This is an optimization exercise on Yosys and OpenROAD, whose aim is small area, not a production implementation.
Where RTL was checked, it was by simulation tests only, not by an equivalence proof against the original.
The series may have gaps, and a smaller design here may also do less where the tests do not look.
For runs 4 and 7 to 13, only the layout was checked, not whether the RTL still works.
Power is estimated from default activity; no workload was simulated.

run_1/met3.png
Scale bar: 20 um. Cells faint in the background.
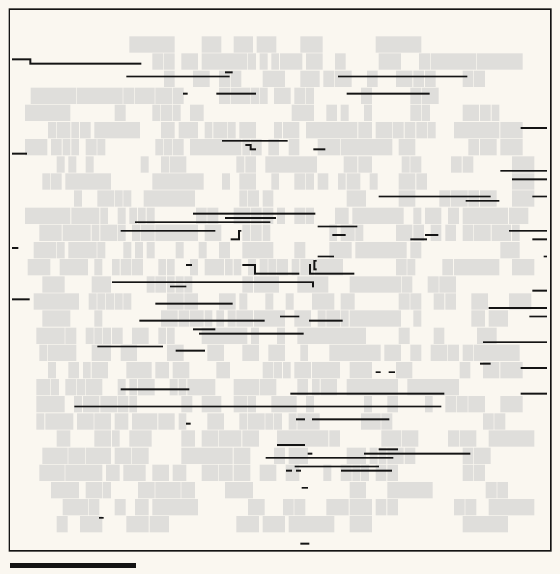
run_1/density.png
Scale bar: 20 um. The die is cut into 9 by 9 equal tiles; dark blue is low, red is high, 0 to 100% covered.
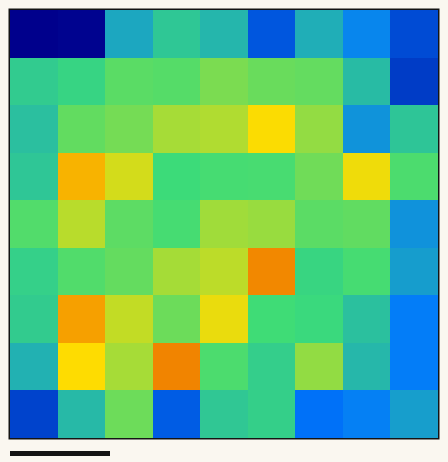
run_1/gate_families.png
Scale bar: 20 um.
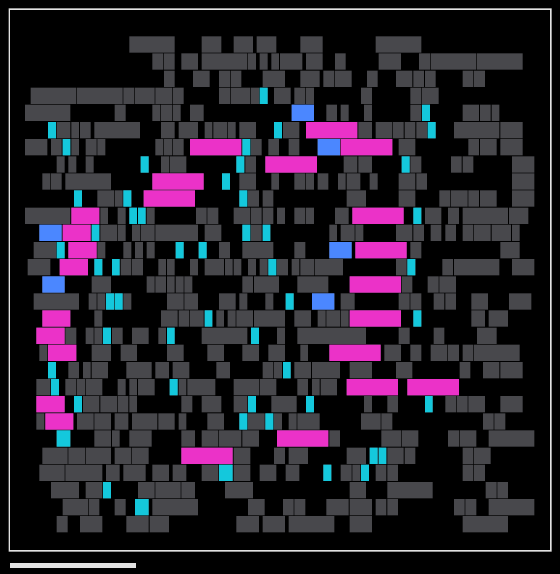
`flow/run.sh`:
```
#!/bin/bash
# synth_recipe.tcl (not shown) runs the flow's synth.tcl, then flattens the netlist and writes it again
# the make line also repeats each setting of config.mk as NAME=value (left out here)
make -C /OpenROAD-flow-scripts/flow DESIGN_CONFIG=/design/flow/config.mk WORK_HOME=/design/flow/orfs CLKGATE_MAP_FILE= SYNTH_SCRIPT=/design/flow/synth_recipe.tcl finish
```
`flow/config.mk`:
```
export PLATFORM = sky130hd
export DESIGN_NAME = calc
export DESIGN_NICKNAME = calc
export VERILOG_FILES = /design/flow/design.v
export SDC_FILE = /design/flow/constraint.sdc
export NUM_CORES = 4
export LEC_CHECK = 0
export ABC_AREA = 1
export CAP_MARGIN = 20
export CORE_MARGIN = 2
export CORE_UTILIZATION = 40
export SLEW_MARGIN = 20
```
`flow/constraint.sdc`:
```
create_clock -name core_clock -period 10.0 [get_ports {clk}]
set_input_delay 2.0000 -clock core_clock [delete_from_list [all_inputs] [get_ports {clk}]]
set_output_delay 2.0000 -clock core_clock [all_outputs]
set_load 0.01 [all_outputs]
```
`flow/design.v`:
```
module calc(input wire clk,
            input wire btnac,
            input wire btnl,
            input wire btnr,
            input wire btnc,
            input wire btnd,
            input wire [15:0] sw,
            output wire [15:0] led);
    reg [15:0] acc;
    reg        btnc_d;
    reg [4:0]  cnt;       
    assign led = acc;
    wire press = btnc & ~btnc_d;
    wire run   = ~&cnt;
    wire k0    = ~|cnt;
    wire [2:0] op = {btnl, btnr, btnd};
    wire is_shr  = (op == 3'b000);
    wire is_shl  = (op == 3'b001);
    wire is_add  = (op == 3'b010);
    wire is_sub  = (op == 3'b011);
    wire is_mul  = (op == 3'b100);
    wire is_nor  = (op == 3'b101);
    wire is_nand = (op == 3'b110);
    wire is_xor  = (op == 3'b111);
    wire is_sh   = ~btnl & ~btnr;
    wire big     = |sw[15:5];
    wire sh_go   = cnt < sw[4:0];
    wire en = run & (is_sh ? (big ? k0 : sh_go) : is_mul ? ~cnt[4] : k0);
    wire [15:0] m;
    genvar i;
    for (i = 0; i < 16; i = i + 1) begin : g_m
        assign m[i] = (cnt[3:0] >= i);
    end
    wire [15:0] x = (is_sh & big) ? 16'd0 :
                    (is_shl | is_mul) ? {acc[14:0], 1'b0} :
                    is_shr ? {acc[15] & ~cnt[4], acc[15:1]} : acc;
    wire a = acc[15];
    wire [15:0] y = is_mul ? (sw & m & {16{a}}) :
                    (is_add | is_xor) ? sw : is_sub ? ~sw : 16'd0;
    wire [15:0] cm = is_mul ? m : (is_add | is_sub) ? 16'hffff : 16'd0;
    wire [16:0] c;
    wire [15:0] s;
    assign c[0] = is_sub;
    for (i = 0; i < 16; i = i + 1) begin : g_add
        assign s[i] = x[i] ^ y[i] ^ c[i];
        if (i < 15) begin : g_c
            assign c[i+1] = ((x[i] & y[i]) | (x[i] & c[i]) | (y[i] & c[i])) & cm[i+1];
        end
    end
    wire [15:0] nxt = is_nor ? ~(acc | sw) : is_nand ? ~(acc & sw) : s;
    always @(posedge clk) begin
        btnc_d <= btnc;
        if (btnac) begin
            acc <= 16'd0;
            cnt <= 5'd31;
        end else if (press) begin
            cnt <= 5'd0;
        end else begin
            if (run) cnt <= cnt + 5'd1;
            if (en) acc <= nxt;
        end
    end
endmodule
```
==> results.sh, run 1 <==
export IMPL_n_tap_cell=77
export IMPL_wl_met2_mm=4.52
export IMPL_seq_area_frac_synth=0.165
export IMPL_grt_max_degree=32
export IMPL_inv_count=53
export IMPL_synth_compound_area_frac=0.329
export IMPL_synth_edff_count=0
export IMPL_drt_total_wl_mm=9.83
export IMPL_nClkBuffers=3
export IMPL_cts_root_buf="clkbuf_8"
export IMPL_postSynthAreaPerCell_um2=6.61
export IMPL_dp_cells=550
export IMPL_multi_input_area_mm2=0.00210
export IMPL_layout_area_top_class="multi-input combinational cells"
export IMPL_maxPowerGroup="combinational cells"
export IMPL_synth_area_leader_cell="dfxtp_1"
export IMPL_dieArea_mm2=0.00734
export IMPL_critPathLaunchType="primary input"
export IMPL_clk_pin_slew_worst_paths_ps=110
export IMPL_p_leak_uw=0.00159
export IMPL_seq_share=0.120
export IMPL_dr_max_layer_used="met4"
export IMPL_post_cts_resized=34
export IMPL_worstSetupEndpointType="flop"
export IMPL_crit_required_ps=10220
export IMPL_max_slew_margin_rel=0.556
export IMPL_clock_area_frac=0.0194
export IMPL_crit_end="acc[15]"
export IMPL_dr_first_iter_drc_count=208
export IMPL_cp_max_fo=5
export IMPL_synth_area_mux_share=0
export IMPL_buffer_area_frac=0.207
export IMPL_ctsHoldBuffers=0
export IMPL_worstSetupPathType="in2reg"
export IMPL_wl_met3_um=560
export IMPL_period_share=0.973
export IMPL_hpwl_mm=7.32
export IMPL_pg_comb_uw=232
export IMPL_ys_types=38
export IMPL_syn_inst=404
export IMPL_antenna_found_initial=0
export IMPL_n_antenna_cell=0
export IMPL_synth_warnings=1
export IMPL_ys_top_cells_by_area="dfxtp_1 (16%), fa_1 (11%), o21ai_0 (8.6%)"
export IMPL_port_buffer_count=37
export IMPL_viasPerCell=5.72
export IMPL_seq_area_um2=440
export IMPL_io_pins=38
export IMPL_grt_pass1_wl_mm=15.7
export IMPL_internal_power_uw=255
export IMPL_r2r_cells=50
export IMPL_hold_depth=2
export IMPL_ant_nets=0
export IMPL_nNonClkBuffers=91
export IMPL_yosys_area_share_simple=0.239
export IMPL_reg2reg_setup_slack_ps=1410
export IMPL_cts_tree="built"
export IMPL_fin_skew_ps=4.40
export IMPL_arrival_ps=9950
export IMPL_crit_start="btnl"
export IMPL_p_seq_uw=134
export IMPL_synth_seq_cells=22
export IMPL_critical_path_depth=54
export IMPL_syn_num_nets=450
export IMPL_cellPowerDensity_mw_per_mm2=125
export IMPL_nNetsFinal=529
export IMPL_place_gp_congestion=0.912
export IMPL_num_multi_input_gates=312
export IMPL_hp_class="reg2reg"
export IMPL_synthToLayoutAreaGrowth_pct=37.8
export IMPL_grt_use_total=0.273
export IMPL_clock_sinks=22
export IMPL_p_sw_frac=0.444
export IMPL_min_from="btnc_d"
export IMPL_fmax_mhz=103
export IMPL_nFlopsAndLatches=22
export IMPL_worst_path_buf_inv=7
export IMPL_numCtsBuffers=3
export IMPL_rsz0062_at_grt="yes"
export IMPL_wl_met1_mm=4.52
export IMPL_fillers=623
export IMPL_path_delay_family="adder cells"
export IMPL_synth_top_family_by_area="compound AO/OA/AOI/OAI gates"
export IMPL_finalHoldViolCount=0
export IMPL_synth_fa_ha_area_frac=0.155
export IMPL_yosys_top_cells_count="nand2_1 (55), inv_1 (48), o21ai_0 (46), nor2_1 (43), a21oi_1 (39)"
export IMPL_crit_slowest_cell="fa_2"
export IMPL_post_cts_repair_setup_buffers=4
export IMPL_clock_latency_ps=280
export IMPL_synth_ff_type="dfxtp_1"
export IMPL_wl_per_cell_um=17.6
export IMPL_finalMaxSlewViolations=0
export IMPL_slowest_delay_ps=390
export IMPL_remaining_drc_errors=0
export IMPL_drive_above_1_share=0.255
export IMPL_synthXorXnorAreaFrac=0
export IMPL_die_height_um=85.7
export IMPL_grt_overflow=0
export IMPL_die_w_um=85.7
export IMPL_r2r_end="acc[15]"
export IMPL_clk_power_uw=93.1
export IMPL_crit_path_frequent_cell="fa_2"
export IMPL_yosysTopAreaCellShare=0.165
export IMPL_min_to="cnt[0]"
export IMPL_irDropWorstVdd_uv=87.3
export IMPL_postSynth_asyncResetShare=0
export IMPL_power_frac_seq=0.292
export IMPL_cap_violations=0
export IMPL_fin_crit_ps=9730
export IMPL_power_share_clock=0.203
export IMPL_r2r_start="cnt[1]"
export IMPL_clockBufferDepth=2
export IMPL_status="no timing/DRC/antenna violations"
export IMPL_rows=29
export IMPL_comb_power_share=0.506
export IMPL_netlist_area_mm2=0.00267
export IMPL_grt_pass1_vias=3105
export IMPL_switching_power_uw=204
export IMPL_firstDrtPassIters=5
export IMPL_setup_viol=0
export IMPL_cts_max_level=1
export IMPL_yosysMostFrequentCell="nand2_1"
export IMPL_worst_slew_pin_slew_ps=666
-- met3.png (at the start) --
The longest straight run is 58.0 um. The wires run mostly horizontal. 58 nets have wire on it. The layer holds 5.7% of the routed length.
vias: 3195
met3 usage: 0.0260

-- density.png (at the start) --
2.5% of the tiles are nearly empty. The fullest tile reaches 85%. 4.9% of the tiles are over 75% full.
core area: 0.00639 mm2
Initial Util: 0.418
final core utilization: 0.576

-- gate_families.png (at the start) --
AND-OR and OR-AND gates: drawn in blue, cells 6. adder and majority cells: drawn in magenta, cells 24. inverters: drawn in cyan, cells 53.
fraction of area in multi-input gates: 0.571
final non-filler cell total: 559

-- run 1: state kept, by name, indices dropped and copies added (netlist names) --
| register | flops |
|---|---|
| acc | 16 |
| btnc_d | 1 |
| cnt | 5 |
-- run 1: layer usage --
layer  vias up  track usage
met2       120        0.450
met4         0       0.0750
met5         -            0
met3        23       0.0260
li1       1562            -
met1      1490        0.382
-- run 1: placed cells by master, fill, tap and decap left out, types with 9 or more instances in the layout --
master / instances
clkdlybuf4s50_1: 22
a211oi_1: 12
ha_1: 9
inv_1: 44
fa_2: 15
a31oi_1: 9
a21oi_1: 38
buf_4: 51
dlygate4sd2_1: 9
nand2_1: 48
nand3_1: 23
o21ai_0: 44
nor2_2: 9
o211ai_1: 12
dfxtp_1: 22
nor2_1: 36
-- run 1: metrics by stage --
step           cell area [um2]  setup slack [ps]  total power (uW)  hold slack (ps)  setup TNS (ps)
3_3_place_gp              3470              -698               357              529           -1390
6_report                  3680               272               460              546               0
3_5_place_dp              3470              -860               359              539           -1760
2_1_floorplan             2760              4.10               270              499               0
5_1_grt                   3680              -159               494              594            -159
4_1_cts                   3610              60.9               453              558               0
==> run 2, diff against run 1 <==
==> flow/design.v (replaced) <==
module calc(input wire clk,
            input wire btnac,
            input wire btnl,
            input wire btnr,
            input wire btnc,
            input wire btnd,
            input wire [15:0] sw,
            output wire [15:0] led);
    reg [15:0] acc;
    reg        btnc_d;
    reg [4:0]  cnt;
    reg        s7;       
    reg        cf;       
    assign led = acc;
    wire press = btnc & ~btnc_d;
    wire idle  = (cnt == 5'd0);
    wire act   = press | ~idle;
    wire ph    = cnt[0];
    wire [3:0] k = cnt[4:1];
    wire kz    = (k == 4'd0);
    wire [2:0] op = {btnl, btnr, btnd};
    wire big = |sw[15:5];
    wire n4  = sw[4];
    wire [3:0] nl = sw[3:0];
    wire a   = acc[15];
    wire k_lt = k < nl;
    wire k_le = k <= nl;
    reg clr, L, R, fill, YE, CE, P, NN, mul;
    always @(*) begin
        clr = 0; L = 0; R = 0; fill = 0; YE = 0; CE = 0; P = 0; NN = 0; mul = 0;
        case (op)
        3'b000: if (big) clr = 1;
                else if (!n4) begin
                    if (k_lt) begin R = 1; fill = a; end
                end else if (kz) begin clr = 1; P = a; end
                else if (k_le) R = 1;
        3'b001: if (big | n4) clr = 1;
                else if (k_lt) L = 1;
        3'b100: begin L = 1; YE = a; CE = a; mul = 1; end
        3'b010: if (kz) begin YE = 1; CE = 1; end
        3'b011: if (k == 4'd1) begin YE = 1; CE = 1; end
                else if (k == 4'd0 || k == 4'd2) P = 1;
        3'b111: if (kz) YE = 1;
        3'b110: if (kz) begin YE = 1; NN = 1; end
        3'b101: if (kz) begin YE = 1; NN = 1; P = 1; end
        endcase
    end
    wire run  = act & ~btnac;
    wire lo   = run & ~ph;
    wire hi   = run & ph;
    wire [1:0] hL  = {hi & L,  lo & L};
    wire [1:0] hR  = {hi & R,  lo & R};
    wire [1:0] hC  = {~btnac & ~(hi & (clr | L | R)), ~btnac & ~(lo & (clr | L | R))};
    wire [1:0] hYE = {hi & YE, lo & YE};
    wire [1:0] hCE = {hi & CE, lo & CE};
    wire [1:0] hP  = {hi & P,  lo & P};
    wire [1:0] hNN = {hi & NN, lo & NN};
    wire [3:0] kp = mul ? k : 4'd15;
    wire [15:0] ge;
    genvar i;
    for (i = 0; i < 16; i = i + 1) begin : g_ge
        assign ge[i] = (kp >= i);
    end
    wire [16:0] c;
    wire [15:0] co, nxt;
    assign c[0] = hP[0];
    assign c[8] = (cf & ~btnac) | hP[1];
    for (i = 0; i < 16; i = i + 1) begin : g_bit
        localparam integer H = i / 8;
        wire xl = (i == 0) ? 1'b0 : (i == 8) ? s7 : acc[i-1];
        wire xr = (i == 15) ? fill : acc[i+1];
        wire x  = (hL[H] & xl) | (hC[H] & acc[i]) | (hR[H] & xr);
        wire y  = sw[i] & ge[i] & hYE[H];
        wire s  = x ^ y ^ c[i];
        assign co[i] = (x & y) | (x & c[i]) | (y & c[i]);
        if (i != 7 && i != 15) begin : g_c
            assign c[i+1] = (co[i] & ge[i+1] & hCE[H]) | hP[H];
        end
        assign nxt[i] = hNN[H] ? ~co[i] : s;
    end
    always @(posedge clk) begin
        btnc_d <= btnc;
        s7 <= acc[7];
        cf <= co[7] & ge[8] & hCE[0];
        if (btnac) cnt <= 5'd0;
        else if (act) cnt <= cnt + 5'd1;
        acc <= nxt;
    end
endmodule
--- a/flow/config.mk
+++ b/flow/config.mk
@@ -5,7 +5,8 @@
 export SDC_FILE = /design/flow/constraint.sdc
 export NUM_CORES = 4
 export LEC_CHECK = 0
-export ABC_AREA = 1
+export ABC_AREA = 0
+export ABC_CLOCK_PERIOD_IN_PS = 10000
 export CAP_MARGIN = 20
 export CORE_MARGIN = 2
 export CORE_UTILIZATION = 40
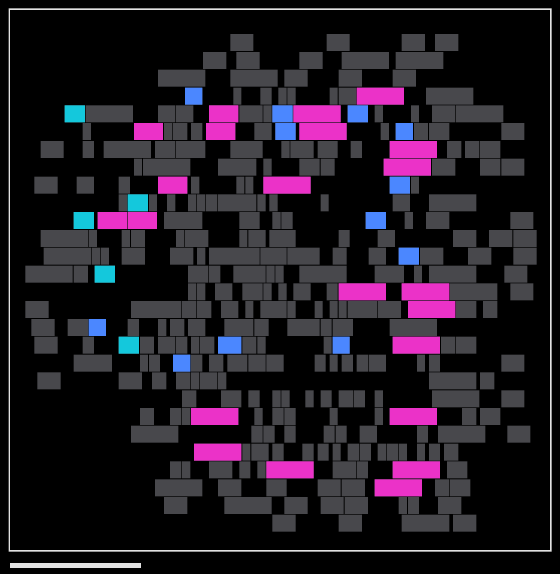
run_2/gate_families.png
Scale bar: 20 um.
XOR/XNOR gates: drawn in cyan, cells 5. AND-OR and OR-AND gates: drawn in blue, cells 12. adder and majority cells: drawn in magenta, cells 22.
commonest non-fill, non-tap cell in the layout: clkdlybuf4s50_1
fraction of area in multi-input gates: 0.608

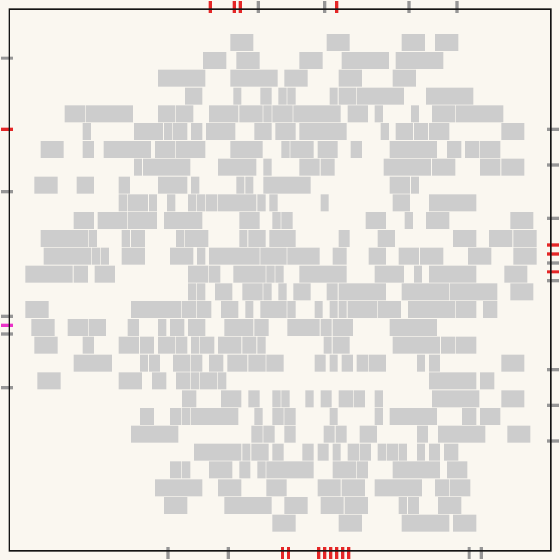
run_2/pins.png
Pins as bars across the die edge, other pins in grey.
`sw`: drawn in red, pins 16, direction input, edge 8 bottom, 4 top, 3 right, 1 left. `btnc`: drawn in magenta, pins 1, direction input, edge left.
All pins by edge: 12 bottom, 11 right, 8 top, 7 left.
die width: 82.5 um
die height: 82.5 um

==> run 2 against run 1 <==
Against the previous run:
- still clean
- sequential power is 22% higher
- non-clock buffer count is 48 lower
- total power is 1.4% higher
==> results.sh, run 2 <==
export IMPL_status="no timing/DRC/antenna violations"
export IMPL_stdcell_area_mm2=0.00286
export IMPL_grt_use_total=0.207
export IMPL_place_gp_congestion=0.944
export IMPL_n_antenna_cell=0
export IMPL_viasPerCell=5.65
export IMPL_synth_area_leader_cell="dfxtp_1"
export IMPL_worst_slew_pin_slew_ps=666
export IMPL_power_share_clock=0.152
export IMPL_num_multi_input_gates=222
export IMPL_p_seq_uw=163
export IMPL_inv_count=20
export IMPL_ys_types=54
export IMPL_num_vias=2193
export IMPL_cellPowerDensity_mw_per_mm2=163
export IMPL_yosysTopAreaCellShare=0.195
export IMPL_cts_max_level=1
export IMPL_wl_per_cell_um=16.8
export IMPL_synth_top_family_by_area="simple AND/OR/NAND/NOR gates"
export IMPL_crit_slowest_cell="fa_1"
export IMPL_syn_num_nets=336
export IMPL_clockBufferDepth=2
export IMPL_netlist_area_mm2=0.00246
export IMPL_dieArea_mm2=0.00681
export IMPL_yosys_area_share_simple=0.263
export IMPL_crit_path_frequent_cell="fa_1"
export IMPL_max_slew_margin_rel=0.556
export IMPL_p_leak_uw=0.000996
export IMPL_irDropWorstVdd_uv=87.0
export IMPL_clk_pin_slew_worst_paths_ps=90
export IMPL_final_util=0.480
export IMPL_top_regs="acc (16), cnt (5)"
export IMPL_port_buffer_count=37
export IMPL_largest_reg_flops=16
export IMPL_post_cts_repair_setup_buffers=0
export IMPL_syn_inst=292
export IMPL_cp_max_fo=4
export IMPL_remaining_drc_errors=0
export IMPL_internal_power_uw=273
export IMPL_rows=28
export IMPL_p_sw_frac=0.414
export IMPL_antenna_found_initial=0
export IMPL_yosysMostFrequentCell="nand2_1"
export IMPL_ant_nets=0
export IMPL_synth_edff_count=0
export IMPL_rsz0062_at_grt="no"
export IMPL_synthXorXnorAreaFrac=0.0178
export IMPL_layout_area_top_class="multi-input combinational cells"
export IMPL_worstSetupPathType="in2reg"
export IMPL_switching_power_uw=193
export IMPL_r2r_cells=25
export IMPL_finalMaxSlewViolations=0
export IMPL_postSynthAreaPerCell_um2=8.44
export IMPL_dr_first_iter_drc_count=177
export IMPL_cap_violations=0
export IMPL_clock_area_frac=0.0193
export IMPL_fmax_mhz=103
export IMPL_grt_max_degree=16
export IMPL_synth_area_mux_share=0.0406
export IMPL_fin_crit_ps=9660
export IMPL_worstSetupEndpointType="flop"
export IMPL_nNetsFinal=358
export IMPL_cts_tree="built"
export IMPL_ys_top_cells_by_area="dfxtp_1 (19%), fa_1 (13%), buf_4 (5.8%)"
export IMPL_postSynth_asyncResetShare=0
export IMPL_nNonClkBuffers=43
export IMPL_grt_overflow=0
export IMPL_multi_input_area_mm2=0.00174
export IMPL_cts_root_buf="clkbuf_8"
export IMPL_crit_required_ps=10160
export IMPL_ctsHoldBuffers=0
export IMPL_seq_share=0.168
export IMPL_critPathLaunchType="primary input"
export IMPL_synthToLayoutAreaGrowth_pct=15.9
export IMPL_synth_warnings=1
export IMPL_synth_compound_area_frac=0.216
export IMPL_dpl_instance_area_mm2=0.00279
export IMPL_clock_sinks=24
export IMPL_core_mm2=0.00596
export IMPL_worst_slack_ps=338
export IMPL_arrival_ps=9830
export IMPL_setup_viol=0
export IMPL_post_cts_resized=0
export IMPL_grt_pass1_wl_mm=10.8
export IMPL_hold_depth=0
export IMPL_finalHoldViolCount=0
export IMPL_final_cell_mix="clkdlybuf4s50_1 (37), nand2_1 (30), dfxtp_1 (24), nor2_1 (21), inv_1 (19)"
export IMPL_firstDrtPassIters=5
export IMPL_seq_area_frac_synth=0.195
export IMPL_io_pins=38
export IMPL_fillers=594
export IMPL_drt_total_wl_mm=6.51
export IMPL_comb_power_share=0.499
export IMPL_clock_latency_ps=280
export IMPL_fin_skew_ps=2.29
export IMPL_hp_class="reg2reg"
export IMPL_seq_area_um2=480
export IMPL_clk_power_uw=70.6
export IMPL_synth_ff_type="dfxtp_1"
export IMPL_synth_seq_cells=24
export IMPL_yosys_top_cells_count="nand2_1 (30), dfxtp_1 (24), nor2_1 (21), buf_4 (19), inv_1 (19)"
export IMPL_numCtsBuffers=3
export IMPL_setup_tns_ps=0
export IMPL_hpwl_mm=5.07
==> run 2: cell types whose count changed in the layout (fill, tap and decap cells not counted), moves of 15 or more <==
cell / delta
nor2_1: -15
inv_1: -25
fa_1: +16
o21ai_0: -30
fa_2: -15
clkdlybuf4s50_1: +15
a21oi_1: -24
nand2_1: -18
buf_4: -45
==> run 2: routing by layer <==
layer,wire length [um],GRT usage,vias up
met5,0,0,-
met4,107,0.0475,0
met3,353,0.0207,8
met2,2960,0.340,81
met1,3100,0.296,1037
li1,-,-,1067
==> run 2: worst max-delay path: cells and delay by family <==
| kind | cells | cell delay, ps |
|---|---|---|
| AO/OA/AOI/OAI | 10 | 2670 |
| adder cells (fa/ha/maj) | 9 | 3860 |
| buffers and inverters | 3 | 620 |
| multiplexers | 1 | 60 |
| AND/OR/NAND/NOR | 4 | 610 |
==> run 2: final timing paths <==
check	start	to	slack [ps]
max	sw[1]	acc[7]	340
min	acc[7]	s7	390
max reg2reg	cnt[2]	acc[7]	1840
min reg2reg	acc[7]	s7	390
==> run 2: through the flow <==
stage                     hold slack [ps]  power (uW)  cells
final                                 390         466    388
after global routing                  417         501    388
after CTS                             394         468    388
after global placement                383         394    384
after floorplan                       363         334    292
after detailed placement              380         396    384
==> run 3, diff against run 2 <==
--- a/flow/config.mk
+++ b/flow/config.mk
@@ -10,4 +10,5 @@
 export CAP_MARGIN = 20
 export CORE_MARGIN = 2
 export CORE_UTILIZATION = 40
+export GPL_TIMING_DRIVEN = 0
 export SLEW_MARGIN = 20
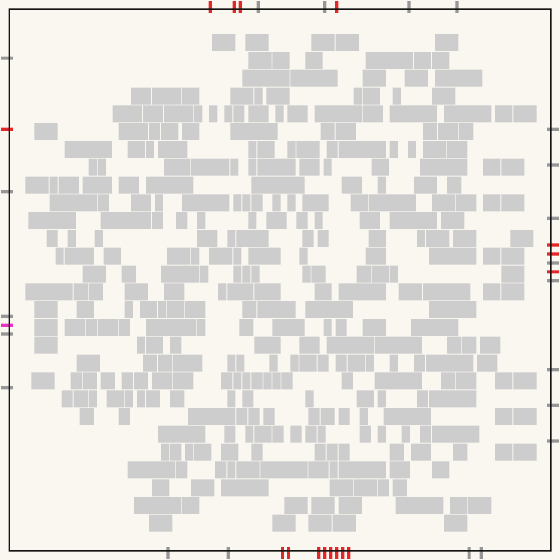
run_3/pins.png
Pins as bars across the die edge, other pins in grey.
`sw`: drawn in red, pins 16, direction input, edge 8 bottom, 4 top, 3 right, 1 left. `btnc`: drawn in magenta, pins 1, direction input, edge left.
PortBufs: 37

==> run 3 against run 2 <==
Against the previous run:
- register-to-register slack gained 170 ps
- worst hold slack gained 5.3 ps
- clock skew grew 0.96 ps
- final cell count grew 4.9%
- non-clock buffer count grew 20
- core utilization grew 2.1 points
- synthesized cell count is the same
- largest cell class unchanged
- largest power group unchanged
==> results.sh, run 3 <==
export IMPL_crit_path_frequent_cell="fa_1"
export IMPL_hp_class="reg2reg"
export IMPL_grt_use_total=0.206
export IMPL_p_leak_uw=0.00109
export IMPL_path_delay_family="adder cells"
export IMPL_cts_tree="built"
export IMPL_grt_pass1_vias=2080
export IMPL_num_vias=2257
export IMPL_seq_share=0.161
export IMPL_post_cts_repair_setup_buffers=0
export IMPL_n_tap_cell=75
export IMPL_top_regs="acc (16), cnt (5)"
export IMPL_die_w_um=82.5
export IMPL_postSynth_asyncResetShare=0
export IMPL_synth_edff_count=0
export IMPL_nNonClkBuffers=63
export IMPL_dp_cells=404
export IMPL_status="no timing/DRC/antenna violations"
export IMPL_post_cts_resized=0
export IMPL_grt_pass1_wl_mm=10.7
export IMPL_syn_num_nets=336
export IMPL_critical_path_depth=25
export IMPL_yosysTopAreaCellShare=0.195
export IMPL_worstSetupEndpointType="flop"
export IMPL_final_cell_mix="clkdlybuf4s50_1 (37), nand2_1 (30), dfxtp_1 (24), nor2_1 (21)"
export IMPL_num_multi_input_gates=222
export IMPL_max_slew_margin_rel=0.575
export IMPL_worst_slack_ps=381
export IMPL_dpl_instance_area_mm2=0.00293
export IMPL_dr_first_iter_drc_count=171
export IMPL_fmax_mhz=104
export IMPL_yosysMostFrequentCell="nand2_1"
export IMPL_fin_cells=407
export IMPL_wl_per_cell_um=15.6
export IMPL_setup_viol=0
export IMPL_crit_slowest_cell="nor4_1"
export IMPL_period_share=0.962
export IMPL_dieArea_mm2=0.00681
export IMPL_irDropWorstVdd_uv=104
export IMPL_syn_inst=292
export IMPL_remaining_drc_errors=0
export IMPL_firstDrtPassIters=5
export IMPL_cap_violations=0
export IMPL_grt_overflow=0
export IMPL_place_gp_congestion=0.851
export IMPL_clock_sinks=24
export IMPL_hold_depth=0
export IMPL_rsz0062_at_grt="no"
export IMPL_seq_area_frac_synth=0.195
export IMPL_synth_area_leader_cell="dfxtp_1"
export IMPL_layout_area_top_class="multi-input combinational cells"
export IMPL_ant_nets=0
export IMPL_final_common_cell="clkdlybuf4s50_1"
export IMPL_io_pins=38
export IMPL_netlist_area_mm2=0.00246
export IMPL_largest_reg_flops=16
export IMPL_fin_crit_ps=9620
export IMPL_worst_path_buf_inv=2
export IMPL_fillers=604
export IMPL_drive_above_1_share=0.154
export IMPL_stdcell_area_mm2=0.00298
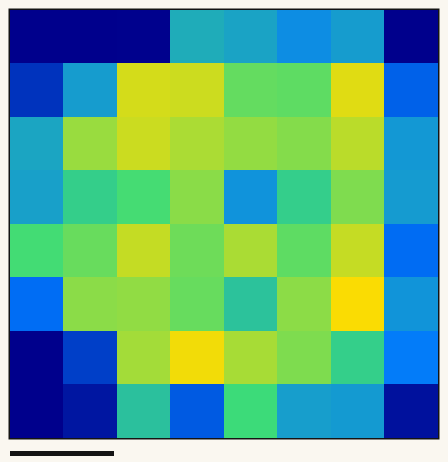
run_3/density.png
Scale bar: 20 um. The die is cut into 8 by 8 equal tiles; dark blue is low, red is high, 0 to 100% covered.
core area: 0.00596 mm2
Initial Util: 0.414
final core utilization: 0.501

==> run 3: per-layer routing <==
| metal | routed length [um] | track usage | share of wire | vias up |
|---|---|---|---|---|
| met5 | 0 | 0 | 0 | - |
| met4 | 77 | 0.0377 | 0.012 | 0 |
| met3 | 365 | 0.0185 | 0.057 | 11 |
| met2 | 2840 | 0.315 | 0.45 | 85 |
| met1 | 3080 | 0.318 | 0.48 | 1058 |
| li1 | - | - | - | 1103 |
==> run 3: report_power, final <==
group | leakage [uW] | total (uW) | switching (uW) | internal, uW
Combinational | 0.000874 | 273 | 132 | 141
Sequential | 0.000197 | 158 | 31.6 | 126
Clock | 0.0000216 | 60.3 | 33.3 | 27.0
==> run 3: logic make-up after synthesis <==
| family | share of synthesized area |
|---|---|
| flip-flops | 0.195 |
| multiplexers | 0.0406 |
| AND/OR/NAND/NOR | 0.263 |
| XOR/XNOR | 0.0178 |
| AO/OA/AOI/OAI | 0.216 |
| buffers and inverters | 0.107 |
| adder cells (fa/ha/maj) | 0.160 |
==> run 3: final timing paths <==
kind | from | to
worst max-delay path | sw[7] | acc[7]
worst min-delay path | acc[7] | s7
worst max register to register | cnt[1] | acc[7]
worst min register to register | acc[7] | s7
==> run 4, diff against run 3 <==
==> flow/design.v (replaced) <==
module alu (
  input signed [31:0] op1,
  input signed [31:0] op2, 
  input [3:0] alu_op,
  output reg zero,
  output reg signed [31:0] result,
  output reg ovf
);
  parameter [3:0] ALUOP_LSR  = 4'b0000;   
  parameter [3:0] ALUOP_LSL  = 4'b0001;   
  parameter [3:0] ALUOP_ASR  = 4'b0010;   
  parameter [3:0] ALUOP_ASL  = 4'b0011;   
  parameter [3:0] ALUOP_ADD  = 4'b0100;   
  parameter [3:0] ALUOP_SUB  = 4'b0101;   
  parameter [3:0] ALUOP_MUL  = 4'b0110;   
  parameter [3:0] ALUOP_AND  = 4'b1000;   
  parameter [3:0] ALUOP_OR   = 4'b1001;   
  parameter [3:0] ALUOP_NOR  = 4'b1010;   
  parameter [3:0] ALUOP_NAND = 4'b1011;   
  parameter [3:0] ALUOP_XOR  = 4'b1100;   
  reg signed [63:0] temp_result;
  always @(*) begin
    case(alu_op)
      ALUOP_LSR: begin  
        result = op1 >> op2;
        ovf = 0;
      end
      ALUOP_LSL: begin  
        result = op1 << op2;
        ovf = 0;
      end
      ALUOP_ASR: begin 
        result = op1 >>> op2;
        ovf = 0;
      end
      ALUOP_ASL: begin  
        result = op1 <<< op2;
        ovf = 0;
      end
      ALUOP_ADD: begin  
        result = op1 + op2;
        ovf = (op1[31] == op2[31]) && (result[31] != op1[31]);
      end
      ALUOP_SUB: begin 
        result = op1 - op2;
        ovf = (op1[31] != op2[31]) && (result[31] != op1[31]);
      end
      ALUOP_MUL: begin  
        temp_result = op1 * op2;
        result = temp_result[31:0];
        ovf = (temp_result[63:32] != {32{temp_result[31]}});
      end
      ALUOP_AND: begin  
        result = op1 & op2;
        ovf = 0;
      end
      ALUOP_OR: begin
        result = op1 | op2;
        ovf = 0;
      end
      ALUOP_NOR: begin  
        result = ~(op1 | op2);
        ovf = 0;
      end
      ALUOP_NAND: begin  
        result = ~(op1 & op2);
        ovf = 0;
      end
      ALUOP_XOR: begin 
        result = op1 ^ op2;
        ovf = 0;
      end
      default: begin
        result = 32'b0;
        ovf = 0;
      end
    endcase
    zero = (result == 0);
  end
endmodule
module calc_enc(input wire btnl,
               input wire btnr,
               input wire btnd,
               output wire [3:0] alu_op);
    wire not_btnl, not_btnr, not_btnd;
    not n1 (not_btnl, btnl);
    not n2 (not_btnr, btnr);
    not n3 (not_btnd, btnd);
    wire op0_and1, op0_and2, op0_and3;
    and (op0_and1, not_btnl, btnd);
    and (op0_and2, btnl, btnr);
    and (op0_and3, op0_and2, not_btnd);
    or  (alu_op[0], op0_and1, op0_and3);
    wire op1_or1;
    or (op1_or1, not_btnr, not_btnd);
    and (alu_op[1], btnl, op1_or1); 
    wire op2_and1, op2_and2, op2_xor, op2_not;
    and (op2_and1, not_btnl, btnr);
    xor (op2_xor, btnd, btnr);
    not (op2_not, op2_xor);
    and (op2_and2, btnl, op2_not);
    or  (alu_op[2], op2_and1, op2_and2);
    wire op3_and1, op3_and2;
    and (op3_and1, btnl, btnr);
    and (op3_and2, btnl, btnd);
    or  (alu_op[3], op3_and1, op3_and2);
endmodule
module accumulator(input wire clk, 
                   input wire btnac,
                   input wire btnc,
                   input wire [15:0] alu_result_low,
                   output reg [15:0] acc_low);
    reg btnc_d;
    always @(posedge clk) btnc_d <= btnc;
    always @(posedge clk) begin
        if (btnac)
            acc_low <= 16'b0;
        else if (btnc & ~btnc_d)   
            acc_low <= alu_result_low;
    end
endmodule
module calc(input wire clk,
            input wire btnac,
            input wire btnl,
            input wire btnr,
            input wire btnc,
            input wire btnd,
            input wire [15:0] sw,
            output wire [15:0] led);
    wire signed [31:0] sw_extended;
    assign sw_extended = {{16{sw[15]}}, sw};
    wire signed [31:0] acc_res_extended;
    assign acc_res_extended = {{16{led[15]}}, led};
    wire [3:0] alu_op;
    wire signed [31:0] alu_result;
    wire zero_flag;
    wire ovf_flag;
    calc_enc alu_decoder (
        .btnl(btnl),
        .btnr(btnr),
        .btnd(btnd),
        .alu_op(alu_op)
    );
    alu alu_inst(
        .op1(acc_res_extended),
        .op2(sw_extended),
        .alu_op(alu_op),
        .zero(zero_flag),
        .result(alu_result),
        .ovf(ovf_flag)
    );
    accumulator acc_inst(
        .clk(clk),
        .btnac(btnac),
        .btnc(btnc),
        .alu_result_low(alu_result[15:0]),
        .acc_low(led)
    );
endmodule
==> flow/config.mk (replaced) <==
export PLATFORM = sky130hd
export DESIGN_NAME = calc
export DESIGN_NICKNAME = calc
export VERILOG_FILES = /design/flow/design.v
export SDC_FILE = /design/flow/constraint.sdc
export NUM_CORES = 4
export LEC_CHECK = 0
export CAP_MARGIN = 20
export CORE_MARGIN = 2
export CORE_UTILIZATION = 40
export SLEW_MARGIN = 20
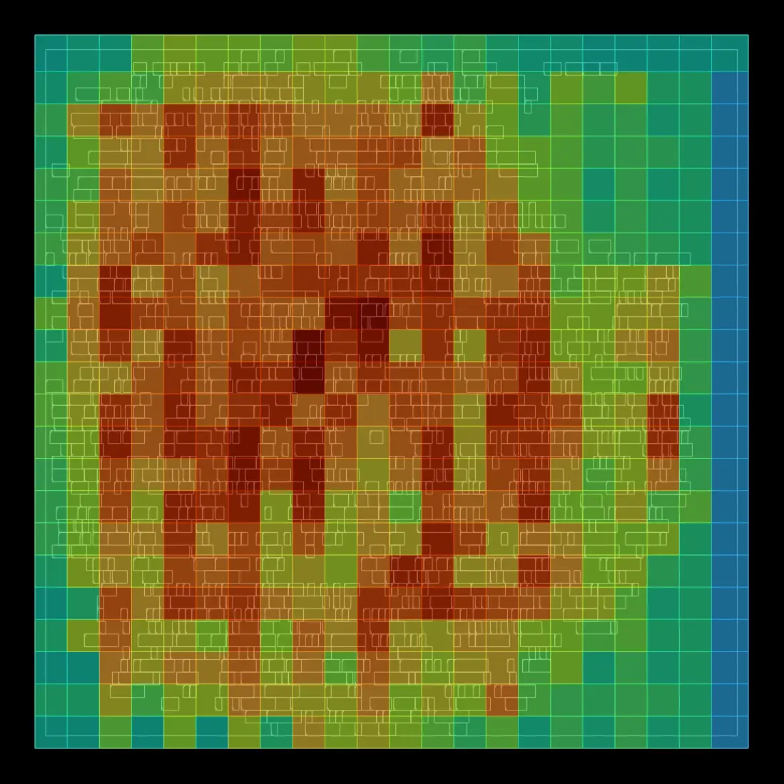
run_4/final_congestion.png
M1 GR Usage: 0.403
mean routed wirelength per cell: 23.9 um
final core utilization: 0.439
met3 usage: 0.0518

==> run 4 against run 3 <==
Against the previous run:
- clock skew is 5.3 ps higher
- non-clock buffer count is 3 higher
- largest power group unchanged
- register-to-register slack better by 2000 ps
- synthesized cell count grew to 4.0 times the previous value
- highest routed layer unchanged
- clock power is 54% higher
- sequential power is 53% lower
- core utilization is 6.1 points lower
- synthesized area grew to 3.6 times the previous value
- critical path type unchanged
- still clean
- worst setup slack better by 1700 ps
==> results.sh, run 4 <==
export IMPL_worst_path_buf_inv=6
export IMPL_final_common_cell="inv_1"
export IMPL_drive_above_1_share=0.0666
export IMPL_clock_sinks=17
export IMPL_yosysMostFrequentCell="inv_1"
export IMPL_crit_required_ps=10170
export IMPL_cts_tree="built"
export IMPL_cts_max_level=1
export IMPL_period_share=0.793
export IMPL_r2r_cells=20
export IMPL_reg2reg_setup_slack_ps=4030
export IMPL_grt_overflow=0
export IMPL_numCtsBuffers=3
export IMPL_cp_max_fo=10
export IMPL_dp_cells=1448
export IMPL_synth_warnings=2
export IMPL_firstDrtPassIters=6
export IMPL_arrival_ps=8110
export IMPL_grt_util_met2=0.456
export IMPL_die_height_um=153
export IMPL_max_slew_margin_rel=0.325
export IMPL_cap_violations=0
export IMPL_crit_slowest_cell="clkdlybuf4s50_1"
export IMPL_setup_tns_ps=0
export IMPL_crit_end="acc_inst.acc_low[15]"
export IMPL_clockBufferDepth=2
export IMPL_top_regs="acc_inst.acc_low (16), acc_inst.btnc_d (1)"
export IMPL_power_share_clock=0.189
export IMPL_fillers=2270
export IMPL_dr_first_iter_drc_count=1343
export IMPL_rsz0062_at_grt="no"
export IMPL_regMostFlops="acc_inst.acc_low"
export IMPL_postSynth_asyncResetShare=0
export IMPL_fin_crit_ps=7930
export IMPL_worst_slew_pin_slew_ps=987
export IMPL_setup_viol=0
export IMPL_netlist_area_mm2=0.00885
export IMPL_port_buffer_count=37
export IMPL_ant_nets=0
export IMPL_multi_input_area_mm2=0.00759
export IMPL_r2r_start="acc_inst.acc_low[5]"
export IMPL_p_leak_uw=0.00408
export IMPL_synth_edff_count=0
export IMPL_io_pins=38
export IMPL_clock_latency_ps=270
export IMPL_crit_start="sw[5]"
export IMPL_post_cts_resized=0
export IMPL_initial_utilization=0.407
export IMPL_r2r_end="acc_inst.acc_low[15]"
export IMPL_path_delay_family="adder cells"
export IMPL_hp_class="reg2reg"
export IMPL_wl_met1_mm=14.3
export IMPL_pg_comb_uw=325
export IMPL_comb_power_share=0.661
export IMPL_total_power_uw=491
export IMPL_p_sw_frac=0.504
export IMPL_min_from="acc_inst.acc_low[14]"
export IMPL_core_mm2=0.0218
export IMPL_postSynthAreaPerCell_um2=7.50
export IMPL_switching_power_uw=247
export IMPL_largest_reg_flops=16
export IMPL_cts_root_buf="clkbuf_16"
export IMPL_fin_skew_ps=8.52
export IMPL_dr_max_layer_used="met4"
export IMPL_syn_num_nets=1393
export IMPL_remaining_drc_errors=0
export IMPL_worstSetupEndpointType="flop"
export IMPL_crit_path_cell_trace="clkdlybuf4s50_1 > inv_2 > nor2_1 > fa_1 > inv_1 > fa_1 > fa_1 > fa_1 > inv_1 > fa_1 > inv_1 > fa_1 > inv_1 > ha_1 > a21o_1 > or3_1 > o2111ai_1 > a21oi_1 > nand3b_1 > a311oi_1"
export IMPL_die_w_um=153
export IMPL_yosys_top_cells_count="inv_1 (158), nand2_1 (145), nor2_1 (130), ha_1 (112), fa_1 (79)"
export IMPL_cellPowerDensity_mw_per_mm2=51.4
export IMPL_fin_cells=1454
export IMPL_synthToLayoutAreaGrowth_pct=7.96
export IMPL_finalHoldViolCount=0
export IMPL_antenna_found_initial=2
export IMPL_synth_area_leader_cell="fa_1"
export IMPL_grt_pass1_wl_mm=53.4
export IMPL_rows=54
export IMPL_worstSetupPathType="in2reg"
export IMPL_place_gp_congestion=1.00
export IMPL_slowest_delay_ps=860
export IMPL_viasPerCell=6.18
export IMPL_grt_use_total=0.294
export IMPL_yosysTopAreaCellShare=0.179
export IMPL_finalMaxSlewViolations=0
export IMPL_hpwl_mm=26.0
export IMPL_dieArea_mm2=0.0233
export IMPL_maxPowerGroup="combinational cells"
export IMPL_wl_met2_mm=14.8
export IMPL_hold_depth=3
export IMPL_wl_met3_mm=3.62
export IMPL_seq_area_frac_synth=0.0384
export IMPL_synth_seq_cells=17
export IMPL_min_to="acc_inst.acc_low[14]"
export IMPL_status="no timing/DRC/antenna violations"
export IMPL_power_frac_seq=0.149
export IMPL_grt_pass1_vias=8850
export IMPL_critical_path_depth=20
export IMPL_p_seq_uw=73.5
export IMPL_irDropWorstVdd_uv=43.0
export IMPL_synth_ff_type="dfxtp_1"
export IMPL_syn_inst=1180
export IMPL_internal_power_uw=244
export IMPL_fmax_mhz=126
export IMPL_ctsHoldBuffers=0
export IMPL_nNetsFinal=1386
export IMPL_ys_top_cells_by_area="fa_1 (18%), ha_1 (16%), inv_1 (6.7%)"
export IMPL_grt_busiest_layer="met2"
export IMPL_crit_path_frequent_cell="fa_1"
export IMPL_final_cell_mix="inv_1 (158), nand2_1 (145), nor2_1 (128), ha_1 (112), fa_1 (79)"
export IMPL_clk_pin_slew_worst_paths_ps=60
export IMPL_grt_max_degree=44
export IMPL_whs_ps=706
export IMPL_post_cts_repair_setup_buffers=0
export IMPL_seq_area_um2=340
export IMPL_critPathLaunchType="primary input"
export IMPL_ys_types=85
export IMPL_clk_power_uw=93.0
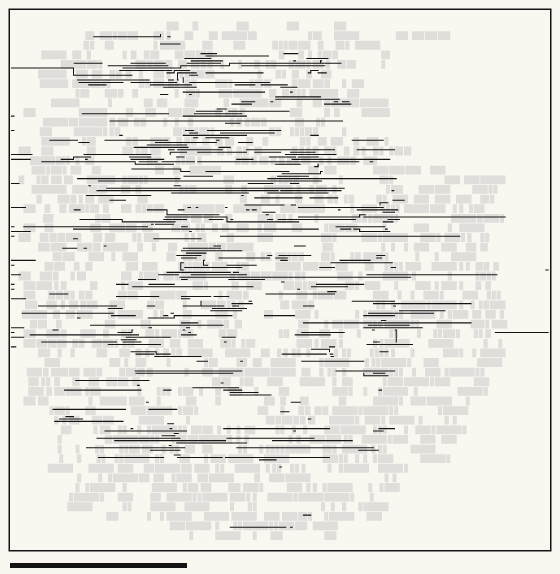
run_4/met3.png
Scale bar: 50 um. Cells faint in the background.
The longest straight run is 69.2 um. The layer carries 3620 um of wire. The wires run mostly horizontal. The layer holds 10% of the routed length. 179 nets have wire on it.
routed wire length: 34.7 mm
vias: 8992

## run 4: worst reg2reg max path: stages (launching register included)
cell and delay (ps):
dfxtp_1 400, buf_4 320, inv_1 200, nor2_1 160, fa_1 430, inv_1 80, fa_1 440, fa_1 510
fa_1 560, inv_1 50, fa_1 470, inv_1 50, fa_1 480, inv_1 40, ha_1 350, a21o_1 200
or3_1 340, o2111ai_1 270, a21oi_1 100, nand3b_1 170, a311oi_1 270
## run 4: area by class of cell
type / instances / share of cell area
multi-input combinational: 920 / 0.794
inverter: 165 / 0.0651
timing repair buffer: 66 / 0.0600
tap: 280 / 0.0367
sequential: 17 / 0.0356
clock buffer: 4 / 0.00825
antenna: 2 / 0.000524
## run 4: logic make-up after synthesis
kind of cell,Yosys count,share of synthesized area
mux,39,0.0700
xor+xnor,60,0.0609
simple gates,370,0.185
fa+ha+maj,191,0.337
compound gates,260,0.201
buf+inv,243,0.108
flops,17,0.0384
## run 4: stage by stage
step           setup slack (ps)  instance area [um2]
2_1_floorplan              2070                 8850
3_3_place_gp               2010                 9460
3_5_place_dp               1890                 9470
4_1_cts                    2130                 9550
5_1_grt                    1860                 9550
6_report                   2070                 9560
==> run 5: a larger rewrite; changed files in full <==
removed: flow/run.sh
==> flow/design.v <==
module calc(input wire clk,
            input wire btnac,
            input wire btnl,
            input wire btnr,
            input wire btnc,
            input wire btnd,
            input wire [15:0] sw,
            output wire [15:0] led);
    reg [15:0] acc;
    reg        btnc_d;
    reg [4:0]  cnt;
    reg        s7;       
    reg        cf;       
    assign led = acc;
    wire press = btnc & ~btnc_d;
    wire act   = press | (cnt != 5'd0);
    wire [1:0] hL, hC, hR, hYE, hCE, hP, hNN;
    wire fill, mul;
    calc_ctrl u_ctrl (.op({btnl, btnr, btnd}), .sw(sw[15:0]), .k(cnt[4:1]), .ph(cnt[0]),
                      .act(act), .clr_n(~btnac), .a(acc[15]),
                      .hL(hL), .hC(hC), .hR(hR), .hYE(hYE), .hCE(hCE), .hP(hP), .hNN(hNN),
                      .fill(fill), .mul(mul));
    wire [15:0] ge;
    calc_therm u_therm (.k(cnt[4:1]), .mul(mul), .ge(ge));
    wire [16:0] c;
    wire [15:0] nxt;
    wire c8n;
    assign c[0] = hP[0];
    assign c[8] = (cf & ~btnac) | hP[1];
    genvar i;
    for (i = 0; i < 16; i = i + 1) begin : g_bit
        localparam integer H = i / 8;
        wire cn;
        calc_bit u_bit (.xl((i == 0) ? 1'b0 : (i == 8) ? s7 : acc[i-1]), .xc(acc[i]),
                        .xr((i == 15) ? fill : acc[i+1]),
                        .sl(hL[H]), .sc(hC[H]), .sr(hR[H]), .b(sw[i]), .g(ge[i]), .ye(hYE[H]),
                        .ci(c[i]), .nn(hNN[H]), .gn((i == 15) ? 1'b0 : ge[i+1]), .ce(hCE[H]),
                        .p(hP[H]), .q(nxt[i]), .cn(cn));
        if (i == 7) begin : g_c7
            assign c8n = cn;
        end else if (i != 15) begin : g_c
            assign c[i+1] = cn;
        end
    end
    always @(posedge clk) begin
        btnc_d <= btnc;
        s7 <= acc[7];
        cf <= c8n;
        if (btnac) cnt <= 5'd0;
        else if (act) cnt <= cnt + 5'd1;
        acc <= nxt;
    end
endmodule
module calc_ctrl(input wire [2:0] op, input wire [15:0] sw, input wire [3:0] k,
                 input wire ph, act, clr_n, a,
                 output wire [1:0] hL, hC, hR, hYE, hCE, hP, hNN,
                 output wire fill, output wire mul);
    wire l = op[2], r = op[1], d = op[0];
    wire big = |sw[15:5];
    wire n4  = sw[4];
    wire [3:0] nl = sw[3:0];
    wire kz   = (k == 4'd0);
    wire k1   = (k == 4'd1);
    wire k2   = (k == 4'd2);
    wire k_lt = k < nl;
    wire k_le = k <= nl;
    wire sh      = ~l & ~r;
    wire lsr     = sh & ~d;
    wire lsl     = sh & d;
    wire addsub  = ~l & r;
    wire sub     = addsub & d;
    assign mul   = l & ~r & ~d;
    wire logic_  = l & (r | d);
    wire nn      = l & (r ^ d);
    wire nor_    = l & ~r & d;
    wire clr  = sh & (big | (d & n4));
    wire fst  = lsr & ~big & n4 & kz;                  
    wire R    = lsr & ~big & (n4 ? (~kz & k_le) : k_lt);
    wire L    = mul | (lsl & ~big & ~n4 & k_lt);
    wire YE   = (mul & a) | (addsub & k1) | (logic_ & kz);
    wire CE   = (mul & a) | (addsub & k1);
    wire P    = (sub & (kz | k2)) | (nor_ & kz) | (fst & a);
    wire NN   = nn & kz;
    assign fill = a & ~n4;
    wire run = act & clr_n;
    wire lo  = run & ~ph;
    wire hi  = run & ph;
    wire nc  = clr | fst | L | R;
    assign hL  = {hi & L,  lo & L};
    assign hR  = {hi & R,  lo & R};
    assign hC  = {clr_n & ~(hi & nc), clr_n & ~(lo & nc)};
    assign hYE = {hi & YE, lo & YE};
    assign hCE = {hi & CE, lo & CE};
    assign hP  = {hi & P,  lo & P};
    assign hNN = {hi & NN, lo & NN};
endmodule
module calc_therm(input wire [3:0] k, input wire mul, output wire [15:0] ge);
    wire [3:0] kp = mul ? k : 4'd15;
    genvar i;
    for (i = 0; i < 16; i = i + 1) begin : g_ge
        assign ge[i] = (kp >= i);
    end
endmodule
module calc_bit(input wire xl, xc, xr, sl, sc, sr, b, g, ye, ci, nn, gn, ce, p,
                output wire q, cn);
    wire x = (sl & xl) | (sc & xc) | (sr & xr);
    wire y = b & g & ye;
    wire s = x ^ y ^ ci;
    wire co = (x & y) | (x & ci) | (y & ci);
    assign q = nn ? ~co : s;
    assign cn = (co & gn & ce) | p;
endmodule
==> flow/flow/run.sh <==
#!/bin/bash
# Standard layout, with two changes: the port buffers are the smallest
# buffer cell, and after floorplan every combinational cell gets the smallest
# drive strength that keeps timing (flow/downsize.tcl).
export BUFFER_PORTS_ARGS="-buffer_cell sky130_fd_sc_hd__buf_1"
export POST_FLOORPLAN_TCL="$PWD/flow/downsize.tcl"
bash standard.sh > standard.log 2>&1
==> flow/flow/downsize.tcl <==
# Run at the end of floorplan: give every combinational cell the smallest
# drive strength of its kind (drive 1) unless that lowers the worst setup
# slack by more than 20 ps.
set base_ws [sta::worst_slack_cmd max]
set n 0
foreach inst [get_cells *] {
  set ref [get_property $inst ref_name]
  if {![regexp {^(sky130_fd_sc_hd__[a-z0-9]+)_([0-9]+)$} $ref -> base drv]} { continue }
  if {[regexp {df|dl|clk|tap|fill|decap|conb|buf|inv} $base]} { continue }
  if {$drv <= 1} { continue }
  set cand [get_lib_cells -quiet */${base}_1]
  if {[llength $cand] == 0} { continue }
  replace_cell $inst [lindex $cand 0]
  if {[sta::worst_slack_cmd max] < $base_ws - 20e-12} {
    replace_cell $inst [lindex [get_lib_cells */$ref] 0]
  } else {
    incr n
  }
}
puts "downsize: $n cells set to drive 1, worst slack [sta::worst_slack_cmd max] (was $base_ws)"
==> flow/standard.sh <==
#!/bin/bash
# synth_recipe.tcl (not shown) runs the flow's synth.tcl, then flattens the netlist and writes it again
# the make line also repeats each setting of config.mk as NAME=value (left out here)
make -C /OpenROAD-flow-scripts/flow DESIGN_CONFIG=/design/flow/config.mk WORK_HOME=/design/flow/orfs CLKGATE_MAP_FILE= SYNTH_SCRIPT=/design/flow/synth_recipe.tcl "${@:-finish}"
==> flow/config.mk <==
export PLATFORM = sky130hd
export DESIGN_NAME = calc
export DESIGN_NICKNAME = calc
export VERILOG_FILES = /design/flow/design.v
export SDC_FILE = /design/flow/constraint.sdc
export NUM_CORES = 4
export LEC_CHECK = 0
export ABC_AREA = 0
export ABC_CLOCK_PERIOD_IN_PS = 10000
export CAP_MARGIN = 20
export CORE_MARGIN = 2
export CORE_UTILIZATION = 75
export CTS_BUF_LIST = sky130_fd_sc_hd__clkbuf_8
export SLEW_MARGIN = 20
export SYNTH_HIERARCHICAL = 1
export SYNTH_MINIMUM_KEEP_SIZE = 0
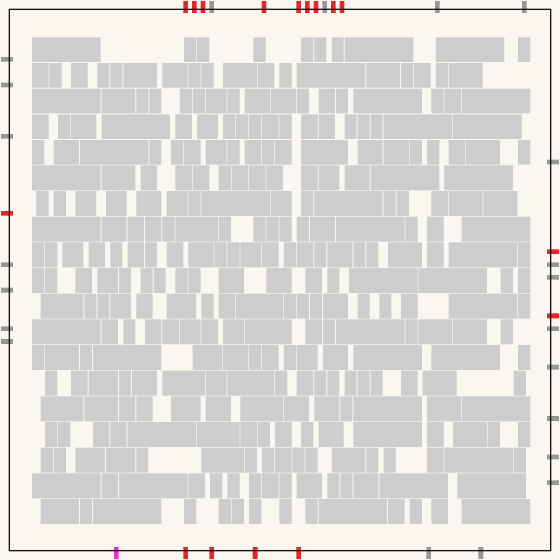
run_5/pins.png
Pins as bars across the die edge, other pins in grey.
`sw`: drawn in red, pins 16, direction input, edge 9 top, 4 bottom, 2 right, 1 left. `btnc`: drawn in magenta, pins 1, direction input, edge bottom.
die height: 57.2 um
die width: 57.2 um

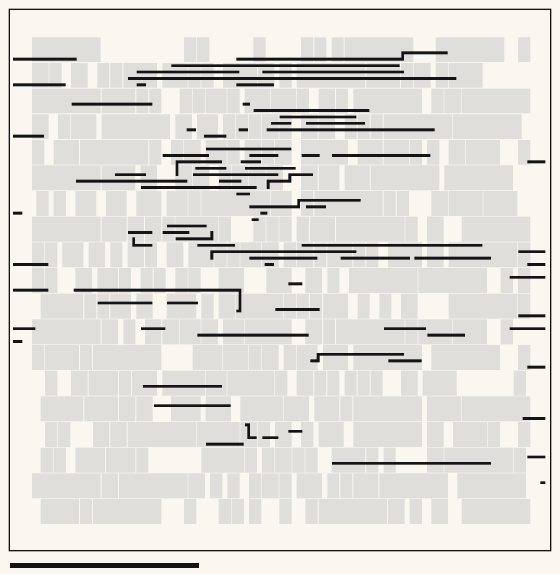
run_5/met3.png
Scale bar: 20 um. Cells faint in the background.
The wires run mostly horizontal. The longest straight run is 34.5 um. 68 nets have wire on it. The layer holds 9.2% of the routed length. The layer carries 503 um of wire.
routed wire length: 5.45 mm
met3 usage: 0.0567
vias: 2213

==> run 5 against run 4 <==
Against the previous run:
- register-to-register slack got worse by 2200 ps
- via count down 75%
- design area shrank 76%
- largest cell class unchanged
==> results.sh, run 5 <==
export IMPL_status="no timing/DRC/antenna violations"
export IMPL_whs_ps=389
export IMPL_clock_latency_ps=270
export IMPL_regMostFlops="acc"
export IMPL_cts_max_level=1
export IMPL_io_pins=38
export IMPL_hpwl_mm=4.15
export IMPL_netlist_area_mm2=0.00213
export IMPL_clockBufferDepth=2
export IMPL_preCtsSetupSlack_ps=506
export IMPL_ant_nets=0
export IMPL_port_buffer_count=37
export IMPL_cts_tree="built"
export IMPL_firstDrtPassIters=6
export IMPL_core_mm2=0.00273
export IMPL_worst_path_buf_inv=9
export IMPL_ctsHoldBuffers=0
export IMPL_viasPerCell=6.51
export IMPL_final_cell_mix="nand2_1 (49), buf_1 (37), inv_1 (28), nand3_1 (24), dfxtp_1 (24)"
export IMPL_hp_class="reg2reg"
export IMPL_max_slew_margin_rel=0.383
export IMPL_clock_sinks=24
export IMPL_arrival_ps=9450
export IMPL_dpl_instance_area_mm2=0.00225
export IMPL_dr_first_iter_drc_count=321
export IMPL_initial_utilization=0.778
export IMPL_syn_num_nets=314
export IMPL_worstSetupPathType="in2reg"
export IMPL_worst_slew_pin_slew_ps=923
export IMPL_finalMaxSlewViolations=0
export IMPL_post_cts_resized=0
export IMPL_n_antenna_cell=0
export IMPL_numCtsBuffers=3
export IMPL_cellPowerDensity_mw_per_mm2=174
export IMPL_final_common_cell="nand2_1"
export IMPL_critPathLaunchType="primary input"
export IMPL_place_gp_congestion=0.921
export IMPL_rows=19
export IMPL_period_share=0.933
export IMPL_p_leak_uw=0.000697
export IMPL_synthToLayoutAreaGrowth_pct=8.65
export IMPL_clk_pin_slew_worst_paths_ps=90
export IMPL_cap_violations=0
export IMPL_grt_pass1_wl_mm=8.97
export IMPL_dp_cells=336
export IMPL_setup_viol=0
export IMPL_total_power_uw=403
export IMPL_synth_warnings=7
export IMPL_worstSetupEndpointType="flop"
export IMPL_antenna_found_initial=0
export IMPL_stdcell_area_mm2=0.00231
export IMPL_grt_pass1_vias=2005
export IMPL_remaining_drc_errors=0
export IMPL_crit_required_ps=10120
export IMPL_rsz0062_at_grt="no"
export IMPL_cp_max_fo=8
export IMPL_post_cts_repair_setup_buffers=0
export IMPL_finalHoldViolCount=0
export IMPL_fin_cells=340
export IMPL_fillers=174
export IMPL_path_delay_family="adder cells"
export IMPL_grt_overflow=0
export IMPL_fin_skew_ps=5.96
export IMPL_nNetsFinal=355
export IMPL_dieArea_mm2=0.00328
export IMPL_wl_per_cell_um=16.0
export IMPL_grt_use_total=0.349
export IMPL_final_util=0.845
export IMPL_drive_above_1_share=0.0194
export IMPL_largest_reg_flops=16
export IMPL_slowest_delay_ps=590
export IMPL_worst_slack_ps=665
export IMPL_fmax_mhz=107
export IMPL_fin_crit_ps=9330
export IMPL_setup_tns_ps=0
export IMPL_grt_max_degree=17
export IMPL_top_regs="acc (16), cnt (5)"
export IMPL_cts_root_buf="clkbuf_8"
export IMPL_postSynthAreaPerCell_um2=7.90
export IMPL_irDropWorstVdd_uv=152
export IMPL_syn_inst=269
export IMPL_crit_slowest_cell="nor2_1"
## run 5: power by group
part | switching [uW] | internal (uW) | leakage (uW)
clock | 33.1 | 35.2 | 0.0000288
sequential | 39.0 | 128 | 0.000197
combinational | 102 | 65.6 | 0.000471
total | 174 | 229 | 0.000697
## run 5: final timing paths
check / startpoint / endpoint / slack [ps] / cells after the start
max: sw[1] / acc[15] / 670 / 32
min reg2reg: acc[7] / s7 / 390 / 0
max reg2reg: cnt[2] / acc[15] / 1820 / 30
min: acc[7] / s7 / 390 / 0
## run 5: per-layer routing
metal | part of all wire | up-vias | global-route usage
met5 | 0 | - | 0
met1 | 0.41 | 1008 | 0.464
met3 | 0.092 | 23 | 0.0567
li1 | - | 1039 | -
met2 | 0.47 | 143 | 0.575
met4 | 0.029 | 0 | 0.130
## run 5: final cells by class
class                           count  area [um2]  area share
Multi-Input combinational cell    214        1480       0.639
Sequential cell                    24         480       0.208
Timing Repair Buffer               39         154      0.0666
Inverter                           28         105      0.0455
Clock buffer                        4        55.1      0.0238
Tap cell                           31        38.8      0.0168
==> run 6, diff against run 5 <==
--- a/flow/config.mk
+++ b/flow/config.mk
@@ -9,7 +9,7 @@
 export ABC_CLOCK_PERIOD_IN_PS = 10000
 export CAP_MARGIN = 20
 export CORE_MARGIN = 2
-export CORE_UTILIZATION = 75
+export CORE_UTILIZATION = 60
 export CTS_BUF_LIST = sky130_fd_sc_hd__clkbuf_8
 export SLEW_MARGIN = 20
 export SYNTH_HIERARCHICAL = 1
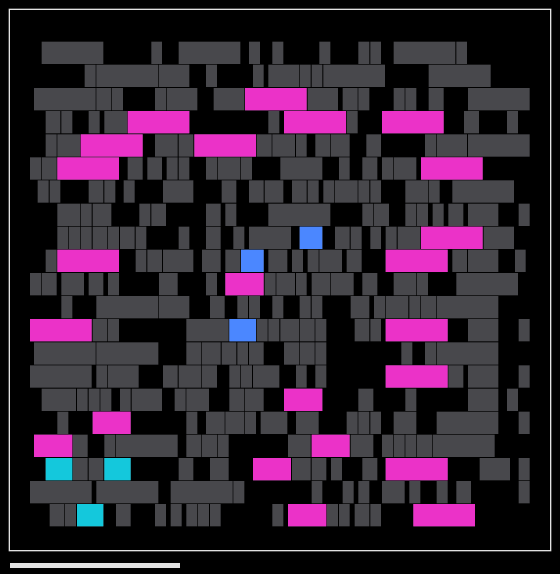
run_6/gate_families.png
Scale bar: 20 um.
AND-OR and OR-AND gates: drawn in blue, cells 3. adder and majority cells: drawn in magenta, cells 23, where widely spread. XOR/XNOR gates: drawn in cyan, cells 3.
commonest non-fill, non-tap cell in the layout: nand2_1
fraction of area in multi-input gates: 0.640
final non-filler cell total: 353

==> run 6 against run 5 <==
Against the previous run:
- count of clock-buffer cells in the layout down 1
- synthesized area unchanged
- non-clock buffer count down 1
- synthesized cell count unchanged
- via count down 6.0%
- final cell count up 3.8%
- clock skew down 3.6 ps
- wire length down 9.7%
- flip-flop and latch count unchanged
- sequential power about the same
- critical path depth unchanged
- sequential share of layout area about the same
- critical path type unchanged
==> results.sh, run 6 <==
export IMPL_grt_max_degree=17
export IMPL_place_gp_congestion=0.875
export IMPL_drive_above_1_share=0.0130
export IMPL_wl_met1_mm=2.29
export IMPL_dr_max_layer_used="met4"
export IMPL_grt_util_met1=0.357
export IMPL_top_regs="acc (16), cnt (5)"
export IMPL_status="no timing/DRC/antenna violations"
export IMPL_grt_util_met2=0.458
export IMPL_dieArea_mm2=0.00403
export IMPL_drt_total_wl_mm=4.92
export IMPL_final_cell_mix="nand2_1 (49), buf_1 (37), inv_1 (28), nand3_1 (24), dfxtp_1 (24)"
export IMPL_finalHoldViolCount=0
export IMPL_worst_slew_pin_slew_ps=895
export IMPL_grt_pass1_wl_mm=8.76
export IMPL_antenna_found_initial=0
export IMPL_r2r_end="acc[15]"
export IMPL_clock_sinks=24
export IMPL_clockBufferDepth=2
export IMPL_wl_per_cell_um=13.9
export IMPL_postSynthAreaPerCell_um2=7.90
export IMPL_critPathLaunchType="primary input"
export IMPL_io_pins=38
export IMPL_netlist_area_mm2=0.00213
export IMPL_cp_max_fo=8
export IMPL_clock_latency_ps=260
export IMPL_grt_busiest_layer="met2"
export IMPL_worstSetupEndpointType="flop"
export IMPL_syn_inst=269
export IMPL_grtUsageMet3=0.0446
export IMPL_cap_violations=0
export IMPL_dr_first_iter_drc_count=135
export IMPL_synth_warnings=7
export IMPL_hp_class="reg2reg"
export IMPL_reg2reg_setup_slack_ps=2120
export IMPL_setup_viol=0
export IMPL_clk_pin_slew_worst_paths_ps=80
export IMPL_num_vias=2080
export IMPL_setup_tns_ps=0
export IMPL_dpl_instance_area_mm2=0.00227
export IMPL_crit_slowest_cell="fa_1"
export IMPL_irDropWorstVdd_uv=148
export IMPL_numCtsBuffers=3
export IMPL_crit_end="acc[7]"
export IMPL_arrival_ps=9020
export IMPL_cts_root_buf="clkbuf_8"
export IMPL_synthToLayoutAreaGrowth_pct=8.53
export IMPL_p_leak_uw=0.000685
export IMPL_crit_required_ps=10120
export IMPL_viasPerCell=5.89
export IMPL_grt_pass1_vias=1966
export IMPL_finalMaxSlewViolations=0
export IMPL_n_antenna_cell=0
export IMPL_wl_met2_mm=2.39
export IMPL_initial_utilization=0.632
export IMPL_fillers=334
export IMPL_rows=21
export IMPL_port_buffer_count=37
export IMPL_ctsHoldBuffers=0
export IMPL_post_cts_repair_setup_buffers=0
export IMPL_post_cts_resized=0
export IMPL_min_to="s7"
export IMPL_remaining_drc_errors=0
export IMPL_cellPowerDensity_mw_per_mm2=167
export IMPL_hold_depth=0
export IMPL_fin_skew_ps=2.32
export IMPL_ant_nets=0
export IMPL_worstSetupPathType="in2reg"
export IMPL_firstDrtPassIters=5
export IMPL_hpwl_mm=3.85
export IMPL_period_share=0.890
export IMPL_r2r_start="cnt[1]"
export IMPL_cts_max_level=1
export IMPL_nNetsFinal=354
export IMPL_wl_met3_um=209
export IMPL_fin_crit_ps=8900
export IMPL_cts_tree="built"
export IMPL_rsz0062_at_grt="no"
export IMPL_grt_overflow=0
export IMPL_r2r_cells=32
export IMPL_stdcell_area_mm2=0.00231
export IMPL_min_from="acc[7]"
export IMPL_fmax_mhz=112
export IMPL_max_slew_margin_rel=0.401
export IMPL_largest_reg_flops=16
export IMPL_crit_start="sw[1]"
export IMPL_grt_use_total=0.268
export IMPL_regMostFlops="acc"
export IMPL_core_mm2=0.00336
export IMPL_slowest_delay_ps=520
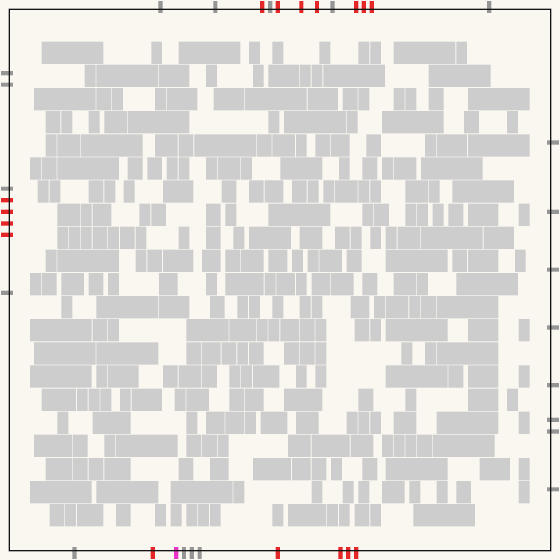
run_6/pins.png
Pins as bars across the die edge, other pins in grey.
`btnc`: drawn in magenta, pins 1, direction input, edge bottom. `sw`: drawn in red, pins 16, direction input, edge 7 top, 5 bottom, 4 left.
die height: 63.5 um
die width: 63.5 um

==> run 6: changes by cell type in the layout (fill, tap and decap cells not counted), sizes merged <==
cell,delta
buf,-1
clkbuf,-1
==> run 6: stage by stage <==
stage	worst slack, ps	instances	hold slack (ps)	util	power (uW)
2_1_floorplan	1460	269	404	-	286
3_3_place_gp	922	350	376	0.674	327
3_5_place_dp	809	350	384	0.674	330
4_1_cts	1090	353	396	0.686	388
5_1_grt	410	353	410	0.686	421
6_report	1100	353	397	0.686	385
==> run 6: final cells by class <==
type,count,area [um2],area share
multi-input cells,214,1480,0.640
flip-flops and latches,24,480,0.208
repair buffers,38,146,0.0634
inverters,28,105,0.0456
well taps,46,57.6,0.0249
clock buffers,3,41.3,0.0179
==> run 6: power breakdown <==
group          switching (uW)  internal [uW]  total, uW  leakage, uW
combinational            96.3           65.1        161     0.000466
sequential               38.1            128        166     0.000197
clock                    29.9           26.9       56.9    0.0000216
==> run 6: worst max-delay path: cells and delay by family <==
family | cells | cell delay (ps)
AO/OA/AOI/OAI | 11 | 1660
adder cells (fa/ha/maj) | 9 | 3890
buffers and inverters | 9 | 630
AND/OR/NAND/NOR | 3 | 830
==> run 7, diff against run 6 <==
--- a/flow/design.v
+++ b/flow/design.v
@@ -22,24 +22,24 @@
                       .fill(fill), .mul(mul));
     wire [15:0] ge;
     calc_therm u_therm (.k(cnt[4:1]), .mul(mul), .ge(ge));
-    wire [16:0] c;
+    wire [16:0] cn;      
     wire [15:0] nxt;
     wire c8n;
-    assign c[0] = hP[0];
-    assign c[8] = (cf & ~btnac) | hP[1];
+    assign cn[0] = ~hP[0];
+    assign cn[8] = ~((cf & ~btnac) | hP[1]);
     genvar i;
     for (i = 0; i < 16; i = i + 1) begin : g_bit
         localparam integer H = i / 8;
-        wire cn;
+        wire con;
         calc_bit u_bit (.xl((i == 0) ? 1'b0 : (i == 8) ? s7 : acc[i-1]), .xc(acc[i]),
                         .xr((i == 15) ? fill : acc[i+1]),
                         .sl(hL[H]), .sc(hC[H]), .sr(hR[H]), .b(sw[i]), .g(ge[i]), .ye(hYE[H]),
-                        .ci(c[i]), .nn(hNN[H]), .gn((i == 15) ? 1'b0 : ge[i+1]), .ce(hCE[H]),
-                        .p(hP[H]), .q(nxt[i]), .cn(cn));
+                        .cin_n(cn[i]), .nn(hNN[H]), .gn((i == 15) ? 1'b0 : ge[i+1]), .ce(hCE[H]),
+                        .p(hP[H]), .q(nxt[i]), .cout_n(con));
         if (i == 7) begin : g_c7
-            assign c8n = cn;
+            assign c8n = ~con;
         end else if (i != 15) begin : g_c
-            assign c[i+1] = cn;
+            assign cn[i+1] = con;
         end
     end
     always @(posedge clk) begin
@@ -95,18 +95,17 @@
     assign hNN = {hi & NN, lo & NN};
 endmodule
 module calc_therm(input wire [3:0] k, input wire mul, output wire [15:0] ge);
-    wire [3:0] kp = mul ? k : 4'd15;
-    genvar i;
-    for (i = 0; i < 16; i = i + 1) begin : g_ge
-        assign ge[i] = (kp >= i);
-    end
+    wire [3:0] kp = k | {4{~mul}};
+    wire [3:0] t2 = {kp[1] & kp[0], kp[1], kp[1] | kp[0], 1'b1};
+    wire [7:0] t3 = {t2 & {4{kp[2]}}, t2 | {4{kp[2]}}};
+    assign ge = {t3 & {8{kp[3]}}, t3 | {8{kp[3]}}};
 endmodule
-module calc_bit(input wire xl, xc, xr, sl, sc, sr, b, g, ye, ci, nn, gn, ce, p,
-                output wire q, cn);
-    wire x = (sl & xl) | (sc & xc) | (sr & xr);
-    wire y = b & g & ye;
-    wire s = x ^ y ^ ci;
-    wire co = (x & y) | (x & ci) | (y & ci);
-    assign q = nn ? ~co : s;
-    assign cn = (co & gn & ce) | p;
+module calc_bit(input wire xl, xc, xr, sl, sc, sr, b, g, ye, cin_n, nn, gn, ce, p,
+                output wire q, cout_n);
+    wire xn = ~((sl & xl) | (sc & xc) | (sr & xr));
+    wire yn = ~(b & g & ye);
+    wire sn = xn ^ yn ^ cin_n;
+    wire con = (xn & yn) | (xn & cin_n) | (yn & cin_n);
+    assign q = nn ? con : ~sn;
+    assign cout_n = ~((~con & gn & ce) | p);
 endmodule
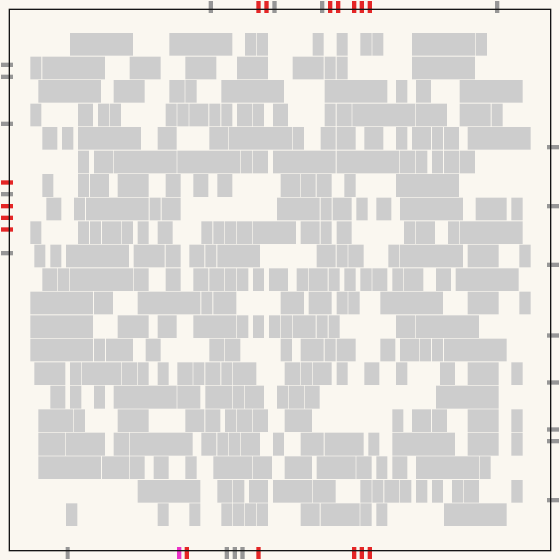
run_7/pins.png
Pins as bars across the die edge, other pins in grey.
`sw`: drawn in red, pins 16, direction input, edge 7 top, 5 bottom, 4 left. `btnc`: drawn in magenta, pins 1, direction input, edge bottom.
All pins by edge: 11 top, 10 bottom, 9 left, 8 right.
die width: 62.5 um
die height: 62.5 um

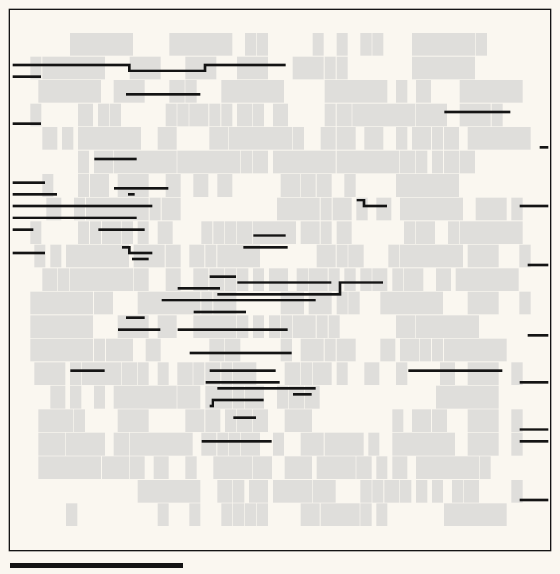
run_7/met3.png
Scale bar: 20 um. Cells faint in the background.
The layer carries 303 um of wire. The layer holds 6.1% of the routed length. 40 nets have wire on it. The wires run mostly horizontal.
routed wire length: 4.94 mm
vias: 2027
met3 usage: 0.0523

==> run 7 against run 6 <==
Against the previous run:
- still clean on timing, DRC and antenna
- total power grew 2.8%
- flip-flop and latch count is the same
- design area shrank 2.2%
- critical endpoint unchanged
- largest power group unchanged
==> results.sh, run 7 <==
export IMPL_numCtsBuffers=3
export IMPL_finalHoldViolCount=0
export IMPL_whs_ps=392
export IMPL_irDropWorstVdd_uv=161
export IMPL_hpwl_mm=3.89
export IMPL_comb_power_share=0.413
export IMPL_port_buffer_count=37
export IMPL_synthToLayoutAreaGrowth_pct=10.0
export IMPL_crit_start="btnl"
export IMPL_cts_max_level=1
export IMPL_rows=21
export IMPL_clockBufferDepth=2
export IMPL_cellPowerDensity_mw_per_mm2=175
export IMPL_setup_viol=0
export IMPL_synth_warnings=7
export IMPL_fin_skew_ps=7.07
export IMPL_fin_cells=342
export IMPL_p_leak_uw=0.000824
export IMPL_r2r_start="cnt[1]"
export IMPL_cts_root_buf="clkbuf_8"
export IMPL_worst_slack_ps=1300
export IMPL_clk_pin_slew_worst_paths_ps=80
export IMPL_arrival_ps=8820
export IMPL_status="no timing/DRC/antenna violations"
export IMPL_internal_power_uw=227
export IMPL_worstSetupEndpointType="flop"
export IMPL_fillers=306
export IMPL_total_power_uw=395
export IMPL_worstSetupPathType="in2reg"
export IMPL_clock_latency_ps=270
export IMPL_period_share=0.870
export IMPL_nNetsFinal=342
export IMPL_min_from="acc[7]"
export IMPL_core_mm2=0.00331
export IMPL_final_cell_mix="buf_1 (37), nand2_1 (34), inv_1 (31), dfxtp_1 (24), nand3_1 (23)"
export IMPL_hold_depth=0
export IMPL_wl_per_cell_um=14.4
export IMPL_remaining_drc_errors=0
export IMPL_cap_violations=0
export IMPL_ant_nets=0
export IMPL_power_share_clock=0.168
export IMPL_finalMaxSlewViolations=0
export IMPL_final_common_cell="buf_1"
export IMPL_cts_tree="built"
export IMPL_top_regs="acc (16), cnt (5)"
export IMPL_post_cts_repair_setup_buffers=0
export IMPL_critPathLaunchType="primary input"
export IMPL_r2r_cells=32
export IMPL_worst_slew_pin_slew_ps=886
export IMPL_fin_crit_ps=8700
export IMPL_dp_cells=338
export IMPL_io_pins=38
export IMPL_post_cts_resized=0
export IMPL_grt_overflow=0
export IMPL_postSynthAreaPerCell_um2=8.07
export IMPL_n_antenna_cell=0
export IMPL_drive_above_1_share=0.0270
export IMPL_crit_slowest_cell="fa_1"
export IMPL_dpl_instance_area_mm2=0.00220
export IMPL_crit_required_ps=10120
export IMPL_r2r_end="acc[7]"
export IMPL_max_slew_margin_rel=0.407
export IMPL_p_sw_frac=0.427
export IMPL_clock_sinks=24
export IMPL_final_util=0.681
export IMPL_stdcell_area_mm2=0.00226
export IMPL_reg2reg_setup_slack_ps=2390
export IMPL_cp_max_fo=11
export IMPL_preCtsSetupSlack_ps=1040
export IMPL_largest_reg_flops=16
export IMPL_viasPerCell=5.93
export IMPL_regMostFlops="acc"
export IMPL_setup_tns_ps=0
export IMPL_power_frac_seq=0.419
export IMPL_min_to="s7"
export IMPL_firstDrtPassIters=5
export IMPL_crit_end="acc[7]"
export IMPL_ctsHoldBuffers=0
export IMPL_grt_pass1_wl_mm=8.55
export IMPL_dieArea_mm2=0.00390
export IMPL_rsz0062_at_grt="no"
export IMPL_place_gp_congestion=0.896
export IMPL_netlist_area_mm2=0.00205
run 7: cell type report:
type / count / area (um2) / share of cell area
Tap cell: 46 / 57.6 / 0.0255
Clock buffer: 4 / 55.1 / 0.0244
Inverter: 32 / 120 / 0.0532
Multi-Input combinational cell: 196 / 1380 / 0.612
Sequential cell: 24 / 480 / 0.213
Timing Repair Buffer: 40 / 161 / 0.0715
run 7: worst max-delay path, delay by kind of cell:
family / cells / cell delay (ps)
compound gates: 10 / 1160
simple gates: 4 / 1230
fa+ha+maj: 8 / 3760
buf+inv: 8 / 660
run 7: power by group through the flow:
stage	registers [uW]	logic (uW)	clock network, uW
global placement	166	160	0
detailed placement	167	162	0
CTS	164	164	68.4
floorplan	171	114	0
finish	166	163	66.5
global route	171	186	72.1
run 7: per-layer routing:
| layer | global-route usage | up-vias | part of all wire |
|---|---|---|---|
| met1 | 0.356 | 936 | 0.45 |
| met2 | 0.449 | 73 | 0.48 |
| met4 | 0.0556 | 0 | 0.0093 |
| li1 | - | 1011 | - |
| met3 | 0.0523 | 7 | 0.061 |
| met5 | 0 | - | 0 |
run_7/gate_families.png
Scale bar: 20 um.
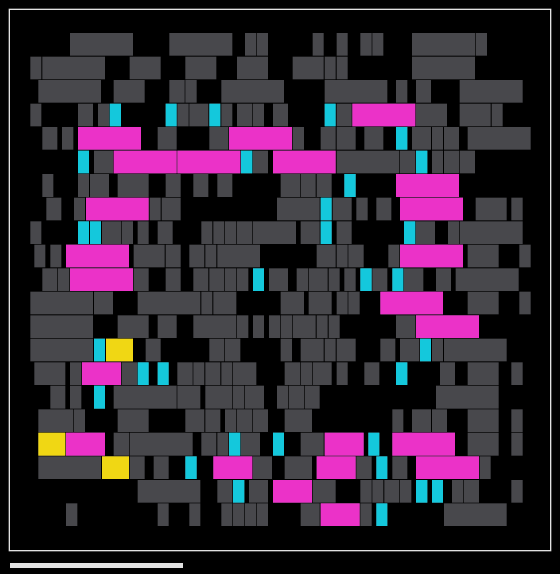

==> run 8, diff against run 7 <==
==> flow/design.v (replaced) <==
module calc(input wire clk,
            input wire btnac,
            input wire btnl,
            input wire btnr,
            input wire btnc,
            input wire btnd,
            input wire [15:0] sw,
            output wire [15:0] led);
    reg [15:0] acc;
    reg        btnc_d;
    reg [4:0]  cnt;
    reg        s7;       
    reg        cf;       
    assign led = acc;
    wire press = btnc & ~btnc_d;
    wire act   = press | (cnt != 5'd0);
    wire [1:0] hL, hC, hR, hYE, hP, hNN;
    wire CE, fill, mul, lsl;
    calc_ctrl u_ctrl (.op({btnl, btnr, btnd}), .sw(sw[15:0]), .cnt(cnt),
                      .act(act), .clr_n(~btnac), .a(acc[15]),
                      .hL(hL), .hC(hC), .hR(hR), .hYE(hYE), .hP(hP), .hNN(hNN),
                      .CE(CE), .fill(fill), .mul(mul), .lsl(lsl));
    wire [15:0] ge;
    calc_therm u_therm (.k(cnt[4:1]), .mul(mul), .ge(ge));
    wire [16:0] cn;      
    wire [15:0] nxt;
    wire c8n;
    assign cn[0] = ~hP[0];
    assign cn[8] = ~((cf & ~btnac) | hP[1]);
    genvar i;
    for (i = 0; i < 16; i = i + 1) begin : g_bit
        localparam integer H = i / 8;
        wire con;
        calc_bit u_bit (.xl((i == 0) ? 1'b0 : (i == 8) ? (lsl ? acc[7] : s7) : acc[i-1]), .xc(acc[i]),
                        .xr((i == 15) ? fill : acc[i+1]),
                        .sl(hL[H]), .sc(hC[H]), .sr(hR[H]), .b(sw[i]), .g(ge[i]), .ye(hYE[H]),
                        .cin_n(cn[i]), .nn(hNN[H]), .gn((i == 15) ? 1'b0 : ge[i+1]), .ce(CE),
                        .p(hP[H]), .q(nxt[i]), .cout_n(con));
        if (i == 7) begin : g_c7
            assign c8n = ~con;
        end else if (i != 15) begin : g_c
            assign cn[i+1] = con;
        end
    end
    always @(posedge clk) begin
        btnc_d <= btnc;
        s7 <= acc[7];
        cf <= c8n;
        if (btnac) cnt <= 5'd0;
        else if (act) cnt <= cnt + 5'd1;
        acc <= nxt;
    end
endmodule
module calc_ctrl(input wire [2:0] op, input wire [15:0] sw, input wire [4:0] cnt,
                 input wire act, clr_n, a,
                 output wire [1:0] hL, hC, hR, hYE, hP, hNN,
                 output wire CE, fill, mul, lsl);
    wire l = op[2], r = op[1], d = op[0];
    wire [3:0] k = cnt[4:1];
    wire ph  = cnt[0];
    wire big = |sw[15:5];
    wire kz  = (k == 4'd0);
    wire k1  = (k == 4'd1);
    wire k2  = (k == 4'd2);
    wire sh      = ~l & ~r;
    assign lsl   = sh & d;
    wire addsub  = ~l & r;
    wire sub     = addsub & d;
    assign mul   = l & ~r & ~d;
    wire logic_  = l & (r | d);
    wire nn      = l & (r ^ d);
    wire nor_    = l & ~r & d;
    wire [5:0] lt;
    assign lt[0] = 1'b0;
    genvar j;
    for (j = 0; j < 5; j = j + 1) begin : g_lt
        assign lt[j+1] = (~cnt[j] & sw[j]) | (~cnt[j] & lt[j]) | (sw[j] & lt[j]);
    end
    wire shgo = ~big & lt[5];
    wire clr  = sh & (big | (d & sw[4]));
    wire R    = sh & ~d & shgo;
    wire L    = mul | (lsl & shgo);
    wire YE   = (mul & a) | (addsub & k1) | (logic_ & kz);
    assign CE = (mul & a) | (addsub & k1);
    wire P    = (sub & (kz | k2)) | (nor_ & kz);
    wire NN   = nn & kz;
    assign fill = a & ~cnt[4];
    wire run = act & clr_n;
    wire lo  = run & (sh | ~ph);
    wire hi  = run & (sh | ph);
    wire nc  = clr | L | R;
    assign hL  = {hi & L,  lo & L};
    assign hR  = {hi & R,  lo & R};
    assign hC  = {clr_n & ~(hi & nc), clr_n & ~(lo & nc)};
    assign hYE = {hi & YE, lo & YE};
    assign hP  = {hi & P,  lo & P};
    assign hNN = {hi & NN, lo & NN};
endmodule
module calc_therm(input wire [3:0] k, input wire mul, output wire [15:0] ge);
    wire [3:0] kp = k | {4{~mul}};
    wire [3:0] t2 = {kp[1] & kp[0], kp[1], kp[1] | kp[0], 1'b1};
    wire [7:0] t3 = {t2 & {4{kp[2]}}, t2 | {4{kp[2]}}};
    assign ge = {t3 & {8{kp[3]}}, t3 | {8{kp[3]}}};
endmodule
module calc_bit(input wire xl, xc, xr, sl, sc, sr, b, g, ye, cin_n, nn, gn, ce, p,
                output wire q, cout_n);
    wire xn = ~((sl & xl) | (sc & xc) | (sr & xr));
    wire yn = ~(b & g & ye);
    wire sn = xn ^ yn ^ cin_n;
    wire con = (xn & yn) | (xn & cin_n) | (yn & cin_n);
    assign q = nn ? con : ~sn;
    assign cout_n = ~((~con & gn & ce) | p);
endmodule
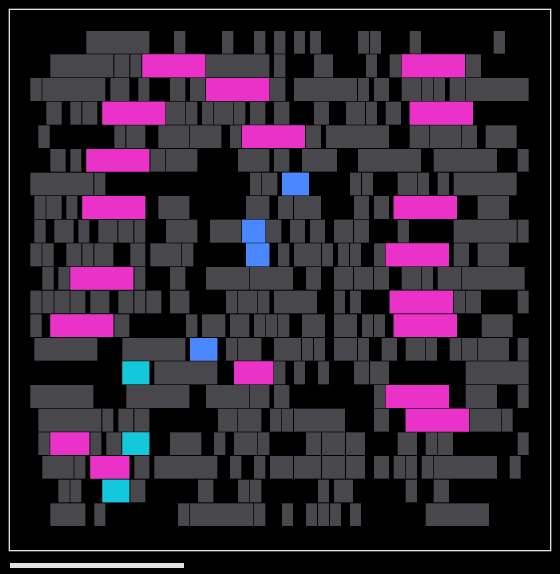
run_8/gate_families.png
Scale bar: 20 um.
AND-OR and OR-AND gates: drawn in blue, cells 4, where centre. adder and majority cells: drawn in magenta, cells 19, where widely spread. XOR/XNOR gates: drawn in cyan, cells 3.
final non-filler cell total: 334
fraction of area in multi-input gates: 0.600
commonest non-fill, non-tap cell in the layout: buf_1

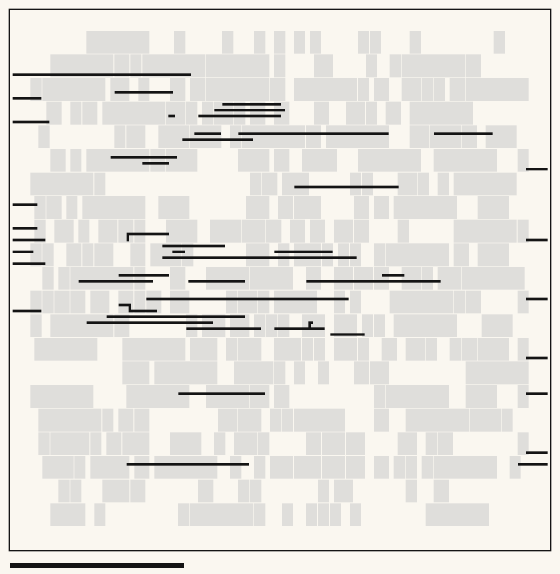
run_8/met3.png
Scale bar: 20 um. Cells faint in the background.
41 nets have wire on it. The longest straight run is 23.0 um. The layer carries 325 um of wire. The layer holds 6.5% of the routed length.
routed wire length: 5.02 mm
met3 usage: 0.0435

==> run 8 against run 7 <==
Against the previous run:
- synthesized area is 0.92% lower
- clock power is 0.8% higher
- sequential power about the same
- total power is 1.5% lower
- flip-flop and latch count did not move
- die area shrank 0.85%
- combinational power decreased by 2%
- via count rose by 0.94%
- critical path type unchanged
- critical endpoint is now acc[15]
==> results.sh, run 8 <==
export IMPL_r2r_end="acc[7]"
export IMPL_n_antenna_cell=0
export IMPL_arrival_ps=8810
export IMPL_die_w_um=62.2
export IMPL_rows=21
export IMPL_pg_comb_uw=159
export IMPL_io_pins=38
export IMPL_drive_above_1_share=0.0417
export IMPL_synthToLayoutAreaGrowth_pct=9.85
export IMPL_seq_area_um2=480
export IMPL_multi_input_area_mm2=0.00134
export IMPL_critPathLaunchType="primary input"
export IMPL_fin_skew_ps=3.28
export IMPL_core_mm2=0.00328
export IMPL_die_height_um=62.2
export IMPL_min_from="acc[7]"
export IMPL_rsz0062_at_grt="no"
export IMPL_internal_power_uw=222
export IMPL_postSynthAreaPerCell_um2=8.29
export IMPL_port_buffer_count=37
export IMPL_crit_end="acc[15]"
export IMPL_cts_root_buf="clkbuf_8"
export IMPL_r2r_cells=31
export IMPL_setup_tns_ps=0
export IMPL_fin_crit_ps=8690
export IMPL_dieArea_mm2=0.00387
export IMPL_num_vias=2046
export IMPL_status="no timing/DRC/antenna violations"
export IMPL_numCtsBuffers=3
export IMPL_crit_slowest_cell="fa_1"
export IMPL_cap_violations=0
export IMPL_p_sw_frac=0.429
export IMPL_power_share_clock=0.172
export IMPL_dp_cells=330
export IMPL_comb_power_share=0.407
export IMPL_clk_power_uw=67.0
export IMPL_cts_max_level=1
export IMPL_initial_utilization=0.619
export IMPL_grt_max_degree=17
export IMPL_synth_warnings=7
export IMPL_min_to="s7"
export IMPL_maxPowerGroup="registers"
export IMPL_p_seq_uw=164
export IMPL_setup_viol=0
export IMPL_cp_max_fo=8
export IMPL_crit_required_ps=10120
export IMPL_clock_latency_ps=260
export IMPL_syn_inst=245
export IMPL_place_gp_congestion=0.952
export IMPL_clockBufferDepth=2
export IMPL_remaining_drc_errors=0
export IMPL_netlist_area_mm2=0.00203
export IMPL_worstSetupPathType="in2reg"
export IMPL_cellPowerDensity_mw_per_mm2=175
export IMPL_p_leak_uw=0.000783
export IMPL_post_cts_resized=0
export IMPL_crit_start="sw[11]"
export IMPL_finalHoldViolCount=0
export IMPL_reg2reg_setup_slack_ps=2410
export IMPL_syn_num_nets=286
export IMPL_grt_overflow=0
export IMPL_largest_reg_flops=16
export IMPL_top_regs="acc (16), cnt (5)"
export IMPL_r2r_start="cnt[1]"
export IMPL_hpwl_mm=3.88
export IMPL_nNetsFinal=330
export IMPL_firstDrtPassIters=8
export IMPL_slowest_delay_ps=550
export IMPL_finalMaxSlewViolations=0
export IMPL_post_cts_repair_setup_buffers=0
export IMPL_clk_pin_slew_worst_paths_ps=90
export IMPL_worstSetupEndpointType="flop"
export IMPL_power_frac_seq=0.421
export IMPL_antenna_found_initial=0
export IMPL_grt_pass1_wl_mm=8.80
export IMPL_switching_power_uw=167
export IMPL_fmax_mhz=115
export IMPL_irDropWorstVdd_uv=160
export IMPL_ant_nets=0
export IMPL_grt_pass1_vias=1937
export IMPL_viasPerCell=6.13
export IMPL_ctsHoldBuffers=0
export IMPL_period_share=0.869
export IMPL_max_slew_margin_rel=0.396
export IMPL_worst_slew_pin_slew_ps=903
run 8: area by class of cell:
class,count,area share
timing repair buffer,42,0.0790
clock buffer,4,0.0247
sequential,24,0.215
multi-input combinational,185,0.600
inverter,33,0.0555
tap,46,0.0258
run 8: metal layers:
metal	track usage	part of all wire	vias up	wire (um)
li1	-	-	993	-
met1	0.374	0.44	969	2190
met2	0.457	0.49	78	2450
met3	0.0435	0.065	6	325
met4	0.0972	0.0098	0	49
met5	0	0	-	0
run 8: stage by stage:
step                      hold WS (ps)  setup slack, ps   util  power, uW  area, um2
after global routing               444              666  0.680        420       2230
after floorplan                    412             1680      -        275       2030
final                              421             1310  0.680        390       2230
after detailed placement           410             1050  0.663        322       2180
after CTS                          424             1370  0.680        391       2230
after global placement             419             1150  0.663        320       2180
run 8: critical path, delay by kind of cell:
| family | cells | cell delay (ps) |
|---|---|---|
| AOI/OAI and AO/OA | 10 | 1150 |
| and+or+nand+nor | 4 | 1360 |
| adders and majority gates | 8 | 3740 |
| buffers and inverters | 8 | 540 |
==> run 9, diff against run 8 <==
--- a/flow/config.mk
+++ b/flow/config.mk
@@ -11,6 +11,8 @@
 export CORE_MARGIN = 2
 export CORE_UTILIZATION = 60
 export CTS_BUF_LIST = sky130_fd_sc_hd__clkbuf_8
+export CTS_CLUSTER_DIAMETER = 200
+export CTS_CLUSTER_SIZE = 30
 export SLEW_MARGIN = 20
 export SYNTH_HIERARCHICAL = 1
 export SYNTH_MINIMUM_KEEP_SIZE = 0
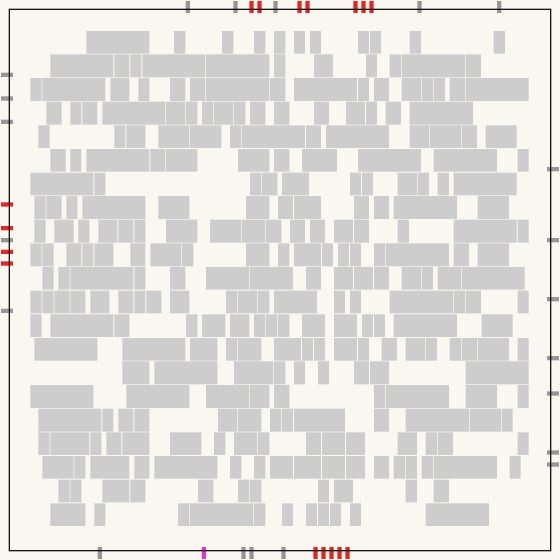
run_9/pins.png
Pins as bars across the die edge, other pins in grey.
die width: 62.2 um
die height: 62.2 um

==> run 9 against run 8 <==
Against the previous run:
- synthesized area did not move
- die area is the same
- global-route usage is the same
- total power stayed put
- critical endpoint unchanged
- via count is the same
==> results.sh, run 9 <==
export IMPL_reg2reg_setup_slack_ps=2410
export IMPL_rows=21
export IMPL_wl_met3_um=325
export IMPL_crit_path_frequent_cell="fa_1"
export IMPL_finalMaxSlewViolations=0
export IMPL_min_to="s7"
export IMPL_worst_slew_pin_slew_ps=903
export IMPL_fin_crit_ps=8690
export IMPL_cp_max_fo=8
export IMPL_clk_pin_slew_worst_paths_ps=90
export IMPL_viasPerCell=6.13
export IMPL_postSynthAreaPerCell_um2=8.29
export IMPL_setup_tns_ps=0
export IMPL_r2r_cells=31
export IMPL_grt_util_met2=0.457
export IMPL_min_from="acc[7]"
export IMPL_dieArea_mm2=0.00387
export IMPL_cap_violations=0
export IMPL_hold_depth=0
export IMPL_dr_first_iter_drc_count=161
export IMPL_hp_class="reg2reg"
export IMPL_io_pins=38
export IMPL_whs_ps=421
export IMPL_preCtsSetupSlack_ps=1050
export IMPL_max_slew_margin_rel=0.396
export IMPL_wl_met2_mm=2.45
export IMPL_dr_max_layer_used="met4"
export IMPL_grt_use_total=0.277
export IMPL_status="no timing/DRC/antenna violations"
export IMPL_dpl_instance_area_mm2=0.00218
export IMPL_comb_power_share=0.407
export IMPL_place_gp_congestion=0.952
export IMPL_clockBufferDepth=2
export IMPL_r2r_end="acc[7]"
export IMPL_cts_max_level=1
export IMPL_cellPowerDensity_mw_per_mm2=175
export IMPL_rsz0062_at_grt="no"
export IMPL_drt_total_wl_mm=5.02
export IMPL_ctsHoldBuffers=0
export IMPL_p_sw_frac=0.429
export IMPL_clock_sinks=24
export IMPL_final_common_cell="buf_1"
export IMPL_post_cts_resized=0
export IMPL_p_leak_uw=0.000783
export IMPL_largest_reg_flops=16
export IMPL_clock_latency_ps=260
export IMPL_top_regs="acc (16), cnt (5)"
export IMPL_worstSetupEndpointType="flop"
export IMPL_power_share_clock=0.172
export IMPL_n_antenna_cell=0
export IMPL_fin_skew_ps=3.28
export IMPL_fmax_mhz=115
export IMPL_setup_viol=0
export IMPL_grt_max_degree=17
export IMPL_final_cell_mix="buf_1 (37), inv_1 (31), nand2_1 (28), dfxtp_1 (24), nand3_1 (21)"
export IMPL_internal_power_uw=222
export IMPL_wl_per_cell_um=15.0
export IMPL_grt_pass1_vias=1937
export IMPL_numCtsBuffers=3
export IMPL_cts_tree="built"
export IMPL_remaining_drc_errors=0
export IMPL_slowest_delay_ps=550
export IMPL_ant_nets=0
export IMPL_firstDrtPassIters=8
export IMPL_critPathLaunchType="primary input"
export IMPL_irDropWorstVdd_uv=160
export IMPL_crit_slowest_cell="fa_1"
export IMPL_num_vias=2046
export IMPL_port_buffer_count=37
export IMPL_total_power_uw=390
export IMPL_fin_cells=334
export IMPL_grt_overflow=0
export IMPL_netlist_area_mm2=0.00203
export IMPL_post_cts_repair_setup_buffers=0
export IMPL_synthToLayoutAreaGrowth_pct=9.85
export IMPL_dp_cells=330
export IMPL_grtUsageMet3=0.0435
export IMPL_syn_inst=245
export IMPL_worstSetupPathType="in2reg"
export IMPL_worst_slack_ps=1310
export IMPL_arrival_ps=8810
export IMPL_synth_warnings=7
export IMPL_grt_busiest_layer="met2"
export IMPL_wl_met1_mm=2.19
export IMPL_regMostFlops="acc"
export IMPL_r2r_start="cnt[1]"
export IMPL_finalHoldViolCount=0
export IMPL_grt_pass1_wl_mm=8.80
export IMPL_fillers=307
export IMPL_crit_required_ps=10120
export IMPL_cts_root_buf="clkbuf_8"
export IMPL_stdcell_area_mm2=0.00223
export IMPL_nNetsFinal=330
export IMPL_hpwl_mm=3.88
export IMPL_period_share=0.869
export IMPL_switching_power_uw=167
export IMPL_antenna_found_initial=0
export IMPL_power_frac_seq=0.421
export IMPL_syn_num_nets=286
export IMPL_drive_above_1_share=0.0417
export IMPL_grt_util_met1=0.374
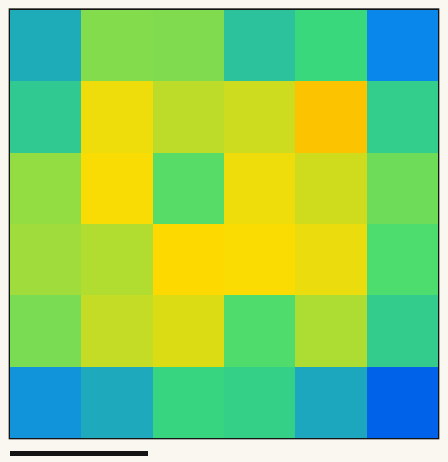
run_9/density.png
Scale bar: 20 um. The die is cut into 6 by 6 equal tiles; dark blue is low, red is high, 0 to 100% covered.
final core utilization: 0.680
Initial Util: 0.619
core area: 0.00328 mm2

## run 9: worst max-delay path: cells and delay by family
family                   cells  cell delay, ps
adder cells (fa/ha/maj)      8            3740
AND/OR/NAND/NOR              4            1360
AO/OA/AOI/OAI               10            1150
buffers and inverters        8             540
## run 9: worst max-delay path by stage
stage,startpoint,end,slack (ps),cells after the start
global route,sw[11],acc[15],670,30
global placement,sw[11],acc[7],1150,30
finish,sw[11],acc[15],1310,30
detailed placement,sw[11],acc[15],1050,30
floorplan,sw[11],acc[15],1680,29
CTS,sw[11],acc[15],1370,30
## run 9: cell type report
cell class                      instances  area (um2)  share of cell area
Sequential cell                        24         480               0.215
Multi-Input combinational cell        185        1340               0.600
Timing Repair Buffer                   42         176              0.0790
Clock buffer                            4        55.1              0.0247
Tap cell                               46        57.6              0.0258
Inverter                               33         124              0.0555
## run 9: power by group through the flow
stage | clock network (uW) | registers (uW) | logic, uW
after global routing | 71.4 | 168 | 181
after detailed placement | 0 | 165 | 157
final | 67.0 | 164 | 159
after global placement | 0 | 164 | 157
after floorplan | 0 | 167 | 108
after CTS | 69.2 | 163 | 159
run_9/final_congestion.png
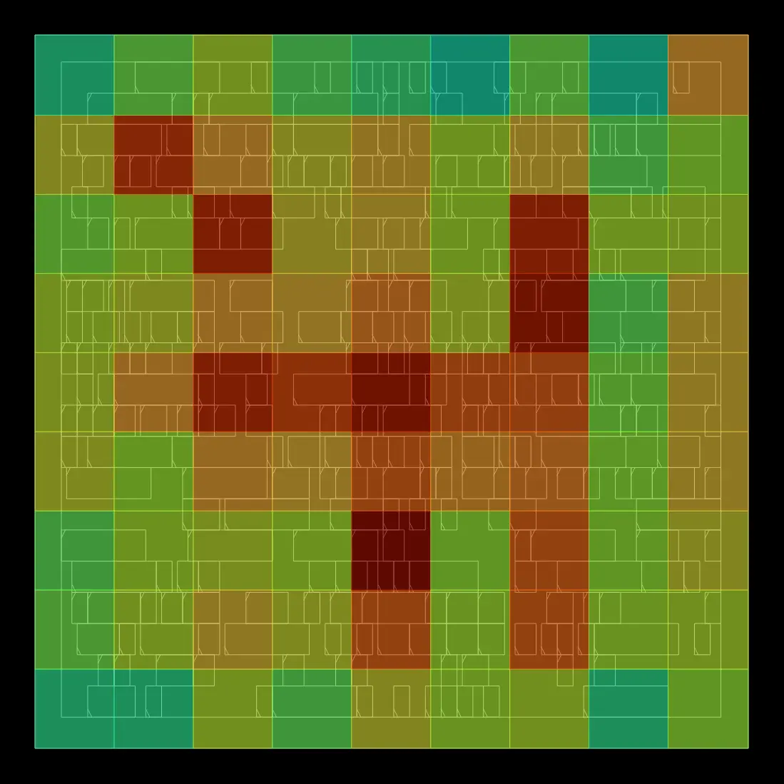

==> run 10, diff against run 9 <==
--- a/flow/config.mk
+++ b/flow/config.mk
@@ -10,7 +10,7 @@
 export CAP_MARGIN = 20
 export CORE_MARGIN = 2
 export CORE_UTILIZATION = 60
-export CTS_BUF_LIST = sky130_fd_sc_hd__clkbuf_8
+export CTS_BUF_LIST = sky130_fd_sc_hd__clkbuf_16
 export CTS_CLUSTER_DIAMETER = 200
 export CTS_CLUSTER_SIZE = 30
 export SLEW_MARGIN = 20
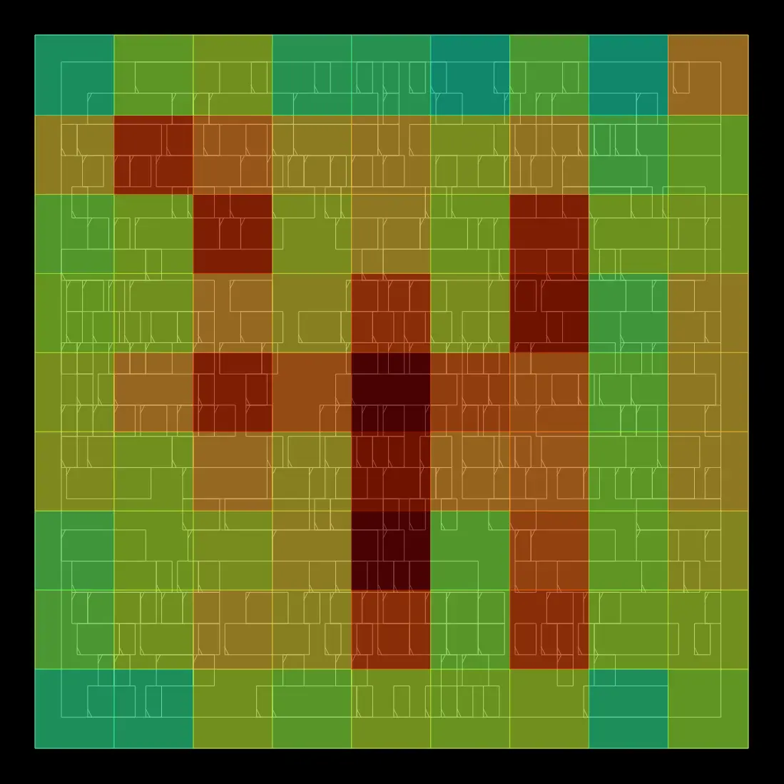
run_10/final_congestion.png
met3 usage: 0.0362
M1 GR Usage: 0.383
GR Util met2: 0.467
final core utilization: 0.687
mean routed wirelength per cell: 15.1 um

==> run 10 against run 9 <==
Against the previous run:
- via count increased by 0.29%
- total power increased by 5.2%
- die area unchanged
- flip-flop and latch count unchanged
- critical path type unchanged
- critical endpoint unchanged
- largest power group unchanged
- highest routed layer unchanged
==> results.sh, run 10 <==
export IMPL_status="no timing/DRC/antenna violations"
export IMPL_cts_tree="built"
export IMPL_die_height_um=62.2
export IMPL_finalHoldViolCount=0
export IMPL_port_buffer_count=37
export IMPL_grt_use_total=0.282
export IMPL_crit_slowest_cell="fa_1"
export IMPL_ant_nets=0
export IMPL_final_cell_mix="buf_1 (37), inv_1 (31), nand2_1 (28), dfxtp_1 (24), nand3_1 (21)"
export IMPL_dieArea_mm2=0.00387
export IMPL_top_regs="acc (16), cnt (5)"
export IMPL_whs_ps=421
export IMPL_syn_num_nets=286
export IMPL_setup_tns_ps=0
export IMPL_viasPerCell=6.14
export IMPL_antenna_found_initial=0
export IMPL_post_cts_repair_setup_buffers=0
export IMPL_clockBufferDepth=2
export IMPL_initial_utilization=0.619
export IMPL_fin_cells=334
export IMPL_worst_slew_pin_slew_ps=896
export IMPL_cellPowerDensity_mw_per_mm2=182
export IMPL_cts_root_buf="clkbuf_16"
export IMPL_critPathLaunchType="primary input"
export IMPL_crit_required_ps=10110
export IMPL_preCtsSetupSlack_ps=1050
export IMPL_finalMaxSlewViolations=0
export IMPL_grt_busiest_layer="met2"
export IMPL_place_gp_congestion=0.952
export IMPL_stdcell_area_mm2=0.00226
export IMPL_final_common_cell="buf_1"
export IMPL_hp_class="reg2reg"
export IMPL_clock_sinks=24
export IMPL_p_leak_uw=0.000793
export IMPL_wl_met1_mm=2.15
export IMPL_grt_overflow=0
export IMPL_grt_max_degree=17
export IMPL_cts_max_level=1
export IMPL_io_pins=38
export IMPL_grt_pass1_wl_mm=8.89
export IMPL_period_share=0.865
export IMPL_drive_above_1_share=0.0382
export IMPL_n_antenna_cell=0
export IMPL_num_vias=2052
export IMPL_fin_crit_ps=8650
export IMPL_synthToLayoutAreaGrowth_pct=11.0
export IMPL_ctsHoldBuffers=0
export IMPL_netlist_area_mm2=0.00203
export IMPL_die_w_um=62.2
export IMPL_setup_viol=0
export IMPL_numCtsBuffers=3
export IMPL_fmax_mhz=116
export IMPL_clk_pin_slew_worst_paths_ps=60
export IMPL_wl_met2_mm=2.52
export IMPL_dp_cells=330
export IMPL_largest_reg_flops=16
export IMPL_slowest_delay_ps=550
export IMPL_cap_violations=0
export IMPL_hpwl_mm=3.88
export IMPL_irDropWorstVdd_uv=171
export IMPL_fin_skew_ps=1.32
export IMPL_synth_warnings=7
export IMPL_regMostFlops="acc"
export IMPL_dpl_instance_area_mm2=0.00218
export IMPL_grt_pass1_vias=1944
export IMPL_dr_first_iter_drc_count=168
export IMPL_remaining_drc_errors=0
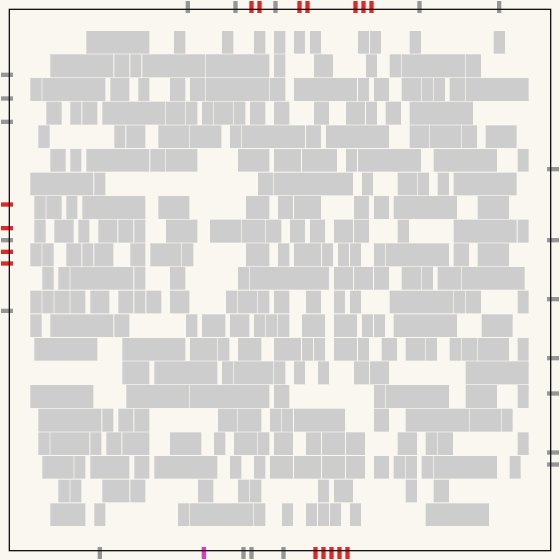
run_10/pins.png
Pins as bars across the die edge, other pins in grey.
`btnc`: drawn in magenta, pins 1, direction input, edge bottom. `sw`: drawn in red, pins 16, direction input, edge 7 top, 5 bottom, 4 left.

run 10: worst paths after layout:
path / from / endpoint / slack (ps) / depth (start not counted)
worst max-delay path: sw[11] / acc[15] / 1350 / 30
worst min register to register: acc[7] / s7 / 420 / 0
worst min-delay path: acc[7] / s7 / 420 / 0
worst max register to register: cnt[1] / acc[7] / 2440 / 31
run 10: critical path, delay by kind of cell:
| family | cells | cell delay (ps) |
|---|---|---|
| fa+ha+maj | 8 | 3740 |
| simple gates | 4 | 1320 |
| compound gates | 10 | 1140 |
| buf+inv | 8 | 550 |
run 10: where the power goes:
group | total (uW) | switching [uW] | internal [uW] | leakage [uW]
Combinational | 159 | 98.5 | 60.1 | 0.000557
Clock | 86.8 | 33.4 | 53.4 | 0.0000385
Sequential | 164 | 37.1 | 127 | 0.000197
run 10: area by class of cell:
type / instances / area (um2) / share of cell area
multi-input cells: 185 / 1340 / 0.593
inverters: 33 / 124 / 0.0549
clock buffers: 3 / 75.1 / 0.0333
well taps: 46 / 57.6 / 0.0255
clock inverters: 1 / 3.75 / 0.00166
repair buffers: 42 / 176 / 0.0782
flip-flops and latches: 24 / 480 / 0.213
==> run 11, diff against run 10 <==
==> flow/design.v (replaced) <==
module calc(input wire clk,
            input wire btnac,
            input wire btnl,
            input wire btnr,
            input wire btnc,
            input wire btnd,
            input wire [15:0] sw,
            output wire [15:0] led);
    reg [15:0] acc;
    reg        btnc_d;
    reg [4:0]  cnt;
    reg        s7;       
    reg        cf;       
    assign led = acc;
    wire press = btnc & ~btnc_d;
    wire act   = press | (cnt != 5'd0);
    wire [1:0] hL, hC, hR, hYE, hP, hNN;
    wire CE, fill, mul, lsl;
    wire [2:0] op = {btnl, btnr, btnd};
    wire clr_n = ~btnac;
    wire a = acc[15];
    wire l = op[2], r = op[1], d = op[0];
    wire [3:0] k = cnt[4:1];
    wire ph  = cnt[0];
    wire big = |sw[15:5];
    wire kz  = (k == 4'd0);
    wire k1  = (k == 4'd1);
    wire k2  = (k == 4'd2);
    wire sh      = ~l & ~r;
    assign lsl   = sh & d;
    wire addsub  = ~l & r;
    wire sub     = addsub & d;
    assign mul   = l & ~r & ~d;
    wire logic_  = l & (r | d);
    wire nn      = l & (r ^ d);
    wire nor_    = l & ~r & d;
    wire [5:0] lt;
    assign lt[0] = 1'b0;
    genvar j;
    for (j = 0; j < 5; j = j + 1) begin : g_lt
        assign lt[j+1] = (~cnt[j] & sw[j]) | (~cnt[j] & lt[j]) | (sw[j] & lt[j]);
    end
    wire shgo = ~big & lt[5];
    wire clr  = sh & (big | (d & sw[4]));
    wire R    = sh & ~d & shgo;
    wire L    = mul | (lsl & shgo);
    wire YE   = (mul & a) | (addsub & k1) | (logic_ & kz);
    assign CE = (mul & a) | (addsub & k1);
    wire P    = (sub & (kz | k2)) | (nor_ & kz);
    wire NN   = nn & kz;
    assign fill = a & ~cnt[4];
    wire run = act & clr_n;
    wire lo  = run & (sh | ~ph);
    wire hi  = run & (sh | ph);
    wire nc  = clr | L | R;
    assign hL  = {hi & L,  lo & L};
    assign hR  = {hi & R,  lo & R};
    assign hC  = {clr_n & ~(hi & nc), clr_n & ~(lo & nc)};
    assign hYE = {hi & YE, lo & YE};
    assign hP  = {hi & P,  lo & P};
    assign hNN = {hi & NN, lo & NN};
    wire [3:0] k_m = cnt[4:1];
    wire [15:0] ge;
    wire [3:0] kp = k_m | {4{~mul}};
    wire [3:0] t2 = {kp[1] & kp[0], kp[1], kp[1] | kp[0], 1'b1};
    wire [7:0] t3 = {t2 & {4{kp[2]}}, t2 | {4{kp[2]}}};
    assign ge = {t3 & {8{kp[3]}}, t3 | {8{kp[3]}}};
    wire [16:0] cn;      
    wire [15:0] nxt;
    wire c8n;
    assign cn[0] = ~hP[0];
    assign cn[8] = ~((cf & ~btnac) | hP[1]);
    genvar i;
    for (i = 0; i < 16; i = i + 1) begin : g_bit
        localparam integer H = i / 8;
        wire con;
        calc_bit u_bit (.xl((i == 0) ? 1'b0 : (i == 8) ? (lsl ? acc[7] : s7) : acc[i-1]), .xc(acc[i]),
                        .xr((i == 15) ? fill : acc[i+1]),
                        .sl(hL[H]), .sc(hC[H]), .sr(hR[H]), .b(sw[i]), .g(ge[i]), .ye(hYE[H]),
                        .cin_n(cn[i]), .nn(hNN[H]), .gn((i == 15) ? 1'b0 : ge[i+1]), .ce(CE),
                        .p(hP[H]), .q(nxt[i]), .cout_n(con));
        if (i == 7) begin : g_c7
            assign c8n = ~con;
        end else if (i != 15) begin : g_c
            assign cn[i+1] = con;
        end
    end
    always @(posedge clk) begin
        btnc_d <= btnc;
        s7 <= acc[7];
        cf <= c8n;
        if (btnac) cnt <= 5'd0;
        else if (act) cnt <= cnt + 5'd1;
        acc <= nxt;
    end
endmodule
module calc_bit(input wire xl, xc, xr, sl, sc, sr, b, g, ye, cin_n, nn, gn, ce, p,
                output wire q, cout_n);
    wire xn = ~((sl & xl) | (sc & xc) | (sr & xr));
    wire yn = ~(b & g & ye);
    wire sn = xn ^ yn ^ cin_n;
    wire con = (xn & yn) | (xn & cin_n) | (yn & cin_n);
    assign q = nn ? con : ~sn;
    assign cout_n = ~((~con & gn & ce) | p);
endmodule
--- a/flow/config.mk
+++ b/flow/config.mk
@@ -10,9 +10,7 @@
 export CAP_MARGIN = 20
 export CORE_MARGIN = 2
 export CORE_UTILIZATION = 60
-export CTS_BUF_LIST = sky130_fd_sc_hd__clkbuf_16
-export CTS_CLUSTER_DIAMETER = 200
-export CTS_CLUSTER_SIZE = 30
+export CTS_BUF_LIST = sky130_fd_sc_hd__clkbuf_8
 export SLEW_MARGIN = 20
 export SYNTH_HIERARCHICAL = 1
 export SYNTH_MINIMUM_KEEP_SIZE = 0
==> run 11 against run 10 <==
Against the previous run:
- worst setup slack worse by 100 ps
- highest routed layer unchanged
- register-to-register slack better by 220 ps
- sequential power is 4% higher
- total power is 6.5% higher
- wire length is 1.4% higher
- via count is 6.1% lower
- first-iteration DRC count is 21% higher
- die area is 3.3% lower
- combinational power is 12% higher
- core utilization is 2.8 points higher
==> results.sh, run 11 <==
export IMPL_netlist_area_mm2=0.00196
export IMPL_r2r_cells=29
export IMPL_multi_input_area_mm2=0.00134
export IMPL_preCtsSetupSlack_ps=1090
export IMPL_fin_skew_ps=5.54
export IMPL_post_cts_resized=0
export IMPL_n_antenna_cell=0
export IMPL_clk_pin_slew_worst_paths_ps=100
export IMPL_r2r_start="cnt[2]"
export IMPL_pg_comb_uw=178
export IMPL_cts_tree="built"
export IMPL_stdcell_area_mm2=0.00220
export IMPL_wl_met1_mm=2.27
export IMPL_fin_crit_ps=8750
export IMPL_power_share_clock=0.202
export IMPL_crit_end="acc[15]"
export IMPL_worstSetupPathType="in2reg"
export IMPL_clock_sinks=24
export IMPL_cts_root_buf="clkbuf_8"
export IMPL_internal_power_uw=255
export IMPL_r2r_end="acc[15]"
export IMPL_grt_busiest_layer="met2"
export IMPL_io_pins=38
export IMPL_grt_util_met1=0.401
export IMPL_firstDrtPassIters=5
export IMPL_period_share=0.875
export IMPL_hpwl_mm=3.95
export IMPL_post_cts_repair_setup_buffers=0
export IMPL_final_common_cell="buf_1"
export IMPL_cap_violations=0
export IMPL_p_seq_uw=171
export IMPL_place_gp_congestion=0.897
export IMPL_reg2reg_setup_slack_ps=2660
export IMPL_syn_num_nets=271
export IMPL_wl_met2_mm=2.41
export IMPL_rows=20
export IMPL_dieArea_mm2=0.00374
export IMPL_wl_met3_um=348
export IMPL_clock_latency_ps=270
export IMPL_worst_slack_ps=1250
export IMPL_ant_nets=0
export IMPL_grt_use_total=0.292
export IMPL_remaining_drc_errors=0
export IMPL_comb_power_share=0.407
export IMPL_maxPowerGroup="combinational cells"
export IMPL_dp_cells=305
export IMPL_grt_pass1_wl_mm=8.27
export IMPL_finalMaxSlewViolations=0
export IMPL_power_frac_seq=0.391
export IMPL_rsz0062_at_grt="no"
export IMPL_seq_area_um2=480
export IMPL_fillers=270
export IMPL_initial_utilization=0.637
export IMPL_whs_ps=409
export IMPL_max_slew_margin_rel=0.291
export IMPL_finalHoldViolCount=0
export IMPL_crit_path_frequent_cell="fa_1"
export IMPL_hp_class="reg2reg"
export IMPL_critPathLaunchType="primary input"
export IMPL_grt_util_met2=0.497
export IMPL_regMostFlops="acc"
export IMPL_setup_tns_ps=0
export IMPL_wl_per_cell_um=16.6
export IMPL_syn_inst=230
export IMPL_p_leak_uw=0.000787
export IMPL_cellPowerDensity_mw_per_mm2=199
export IMPL_switching_power_uw=182
export IMPL_grt_max_degree=17
export IMPL_clk_power_uw=88.2
export IMPL_setup_viol=0
export IMPL_largest_reg_flops=16
export IMPL_numCtsBuffers=3
export IMPL_fmax_mhz=114
export IMPL_nNetsFinal=307
export IMPL_dr_max_layer_used="met4"
export IMPL_viasPerCell=6.24
export IMPL_synth_warnings=7
export IMPL_core_mm2=0.00308
export IMPL_crit_required_ps=10130
export IMPL_slowest_delay_ps=620
export IMPL_drive_above_1_share=0.0264
export IMPL_grt_overflow=0
export IMPL_worst_slew_pin_slew_ps=1060
export IMPL_cp_max_fo=16
export IMPL_dpl_instance_area_mm2=0.00213
export IMPL_cts_max_level=1
export IMPL_status="no timing/DRC/antenna violations"
export IMPL_worstSetupEndpointType="flop"
export IMPL_dr_first_iter_drc_count=203
export IMPL_top_regs="acc (16), cnt (5)"
export IMPL_grt_pass1_vias=1803
export IMPL_final_cell_mix="buf_1 (37), inv_1 (28), dfxtp_1 (24), nor2_1 (22), nand3_1 (21)"
export IMPL_crit_start="btnl"
export IMPL_ctsHoldBuffers=0
export IMPL_synthToLayoutAreaGrowth_pct=12.2
export IMPL_die_height_um=61.2
export IMPL_arrival_ps=8880
export IMPL_irDropWorstVdd_uv=115
export IMPL_p_sw_frac=0.416
export IMPL_crit_slowest_cell="a32o_1"
export IMPL_postSynthAreaPerCell_um2=8.52
export IMPL_clockBufferDepth=2
export IMPL_port_buffer_count=37
export IMPL_antenna_found_initial=0
export IMPL_die_w_um=61.2
==> run 11: layout make-up <==
type	instances	area share
inverters	30	0.0512
clock inverters	1	0.0137
repair buffers	37	0.0631
clock buffers	3	0.0188
well taps	44	0.0250
flip-flops and latches	24	0.218
multi-input cells	170	0.610
==> run 11: worst max-delay path, delay by kind of cell <==
family,cells,cell delay [ps]
multiplexers,1,60
AO/OA/AOI/OAI,9,1420
adder cells (fa/ha/maj),8,3240
AND/OR/NAND/NOR,4,1320
buffers and inverters,8,860
==> run 11: stage by stage <==
step           utilization  power, uW
4_1_cts              0.715        435
6_report             0.715        437
5_1_grt              0.715        468
3_5_place_dp         0.691        348
2_1_floorplan            -        290
3_3_place_gp         0.691        345
==> run 11: how the worst min path moves through the flow <==
| stage | from | to | slack [ps] | cells after the start |
|---|---|---|---|---|
| CTS | acc[7] | s7 | 410 | 0 |
| global placement | acc[7] | s7 | 400 | 0 |
| global route | acc[7] | s7 | 420 | 0 |
| floorplan | acc[7] | s7 | 410 | 0 |
| finish | acc[7] | s7 | 410 | 0 |
| detailed placement | acc[7] | s7 | 390 | 0 |
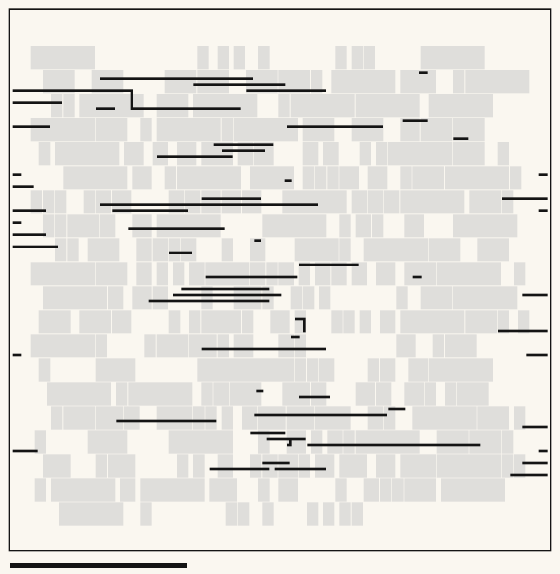
run_11/met3.png
Scale bar: 20 um. Cells faint in the background.
The layer carries 348 um of wire. The wires run mostly horizontal. The longest straight run is 24.4 um. 50 nets have wire on it.
routed wire length: 5.12 mm
met3 usage: 0.0252
vias: 1927

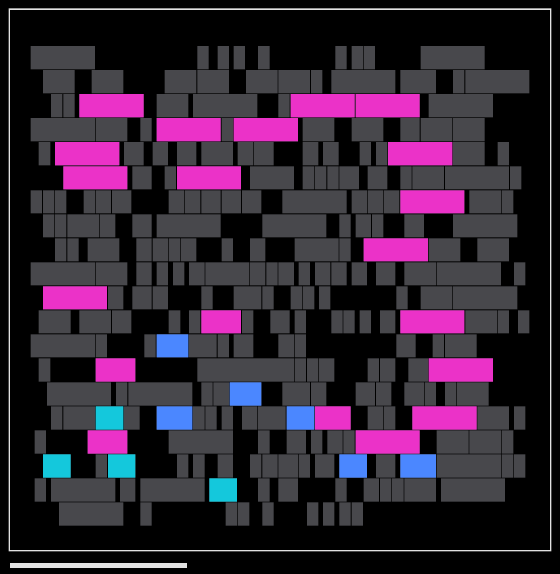
run_11/gate_families.png
Scale bar: 20 um.
AND-OR and OR-AND gates: drawn in blue, cells 6, where bottom centre. XOR/XNOR gates: drawn in cyan, cells 4, where lower left. adder and majority cells: drawn in magenta, cells 20.
final non-filler cell total: 309
fraction of area in multi-input gates: 0.610

==> run 12, diff against run 11 <==
--- a/flow/flow/run.sh
+++ b/flow/flow/run.sh
@@ -4,4 +4,5 @@
 # drive strength that keeps timing (flow/downsize.tcl).
 export BUFFER_PORTS_ARGS="-buffer_cell sky130_fd_sc_hd__buf_1"
 export POST_FLOORPLAN_TCL="$PWD/flow/downsize.tcl"
+export CTS_ARGS="-sink_clustering_enable -repair_clock_nets -dont_use_dummy_load -buf_list sky130_fd_sc_hd__clkbuf_8"
 bash standard.sh > standard.log 2>&1
==> run 12 against run 11 <==
Against the previous run:
- critical path depth did not move
- wire length fell by 0.76%
- die area did not move
- non-clock buffer count did not move
- via count rose by 0.47%
- final cell count fell by 0.32%
==> results.sh, run 12 <==
export IMPL_status="no timing/DRC/antenna violations"
export IMPL_finalMaxSlewViolations=0
export IMPL_dieArea_mm2=0.00374
export IMPL_ant_nets=0
export IMPL_switching_power_uw=179
export IMPL_syn_inst=230
export IMPL_crit_path_frequent_cell="fa_1"
export IMPL_cts_root_buf="clkbuf_8"
export IMPL_cts_tree="built"
export IMPL_crit_slowest_cell="a32o_1"
export IMPL_syn_num_nets=271
export IMPL_hold_depth=0
export IMPL_period_share=0.874
export IMPL_slowest_delay_ps=620
export IMPL_firstDrtPassIters=6
export IMPL_finalHoldViolCount=0
export IMPL_place_gp_congestion=0.897
export IMPL_seq_area_um2=480
export IMPL_cap_violations=0
export IMPL_clk_power_uw=58.3
export IMPL_grt_use_total=0.292
export IMPL_postSynthAreaPerCell_um2=8.52
export IMPL_rows=20
export IMPL_p_sw_frac=0.439
export IMPL_rsz0062_at_grt="no"
export IMPL_crit_required_ps=10110
export IMPL_maxPowerGroup="combinational cells"
export IMPL_arrival_ps=8860
export IMPL_worstSetupPathType="in2reg"
export IMPL_comb_power_share=0.437
export IMPL_min_from="acc[7]"
export IMPL_grt_pass1_vias=1771
export IMPL_worst_path_buf_inv=8
export IMPL_clockBufferDepth=2
export IMPL_hp_class="reg2reg"
export IMPL_synthToLayoutAreaGrowth_pct=10.7
export IMPL_grt_pass1_wl_mm=8.25
export IMPL_worstSetupEndpointType="flop"
export IMPL_dr_first_iter_drc_count=208
export IMPL_core_mm2=0.00308
export IMPL_max_slew_margin_rel=0.320
export IMPL_power_share_clock=0.143
export IMPL_power_frac_seq=0.420
export IMPL_hpwl_mm=3.95
export IMPL_post_cts_repair_setup_buffers=0
export IMPL_drive_above_1_share=0.0227
export IMPL_netlist_area_mm2=0.00196
export IMPL_initial_utilization=0.637
export IMPL_irDropWorstVdd_uv=106
export IMPL_ctsHoldBuffers=0
export IMPL_antenna_found_initial=0
export IMPL_numCtsBuffers=3
export IMPL_fmax_mhz=114
export IMPL_clock_sinks=24
export IMPL_regMostFlops="acc"
export IMPL_final_common_cell="buf_1"
export IMPL_top_regs="acc (16), cnt (5)"
export IMPL_crit_start="btnl"
export IMPL_path_delay_family="adder cells"
export IMPL_wl_per_cell_um=16.5
export IMPL_multi_input_area_mm2=0.00134
export IMPL_dp_cells=305
export IMPL_r2r_end="acc[15]"
export IMPL_post_cts_resized=0
export IMPL_n_antenna_cell=0
export IMPL_fin_crit_ps=8740
export IMPL_critical_path_depth=30
export IMPL_p_seq_uw=171
export IMPL_cp_max_fo=16
export IMPL_total_power_uw=407
export IMPL_clock_latency_ps=270
export IMPL_largest_reg_flops=16
export IMPL_grt_max_degree=17
export IMPL_cts_max_level=1
export IMPL_grt_overflow=0
export IMPL_critPathLaunchType="primary input"
export IMPL_fin_cells=308
export IMPL_nNetsFinal=307
export IMPL_pg_comb_uw=178
export IMPL_viasPerCell=6.29
export IMPL_setup_viol=0
export IMPL_remaining_drc_errors=0
export IMPL_internal_power_uw=228
export IMPL_reg2reg_setup_slack_ps=2710
export IMPL_port_buffer_count=37
export IMPL_min_to="s7"
export IMPL_p_leak_uw=0.000773
export IMPL_io_pins=38
export IMPL_crit_end="acc[15]"
export IMPL_cellPowerDensity_mw_per_mm2=188
export IMPL_worst_slew_pin_slew_ps=1020
export IMPL_r2r_cells=29
export IMPL_setup_tns_ps=0
export IMPL_synth_warnings=7
export IMPL_final_cell_mix="buf_1 (37), inv_1 (28), dfxtp_1 (24), nor2_1 (22), nand3_1 (21)"
export IMPL_clk_pin_slew_worst_paths_ps=90
export IMPL_fin_skew_ps=14.1
export IMPL_fillers=273
export IMPL_r2r_start="cnt[2]"
==> run 12: cell type report <==
type,instances,share of cell area
Multi-Input combinational cell,170,0.618
Sequential cell,24,0.221
Timing Repair Buffer,37,0.0640
Inverter,30,0.0519
Tap cell,44,0.0254
Clock buffer,3,0.0190
==> run 12: worst register-to-register path: cells and delay by family, from the launching register on <==
family / cells / cell delay [ps]
adders and majority gates: 8 / 3270
and+or+nand+nor: 4 / 1350
AOI/OAI and AO/OA: 9 / 1240
DFF: 1 / 650
buffers and inverters: 7 / 590
muxes: 1 / 60
==> run 12: stage by stage <==
stage	worst slack (ps)	util	area, um2	hold WS, ps
floorplan	2200	-	1960	413
global placement	1130	0.691	2130	396
detailed placement	1090	0.691	2130	393
CTS	1350	0.705	2170	407
global route	724	0.705	2170	420
finish	1260	0.705	2170	409
==> run 12: routing by layer <==
| layer | track usage | vias to the layer above | wire length (um) |
|---|---|---|---|
| met1 | 0.409 | 902 | 2180 |
| met3 | 0.0252 | 8 | 429 |
| met2 | 0.491 | 107 | 2390 |
| met4 | 0.0683 | 0 | 82 |
| met5 | 0 | - | 0 |
| li1 | - | 919 | - |
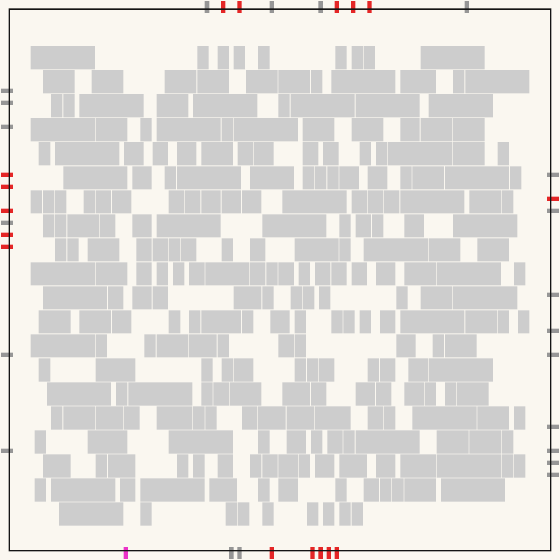
run_12/pins.png
Pins as bars across the die edge, other pins in grey.
`sw`: drawn in red, pins 16, direction input, edge 5 bottom, 5 left, 5 top, 1 right. `btnc`: drawn in magenta, pins 1, direction input, edge bottom.
All pins by edge: 11 left, 10 right, 9 top, 8 bottom.
die height: 61.2 um
die width: 61.2 um

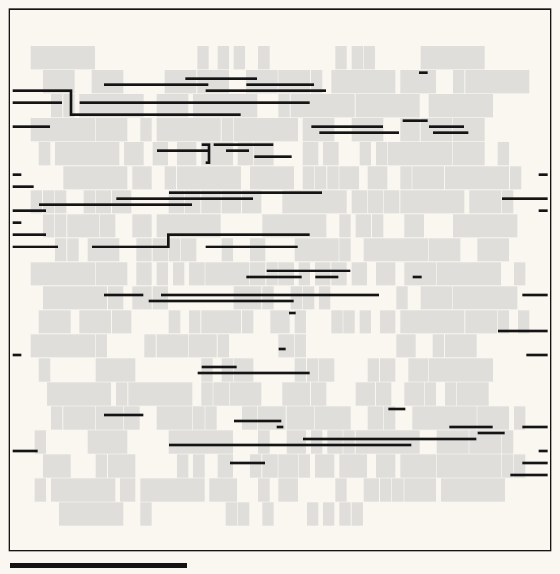
run_12/met3.png
Scale bar: 20 um. Cells faint in the background.
52 nets have wire on it. The longest straight run is 27.1 um.
routed wire length: 5.08 mm
vias: 1936

==> run 13, diff against run 12 <==
==> flow/flow/run.sh (replaced) <==
#!/bin/bash
# Standard layout, with two changes: the port buffers are the smallest
# buffer cell, and after floorplan every combinational cell gets the smallest
# drive strength that keeps timing (flow/downsize.tcl).
export BUFFER_PORTS_ARGS="-buffer_cell sky130_fd_sc_hd__buf_1"
export POST_FLOORPLAN_TCL="$PWD/flow/downsize.tcl"
export CTS_ARGS="-sink_clustering_enable -repair_clock_nets -dont_use_dummy_load -buf_list sky130_fd_sc_hd__clkbuf_8 -sink_clustering_size 30 -sink_clustering_max_diameter 300"
bash standard.sh > standard.log 2>&1
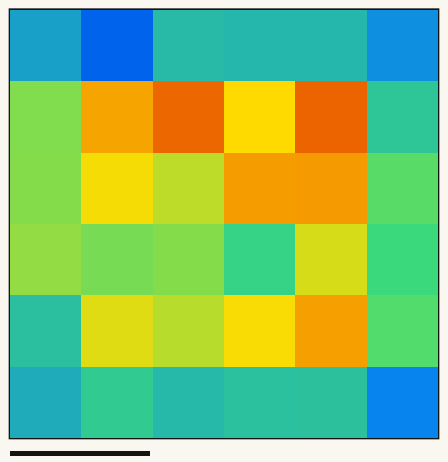
run_13/density.png
Scale bar: 20 um. The die is cut into 6 by 6 equal tiles; dark blue is low, red is high, 0 to 100% covered.
core area: 0.00308 mm2
Initial Util: 0.637
final core utilization: 0.705

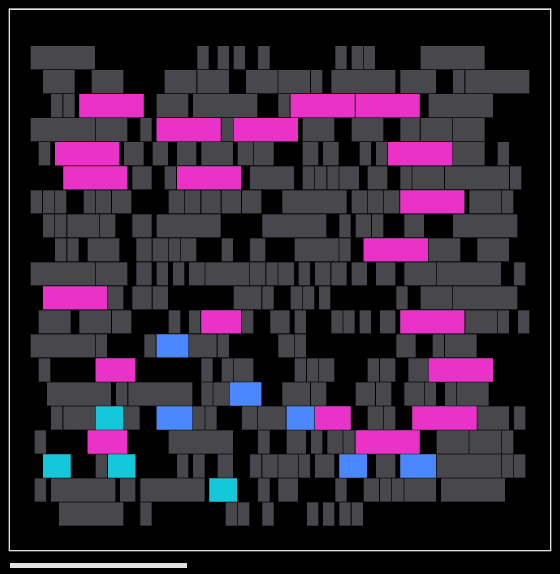
run_13/gate_families.png
Scale bar: 20 um.
fraction of area in multi-input gates: 0.618
final non-filler cell total: 308

==> run 13 against run 12 <==
Against the previous run:
- sequential power is essentially flat
- clock skew stayed put
- design area unchanged
- worst hold slack is the same
- critical endpoint unchanged
- critical path depth unchanged
- via count did not move
==> results.sh, run 13 <==
export IMPL_wl_per_cell_um=16.5
export IMPL_dpl_instance_area_mm2=0.00213
export IMPL_min_from="acc[7]"
export IMPL_arrival_ps=8860
export IMPL_cts_tree="built"
export IMPL_hpwl_mm=3.95
export IMPL_ant_nets=0
export IMPL_power_share_clock=0.143
export IMPL_synth_warnings=7
export IMPL_wl_met1_mm=2.18
export IMPL_syn_inst=230
export IMPL_synthToLayoutAreaGrowth_pct=10.7
export IMPL_io_pins=38
export IMPL_finalMaxSlewViolations=0
export IMPL_n_antenna_cell=0
export IMPL_total_power_uw=407
export IMPL_critPathLaunchType="primary input"
export IMPL_wl_met3_um=429
export IMPL_min_to="s7"
export IMPL_numCtsBuffers=3
export IMPL_worst_slew_pin_slew_ps=1020
export IMPL_dr_max_layer_used="met4"
export IMPL_crit_start="btnl"
export IMPL_post_cts_resized=0
export IMPL_cts_max_level=1
export IMPL_dieArea_mm2=0.00374
export IMPL_fin_crit_ps=8740
export IMPL_cts_root_buf="clkbuf_8"
export IMPL_cp_max_fo=16
export IMPL_internal_power_uw=228
export IMPL_clk_pin_slew_worst_paths_ps=90
export IMPL_r2r_start="cnt[2]"
export IMPL_clockBufferDepth=2
export IMPL_regMostFlops="acc"
export IMPL_crit_required_ps=10110
export IMPL_setup_viol=0
export IMPL_grt_use_total=0.292
export IMPL_dr_first_iter_drc_count=208
export IMPL_postSynthAreaPerCell_um2=8.52
export IMPL_rows=20
export IMPL_final_common_cell="buf_1"
export IMPL_worstSetupEndpointType="flop"
export IMPL_final_cell_mix="buf_1 (37), inv_1 (28), dfxtp_1 (24), nor2_1 (22), nand3_1 (21)"
export IMPL_r2r_cells=29
export IMPL_fin_skew_ps=14.1
export IMPL_crit_path_frequent_cell="fa_1"
export IMPL_clock_sinks=24
export IMPL_grt_pass1_vias=1771
export IMPL_grt_pass1_wl_mm=8.25
export IMPL_die_w_um=61.2
export IMPL_reg2reg_setup_slack_ps=2710
export IMPL_setup_tns_ps=0
export IMPL_clock_latency_ps=270
export IMPL_nNetsFinal=307
export IMPL_post_cts_repair_setup_buffers=0
export IMPL_drt_total_wl_mm=5.08
export IMPL_num_vias=1936
export IMPL_crit_slowest_cell="a32o_1"
export IMPL_cellPowerDensity_mw_per_mm2=188
export IMPL_switching_power_uw=179
export IMPL_antenna_found_initial=0
export IMPL_whs_ps=409
export IMPL_slowest_delay_ps=620
export IMPL_viasPerCell=6.29
export IMPL_grt_max_degree=17
export IMPL_die_height_um=61.2
export IMPL_rsz0062_at_grt="no"
export IMPL_syn_num_nets=271
export IMPL_period_share=0.874
export IMPL_cap_violations=0
export IMPL_worstSetupPathType="in2reg"
export IMPL_stdcell_area_mm2=0.00217
export IMPL_netlist_area_mm2=0.00196
export IMPL_worst_slack_ps=1260
export IMPL_ctsHoldBuffers=0
export IMPL_hold_depth=0
export IMPL_firstDrtPassIters=6
export IMPL_crit_end="acc[15]"
export IMPL_finalHoldViolCount=0
export IMPL_status="no timing/DRC/antenna violations"
export IMPL_remaining_drc_errors=0
export IMPL_fmax_mhz=114
export IMPL_comb_power_share=0.437
export IMPL_wl_met2_mm=2.39
export IMPL_drive_above_1_share=0.0227
[run 13: cell counts in the layout (fill, tap and decap cells not counted)]
Identical to the previous run, type by type.
[run 13: routing by layer]
metal / track usage / vias up
li1: - / 919
met1: 0.409 / 902
met2: 0.491 / 107
met3: 0.0252 / 8
met4: 0.0683 / 0
met5: 0 / -
[run 13: final cells by class]
type	count	area, um2
clock buffer	3	41.3
fill	273	908
inverter	30	113
multi-input combinational	170	1340
sequential	24	480
tap	44	55.1
timing repair buffer	37	139
[run 13: worst max-delay path, delay by kind of cell]
| family | cells | cell delay, ps |
|---|---|---|
| and+or+nand+nor | 4 | 1300 |
| adders and majority gates | 8 | 3230 |
| AOI/OAI and AO/OA | 9 | 1420 |
| muxes | 1 | 60 |
| buffers and inverters | 8 | 850 |
[run 13: power by group through the flow]
stage	Clock [uW]	Sequential (uW)	Combinational [uW]
after floorplan	0	175	114
after global placement	0	171	173
after detailed placement	0	172	175
after CTS	60.4	170	178
after global routing	63.5	176	201
final	58.3	171	178

[re-timing with driven ports]
No port has a modelled driver above. Below, the same layouts with a new extraction and two added sets of constraints.
Step 1, drivers: a clkbuf_16 drives clk and a buf_2 each remaining input, both assumed.
Step 2 moves the port delays by t, midway between the first and last clock arrival at a register: inputs arrive t later, outputs are due t later. That takes back most of the time a late clock gives input paths.
a / b / c = ideal / step 1 / step 2; a / b = the first two.
run | t (ns) | slack for setup (ns) | pins driven straight from the clock port
run 1 | 0.311 | 0.272 / 0.279 / -0.032 | 1
run 2 | 0.303 | 0.338 / 0.335 / 0.032 | 1
run 3 | 0.296 | 0.381 / 0.386 / 0.090 | 1
run 4 | 0.299 | 2.066 / 2.081 / 1.782 | 1
run 5 | 0.295 | 0.665 / 0.671 / 0.376 | 1
run 6 | 0.288 | 1.103 / 1.104 / 0.816 | 1
run 7 | 0.291 | 1.303 / 1.310 / 1.018 | 1
run 8 | 0.289 | 1.312 / 1.319 / 1.030 | 1
run 9 | 0.289 | 1.312 / 1.319 / 1.030 | 1
run 10 | 0.288 | 1.350 / 1.363 / 1.074 | 1
run 11 | 0.294 | 1.247 / 1.248 / 0.954 | 1
run 12 | 0.286 | 1.256 / 1.257 / 0.971 | 1
run 13 | 0.286 | 1.256 / 1.257 / 0.971 | 1
With both steps, setup timing fails in run 1, where it was met with ideal ports. The setup slack of run 2, which loses most, moves by -0.003 ns with the drivers and by -0.306 ns with both steps.
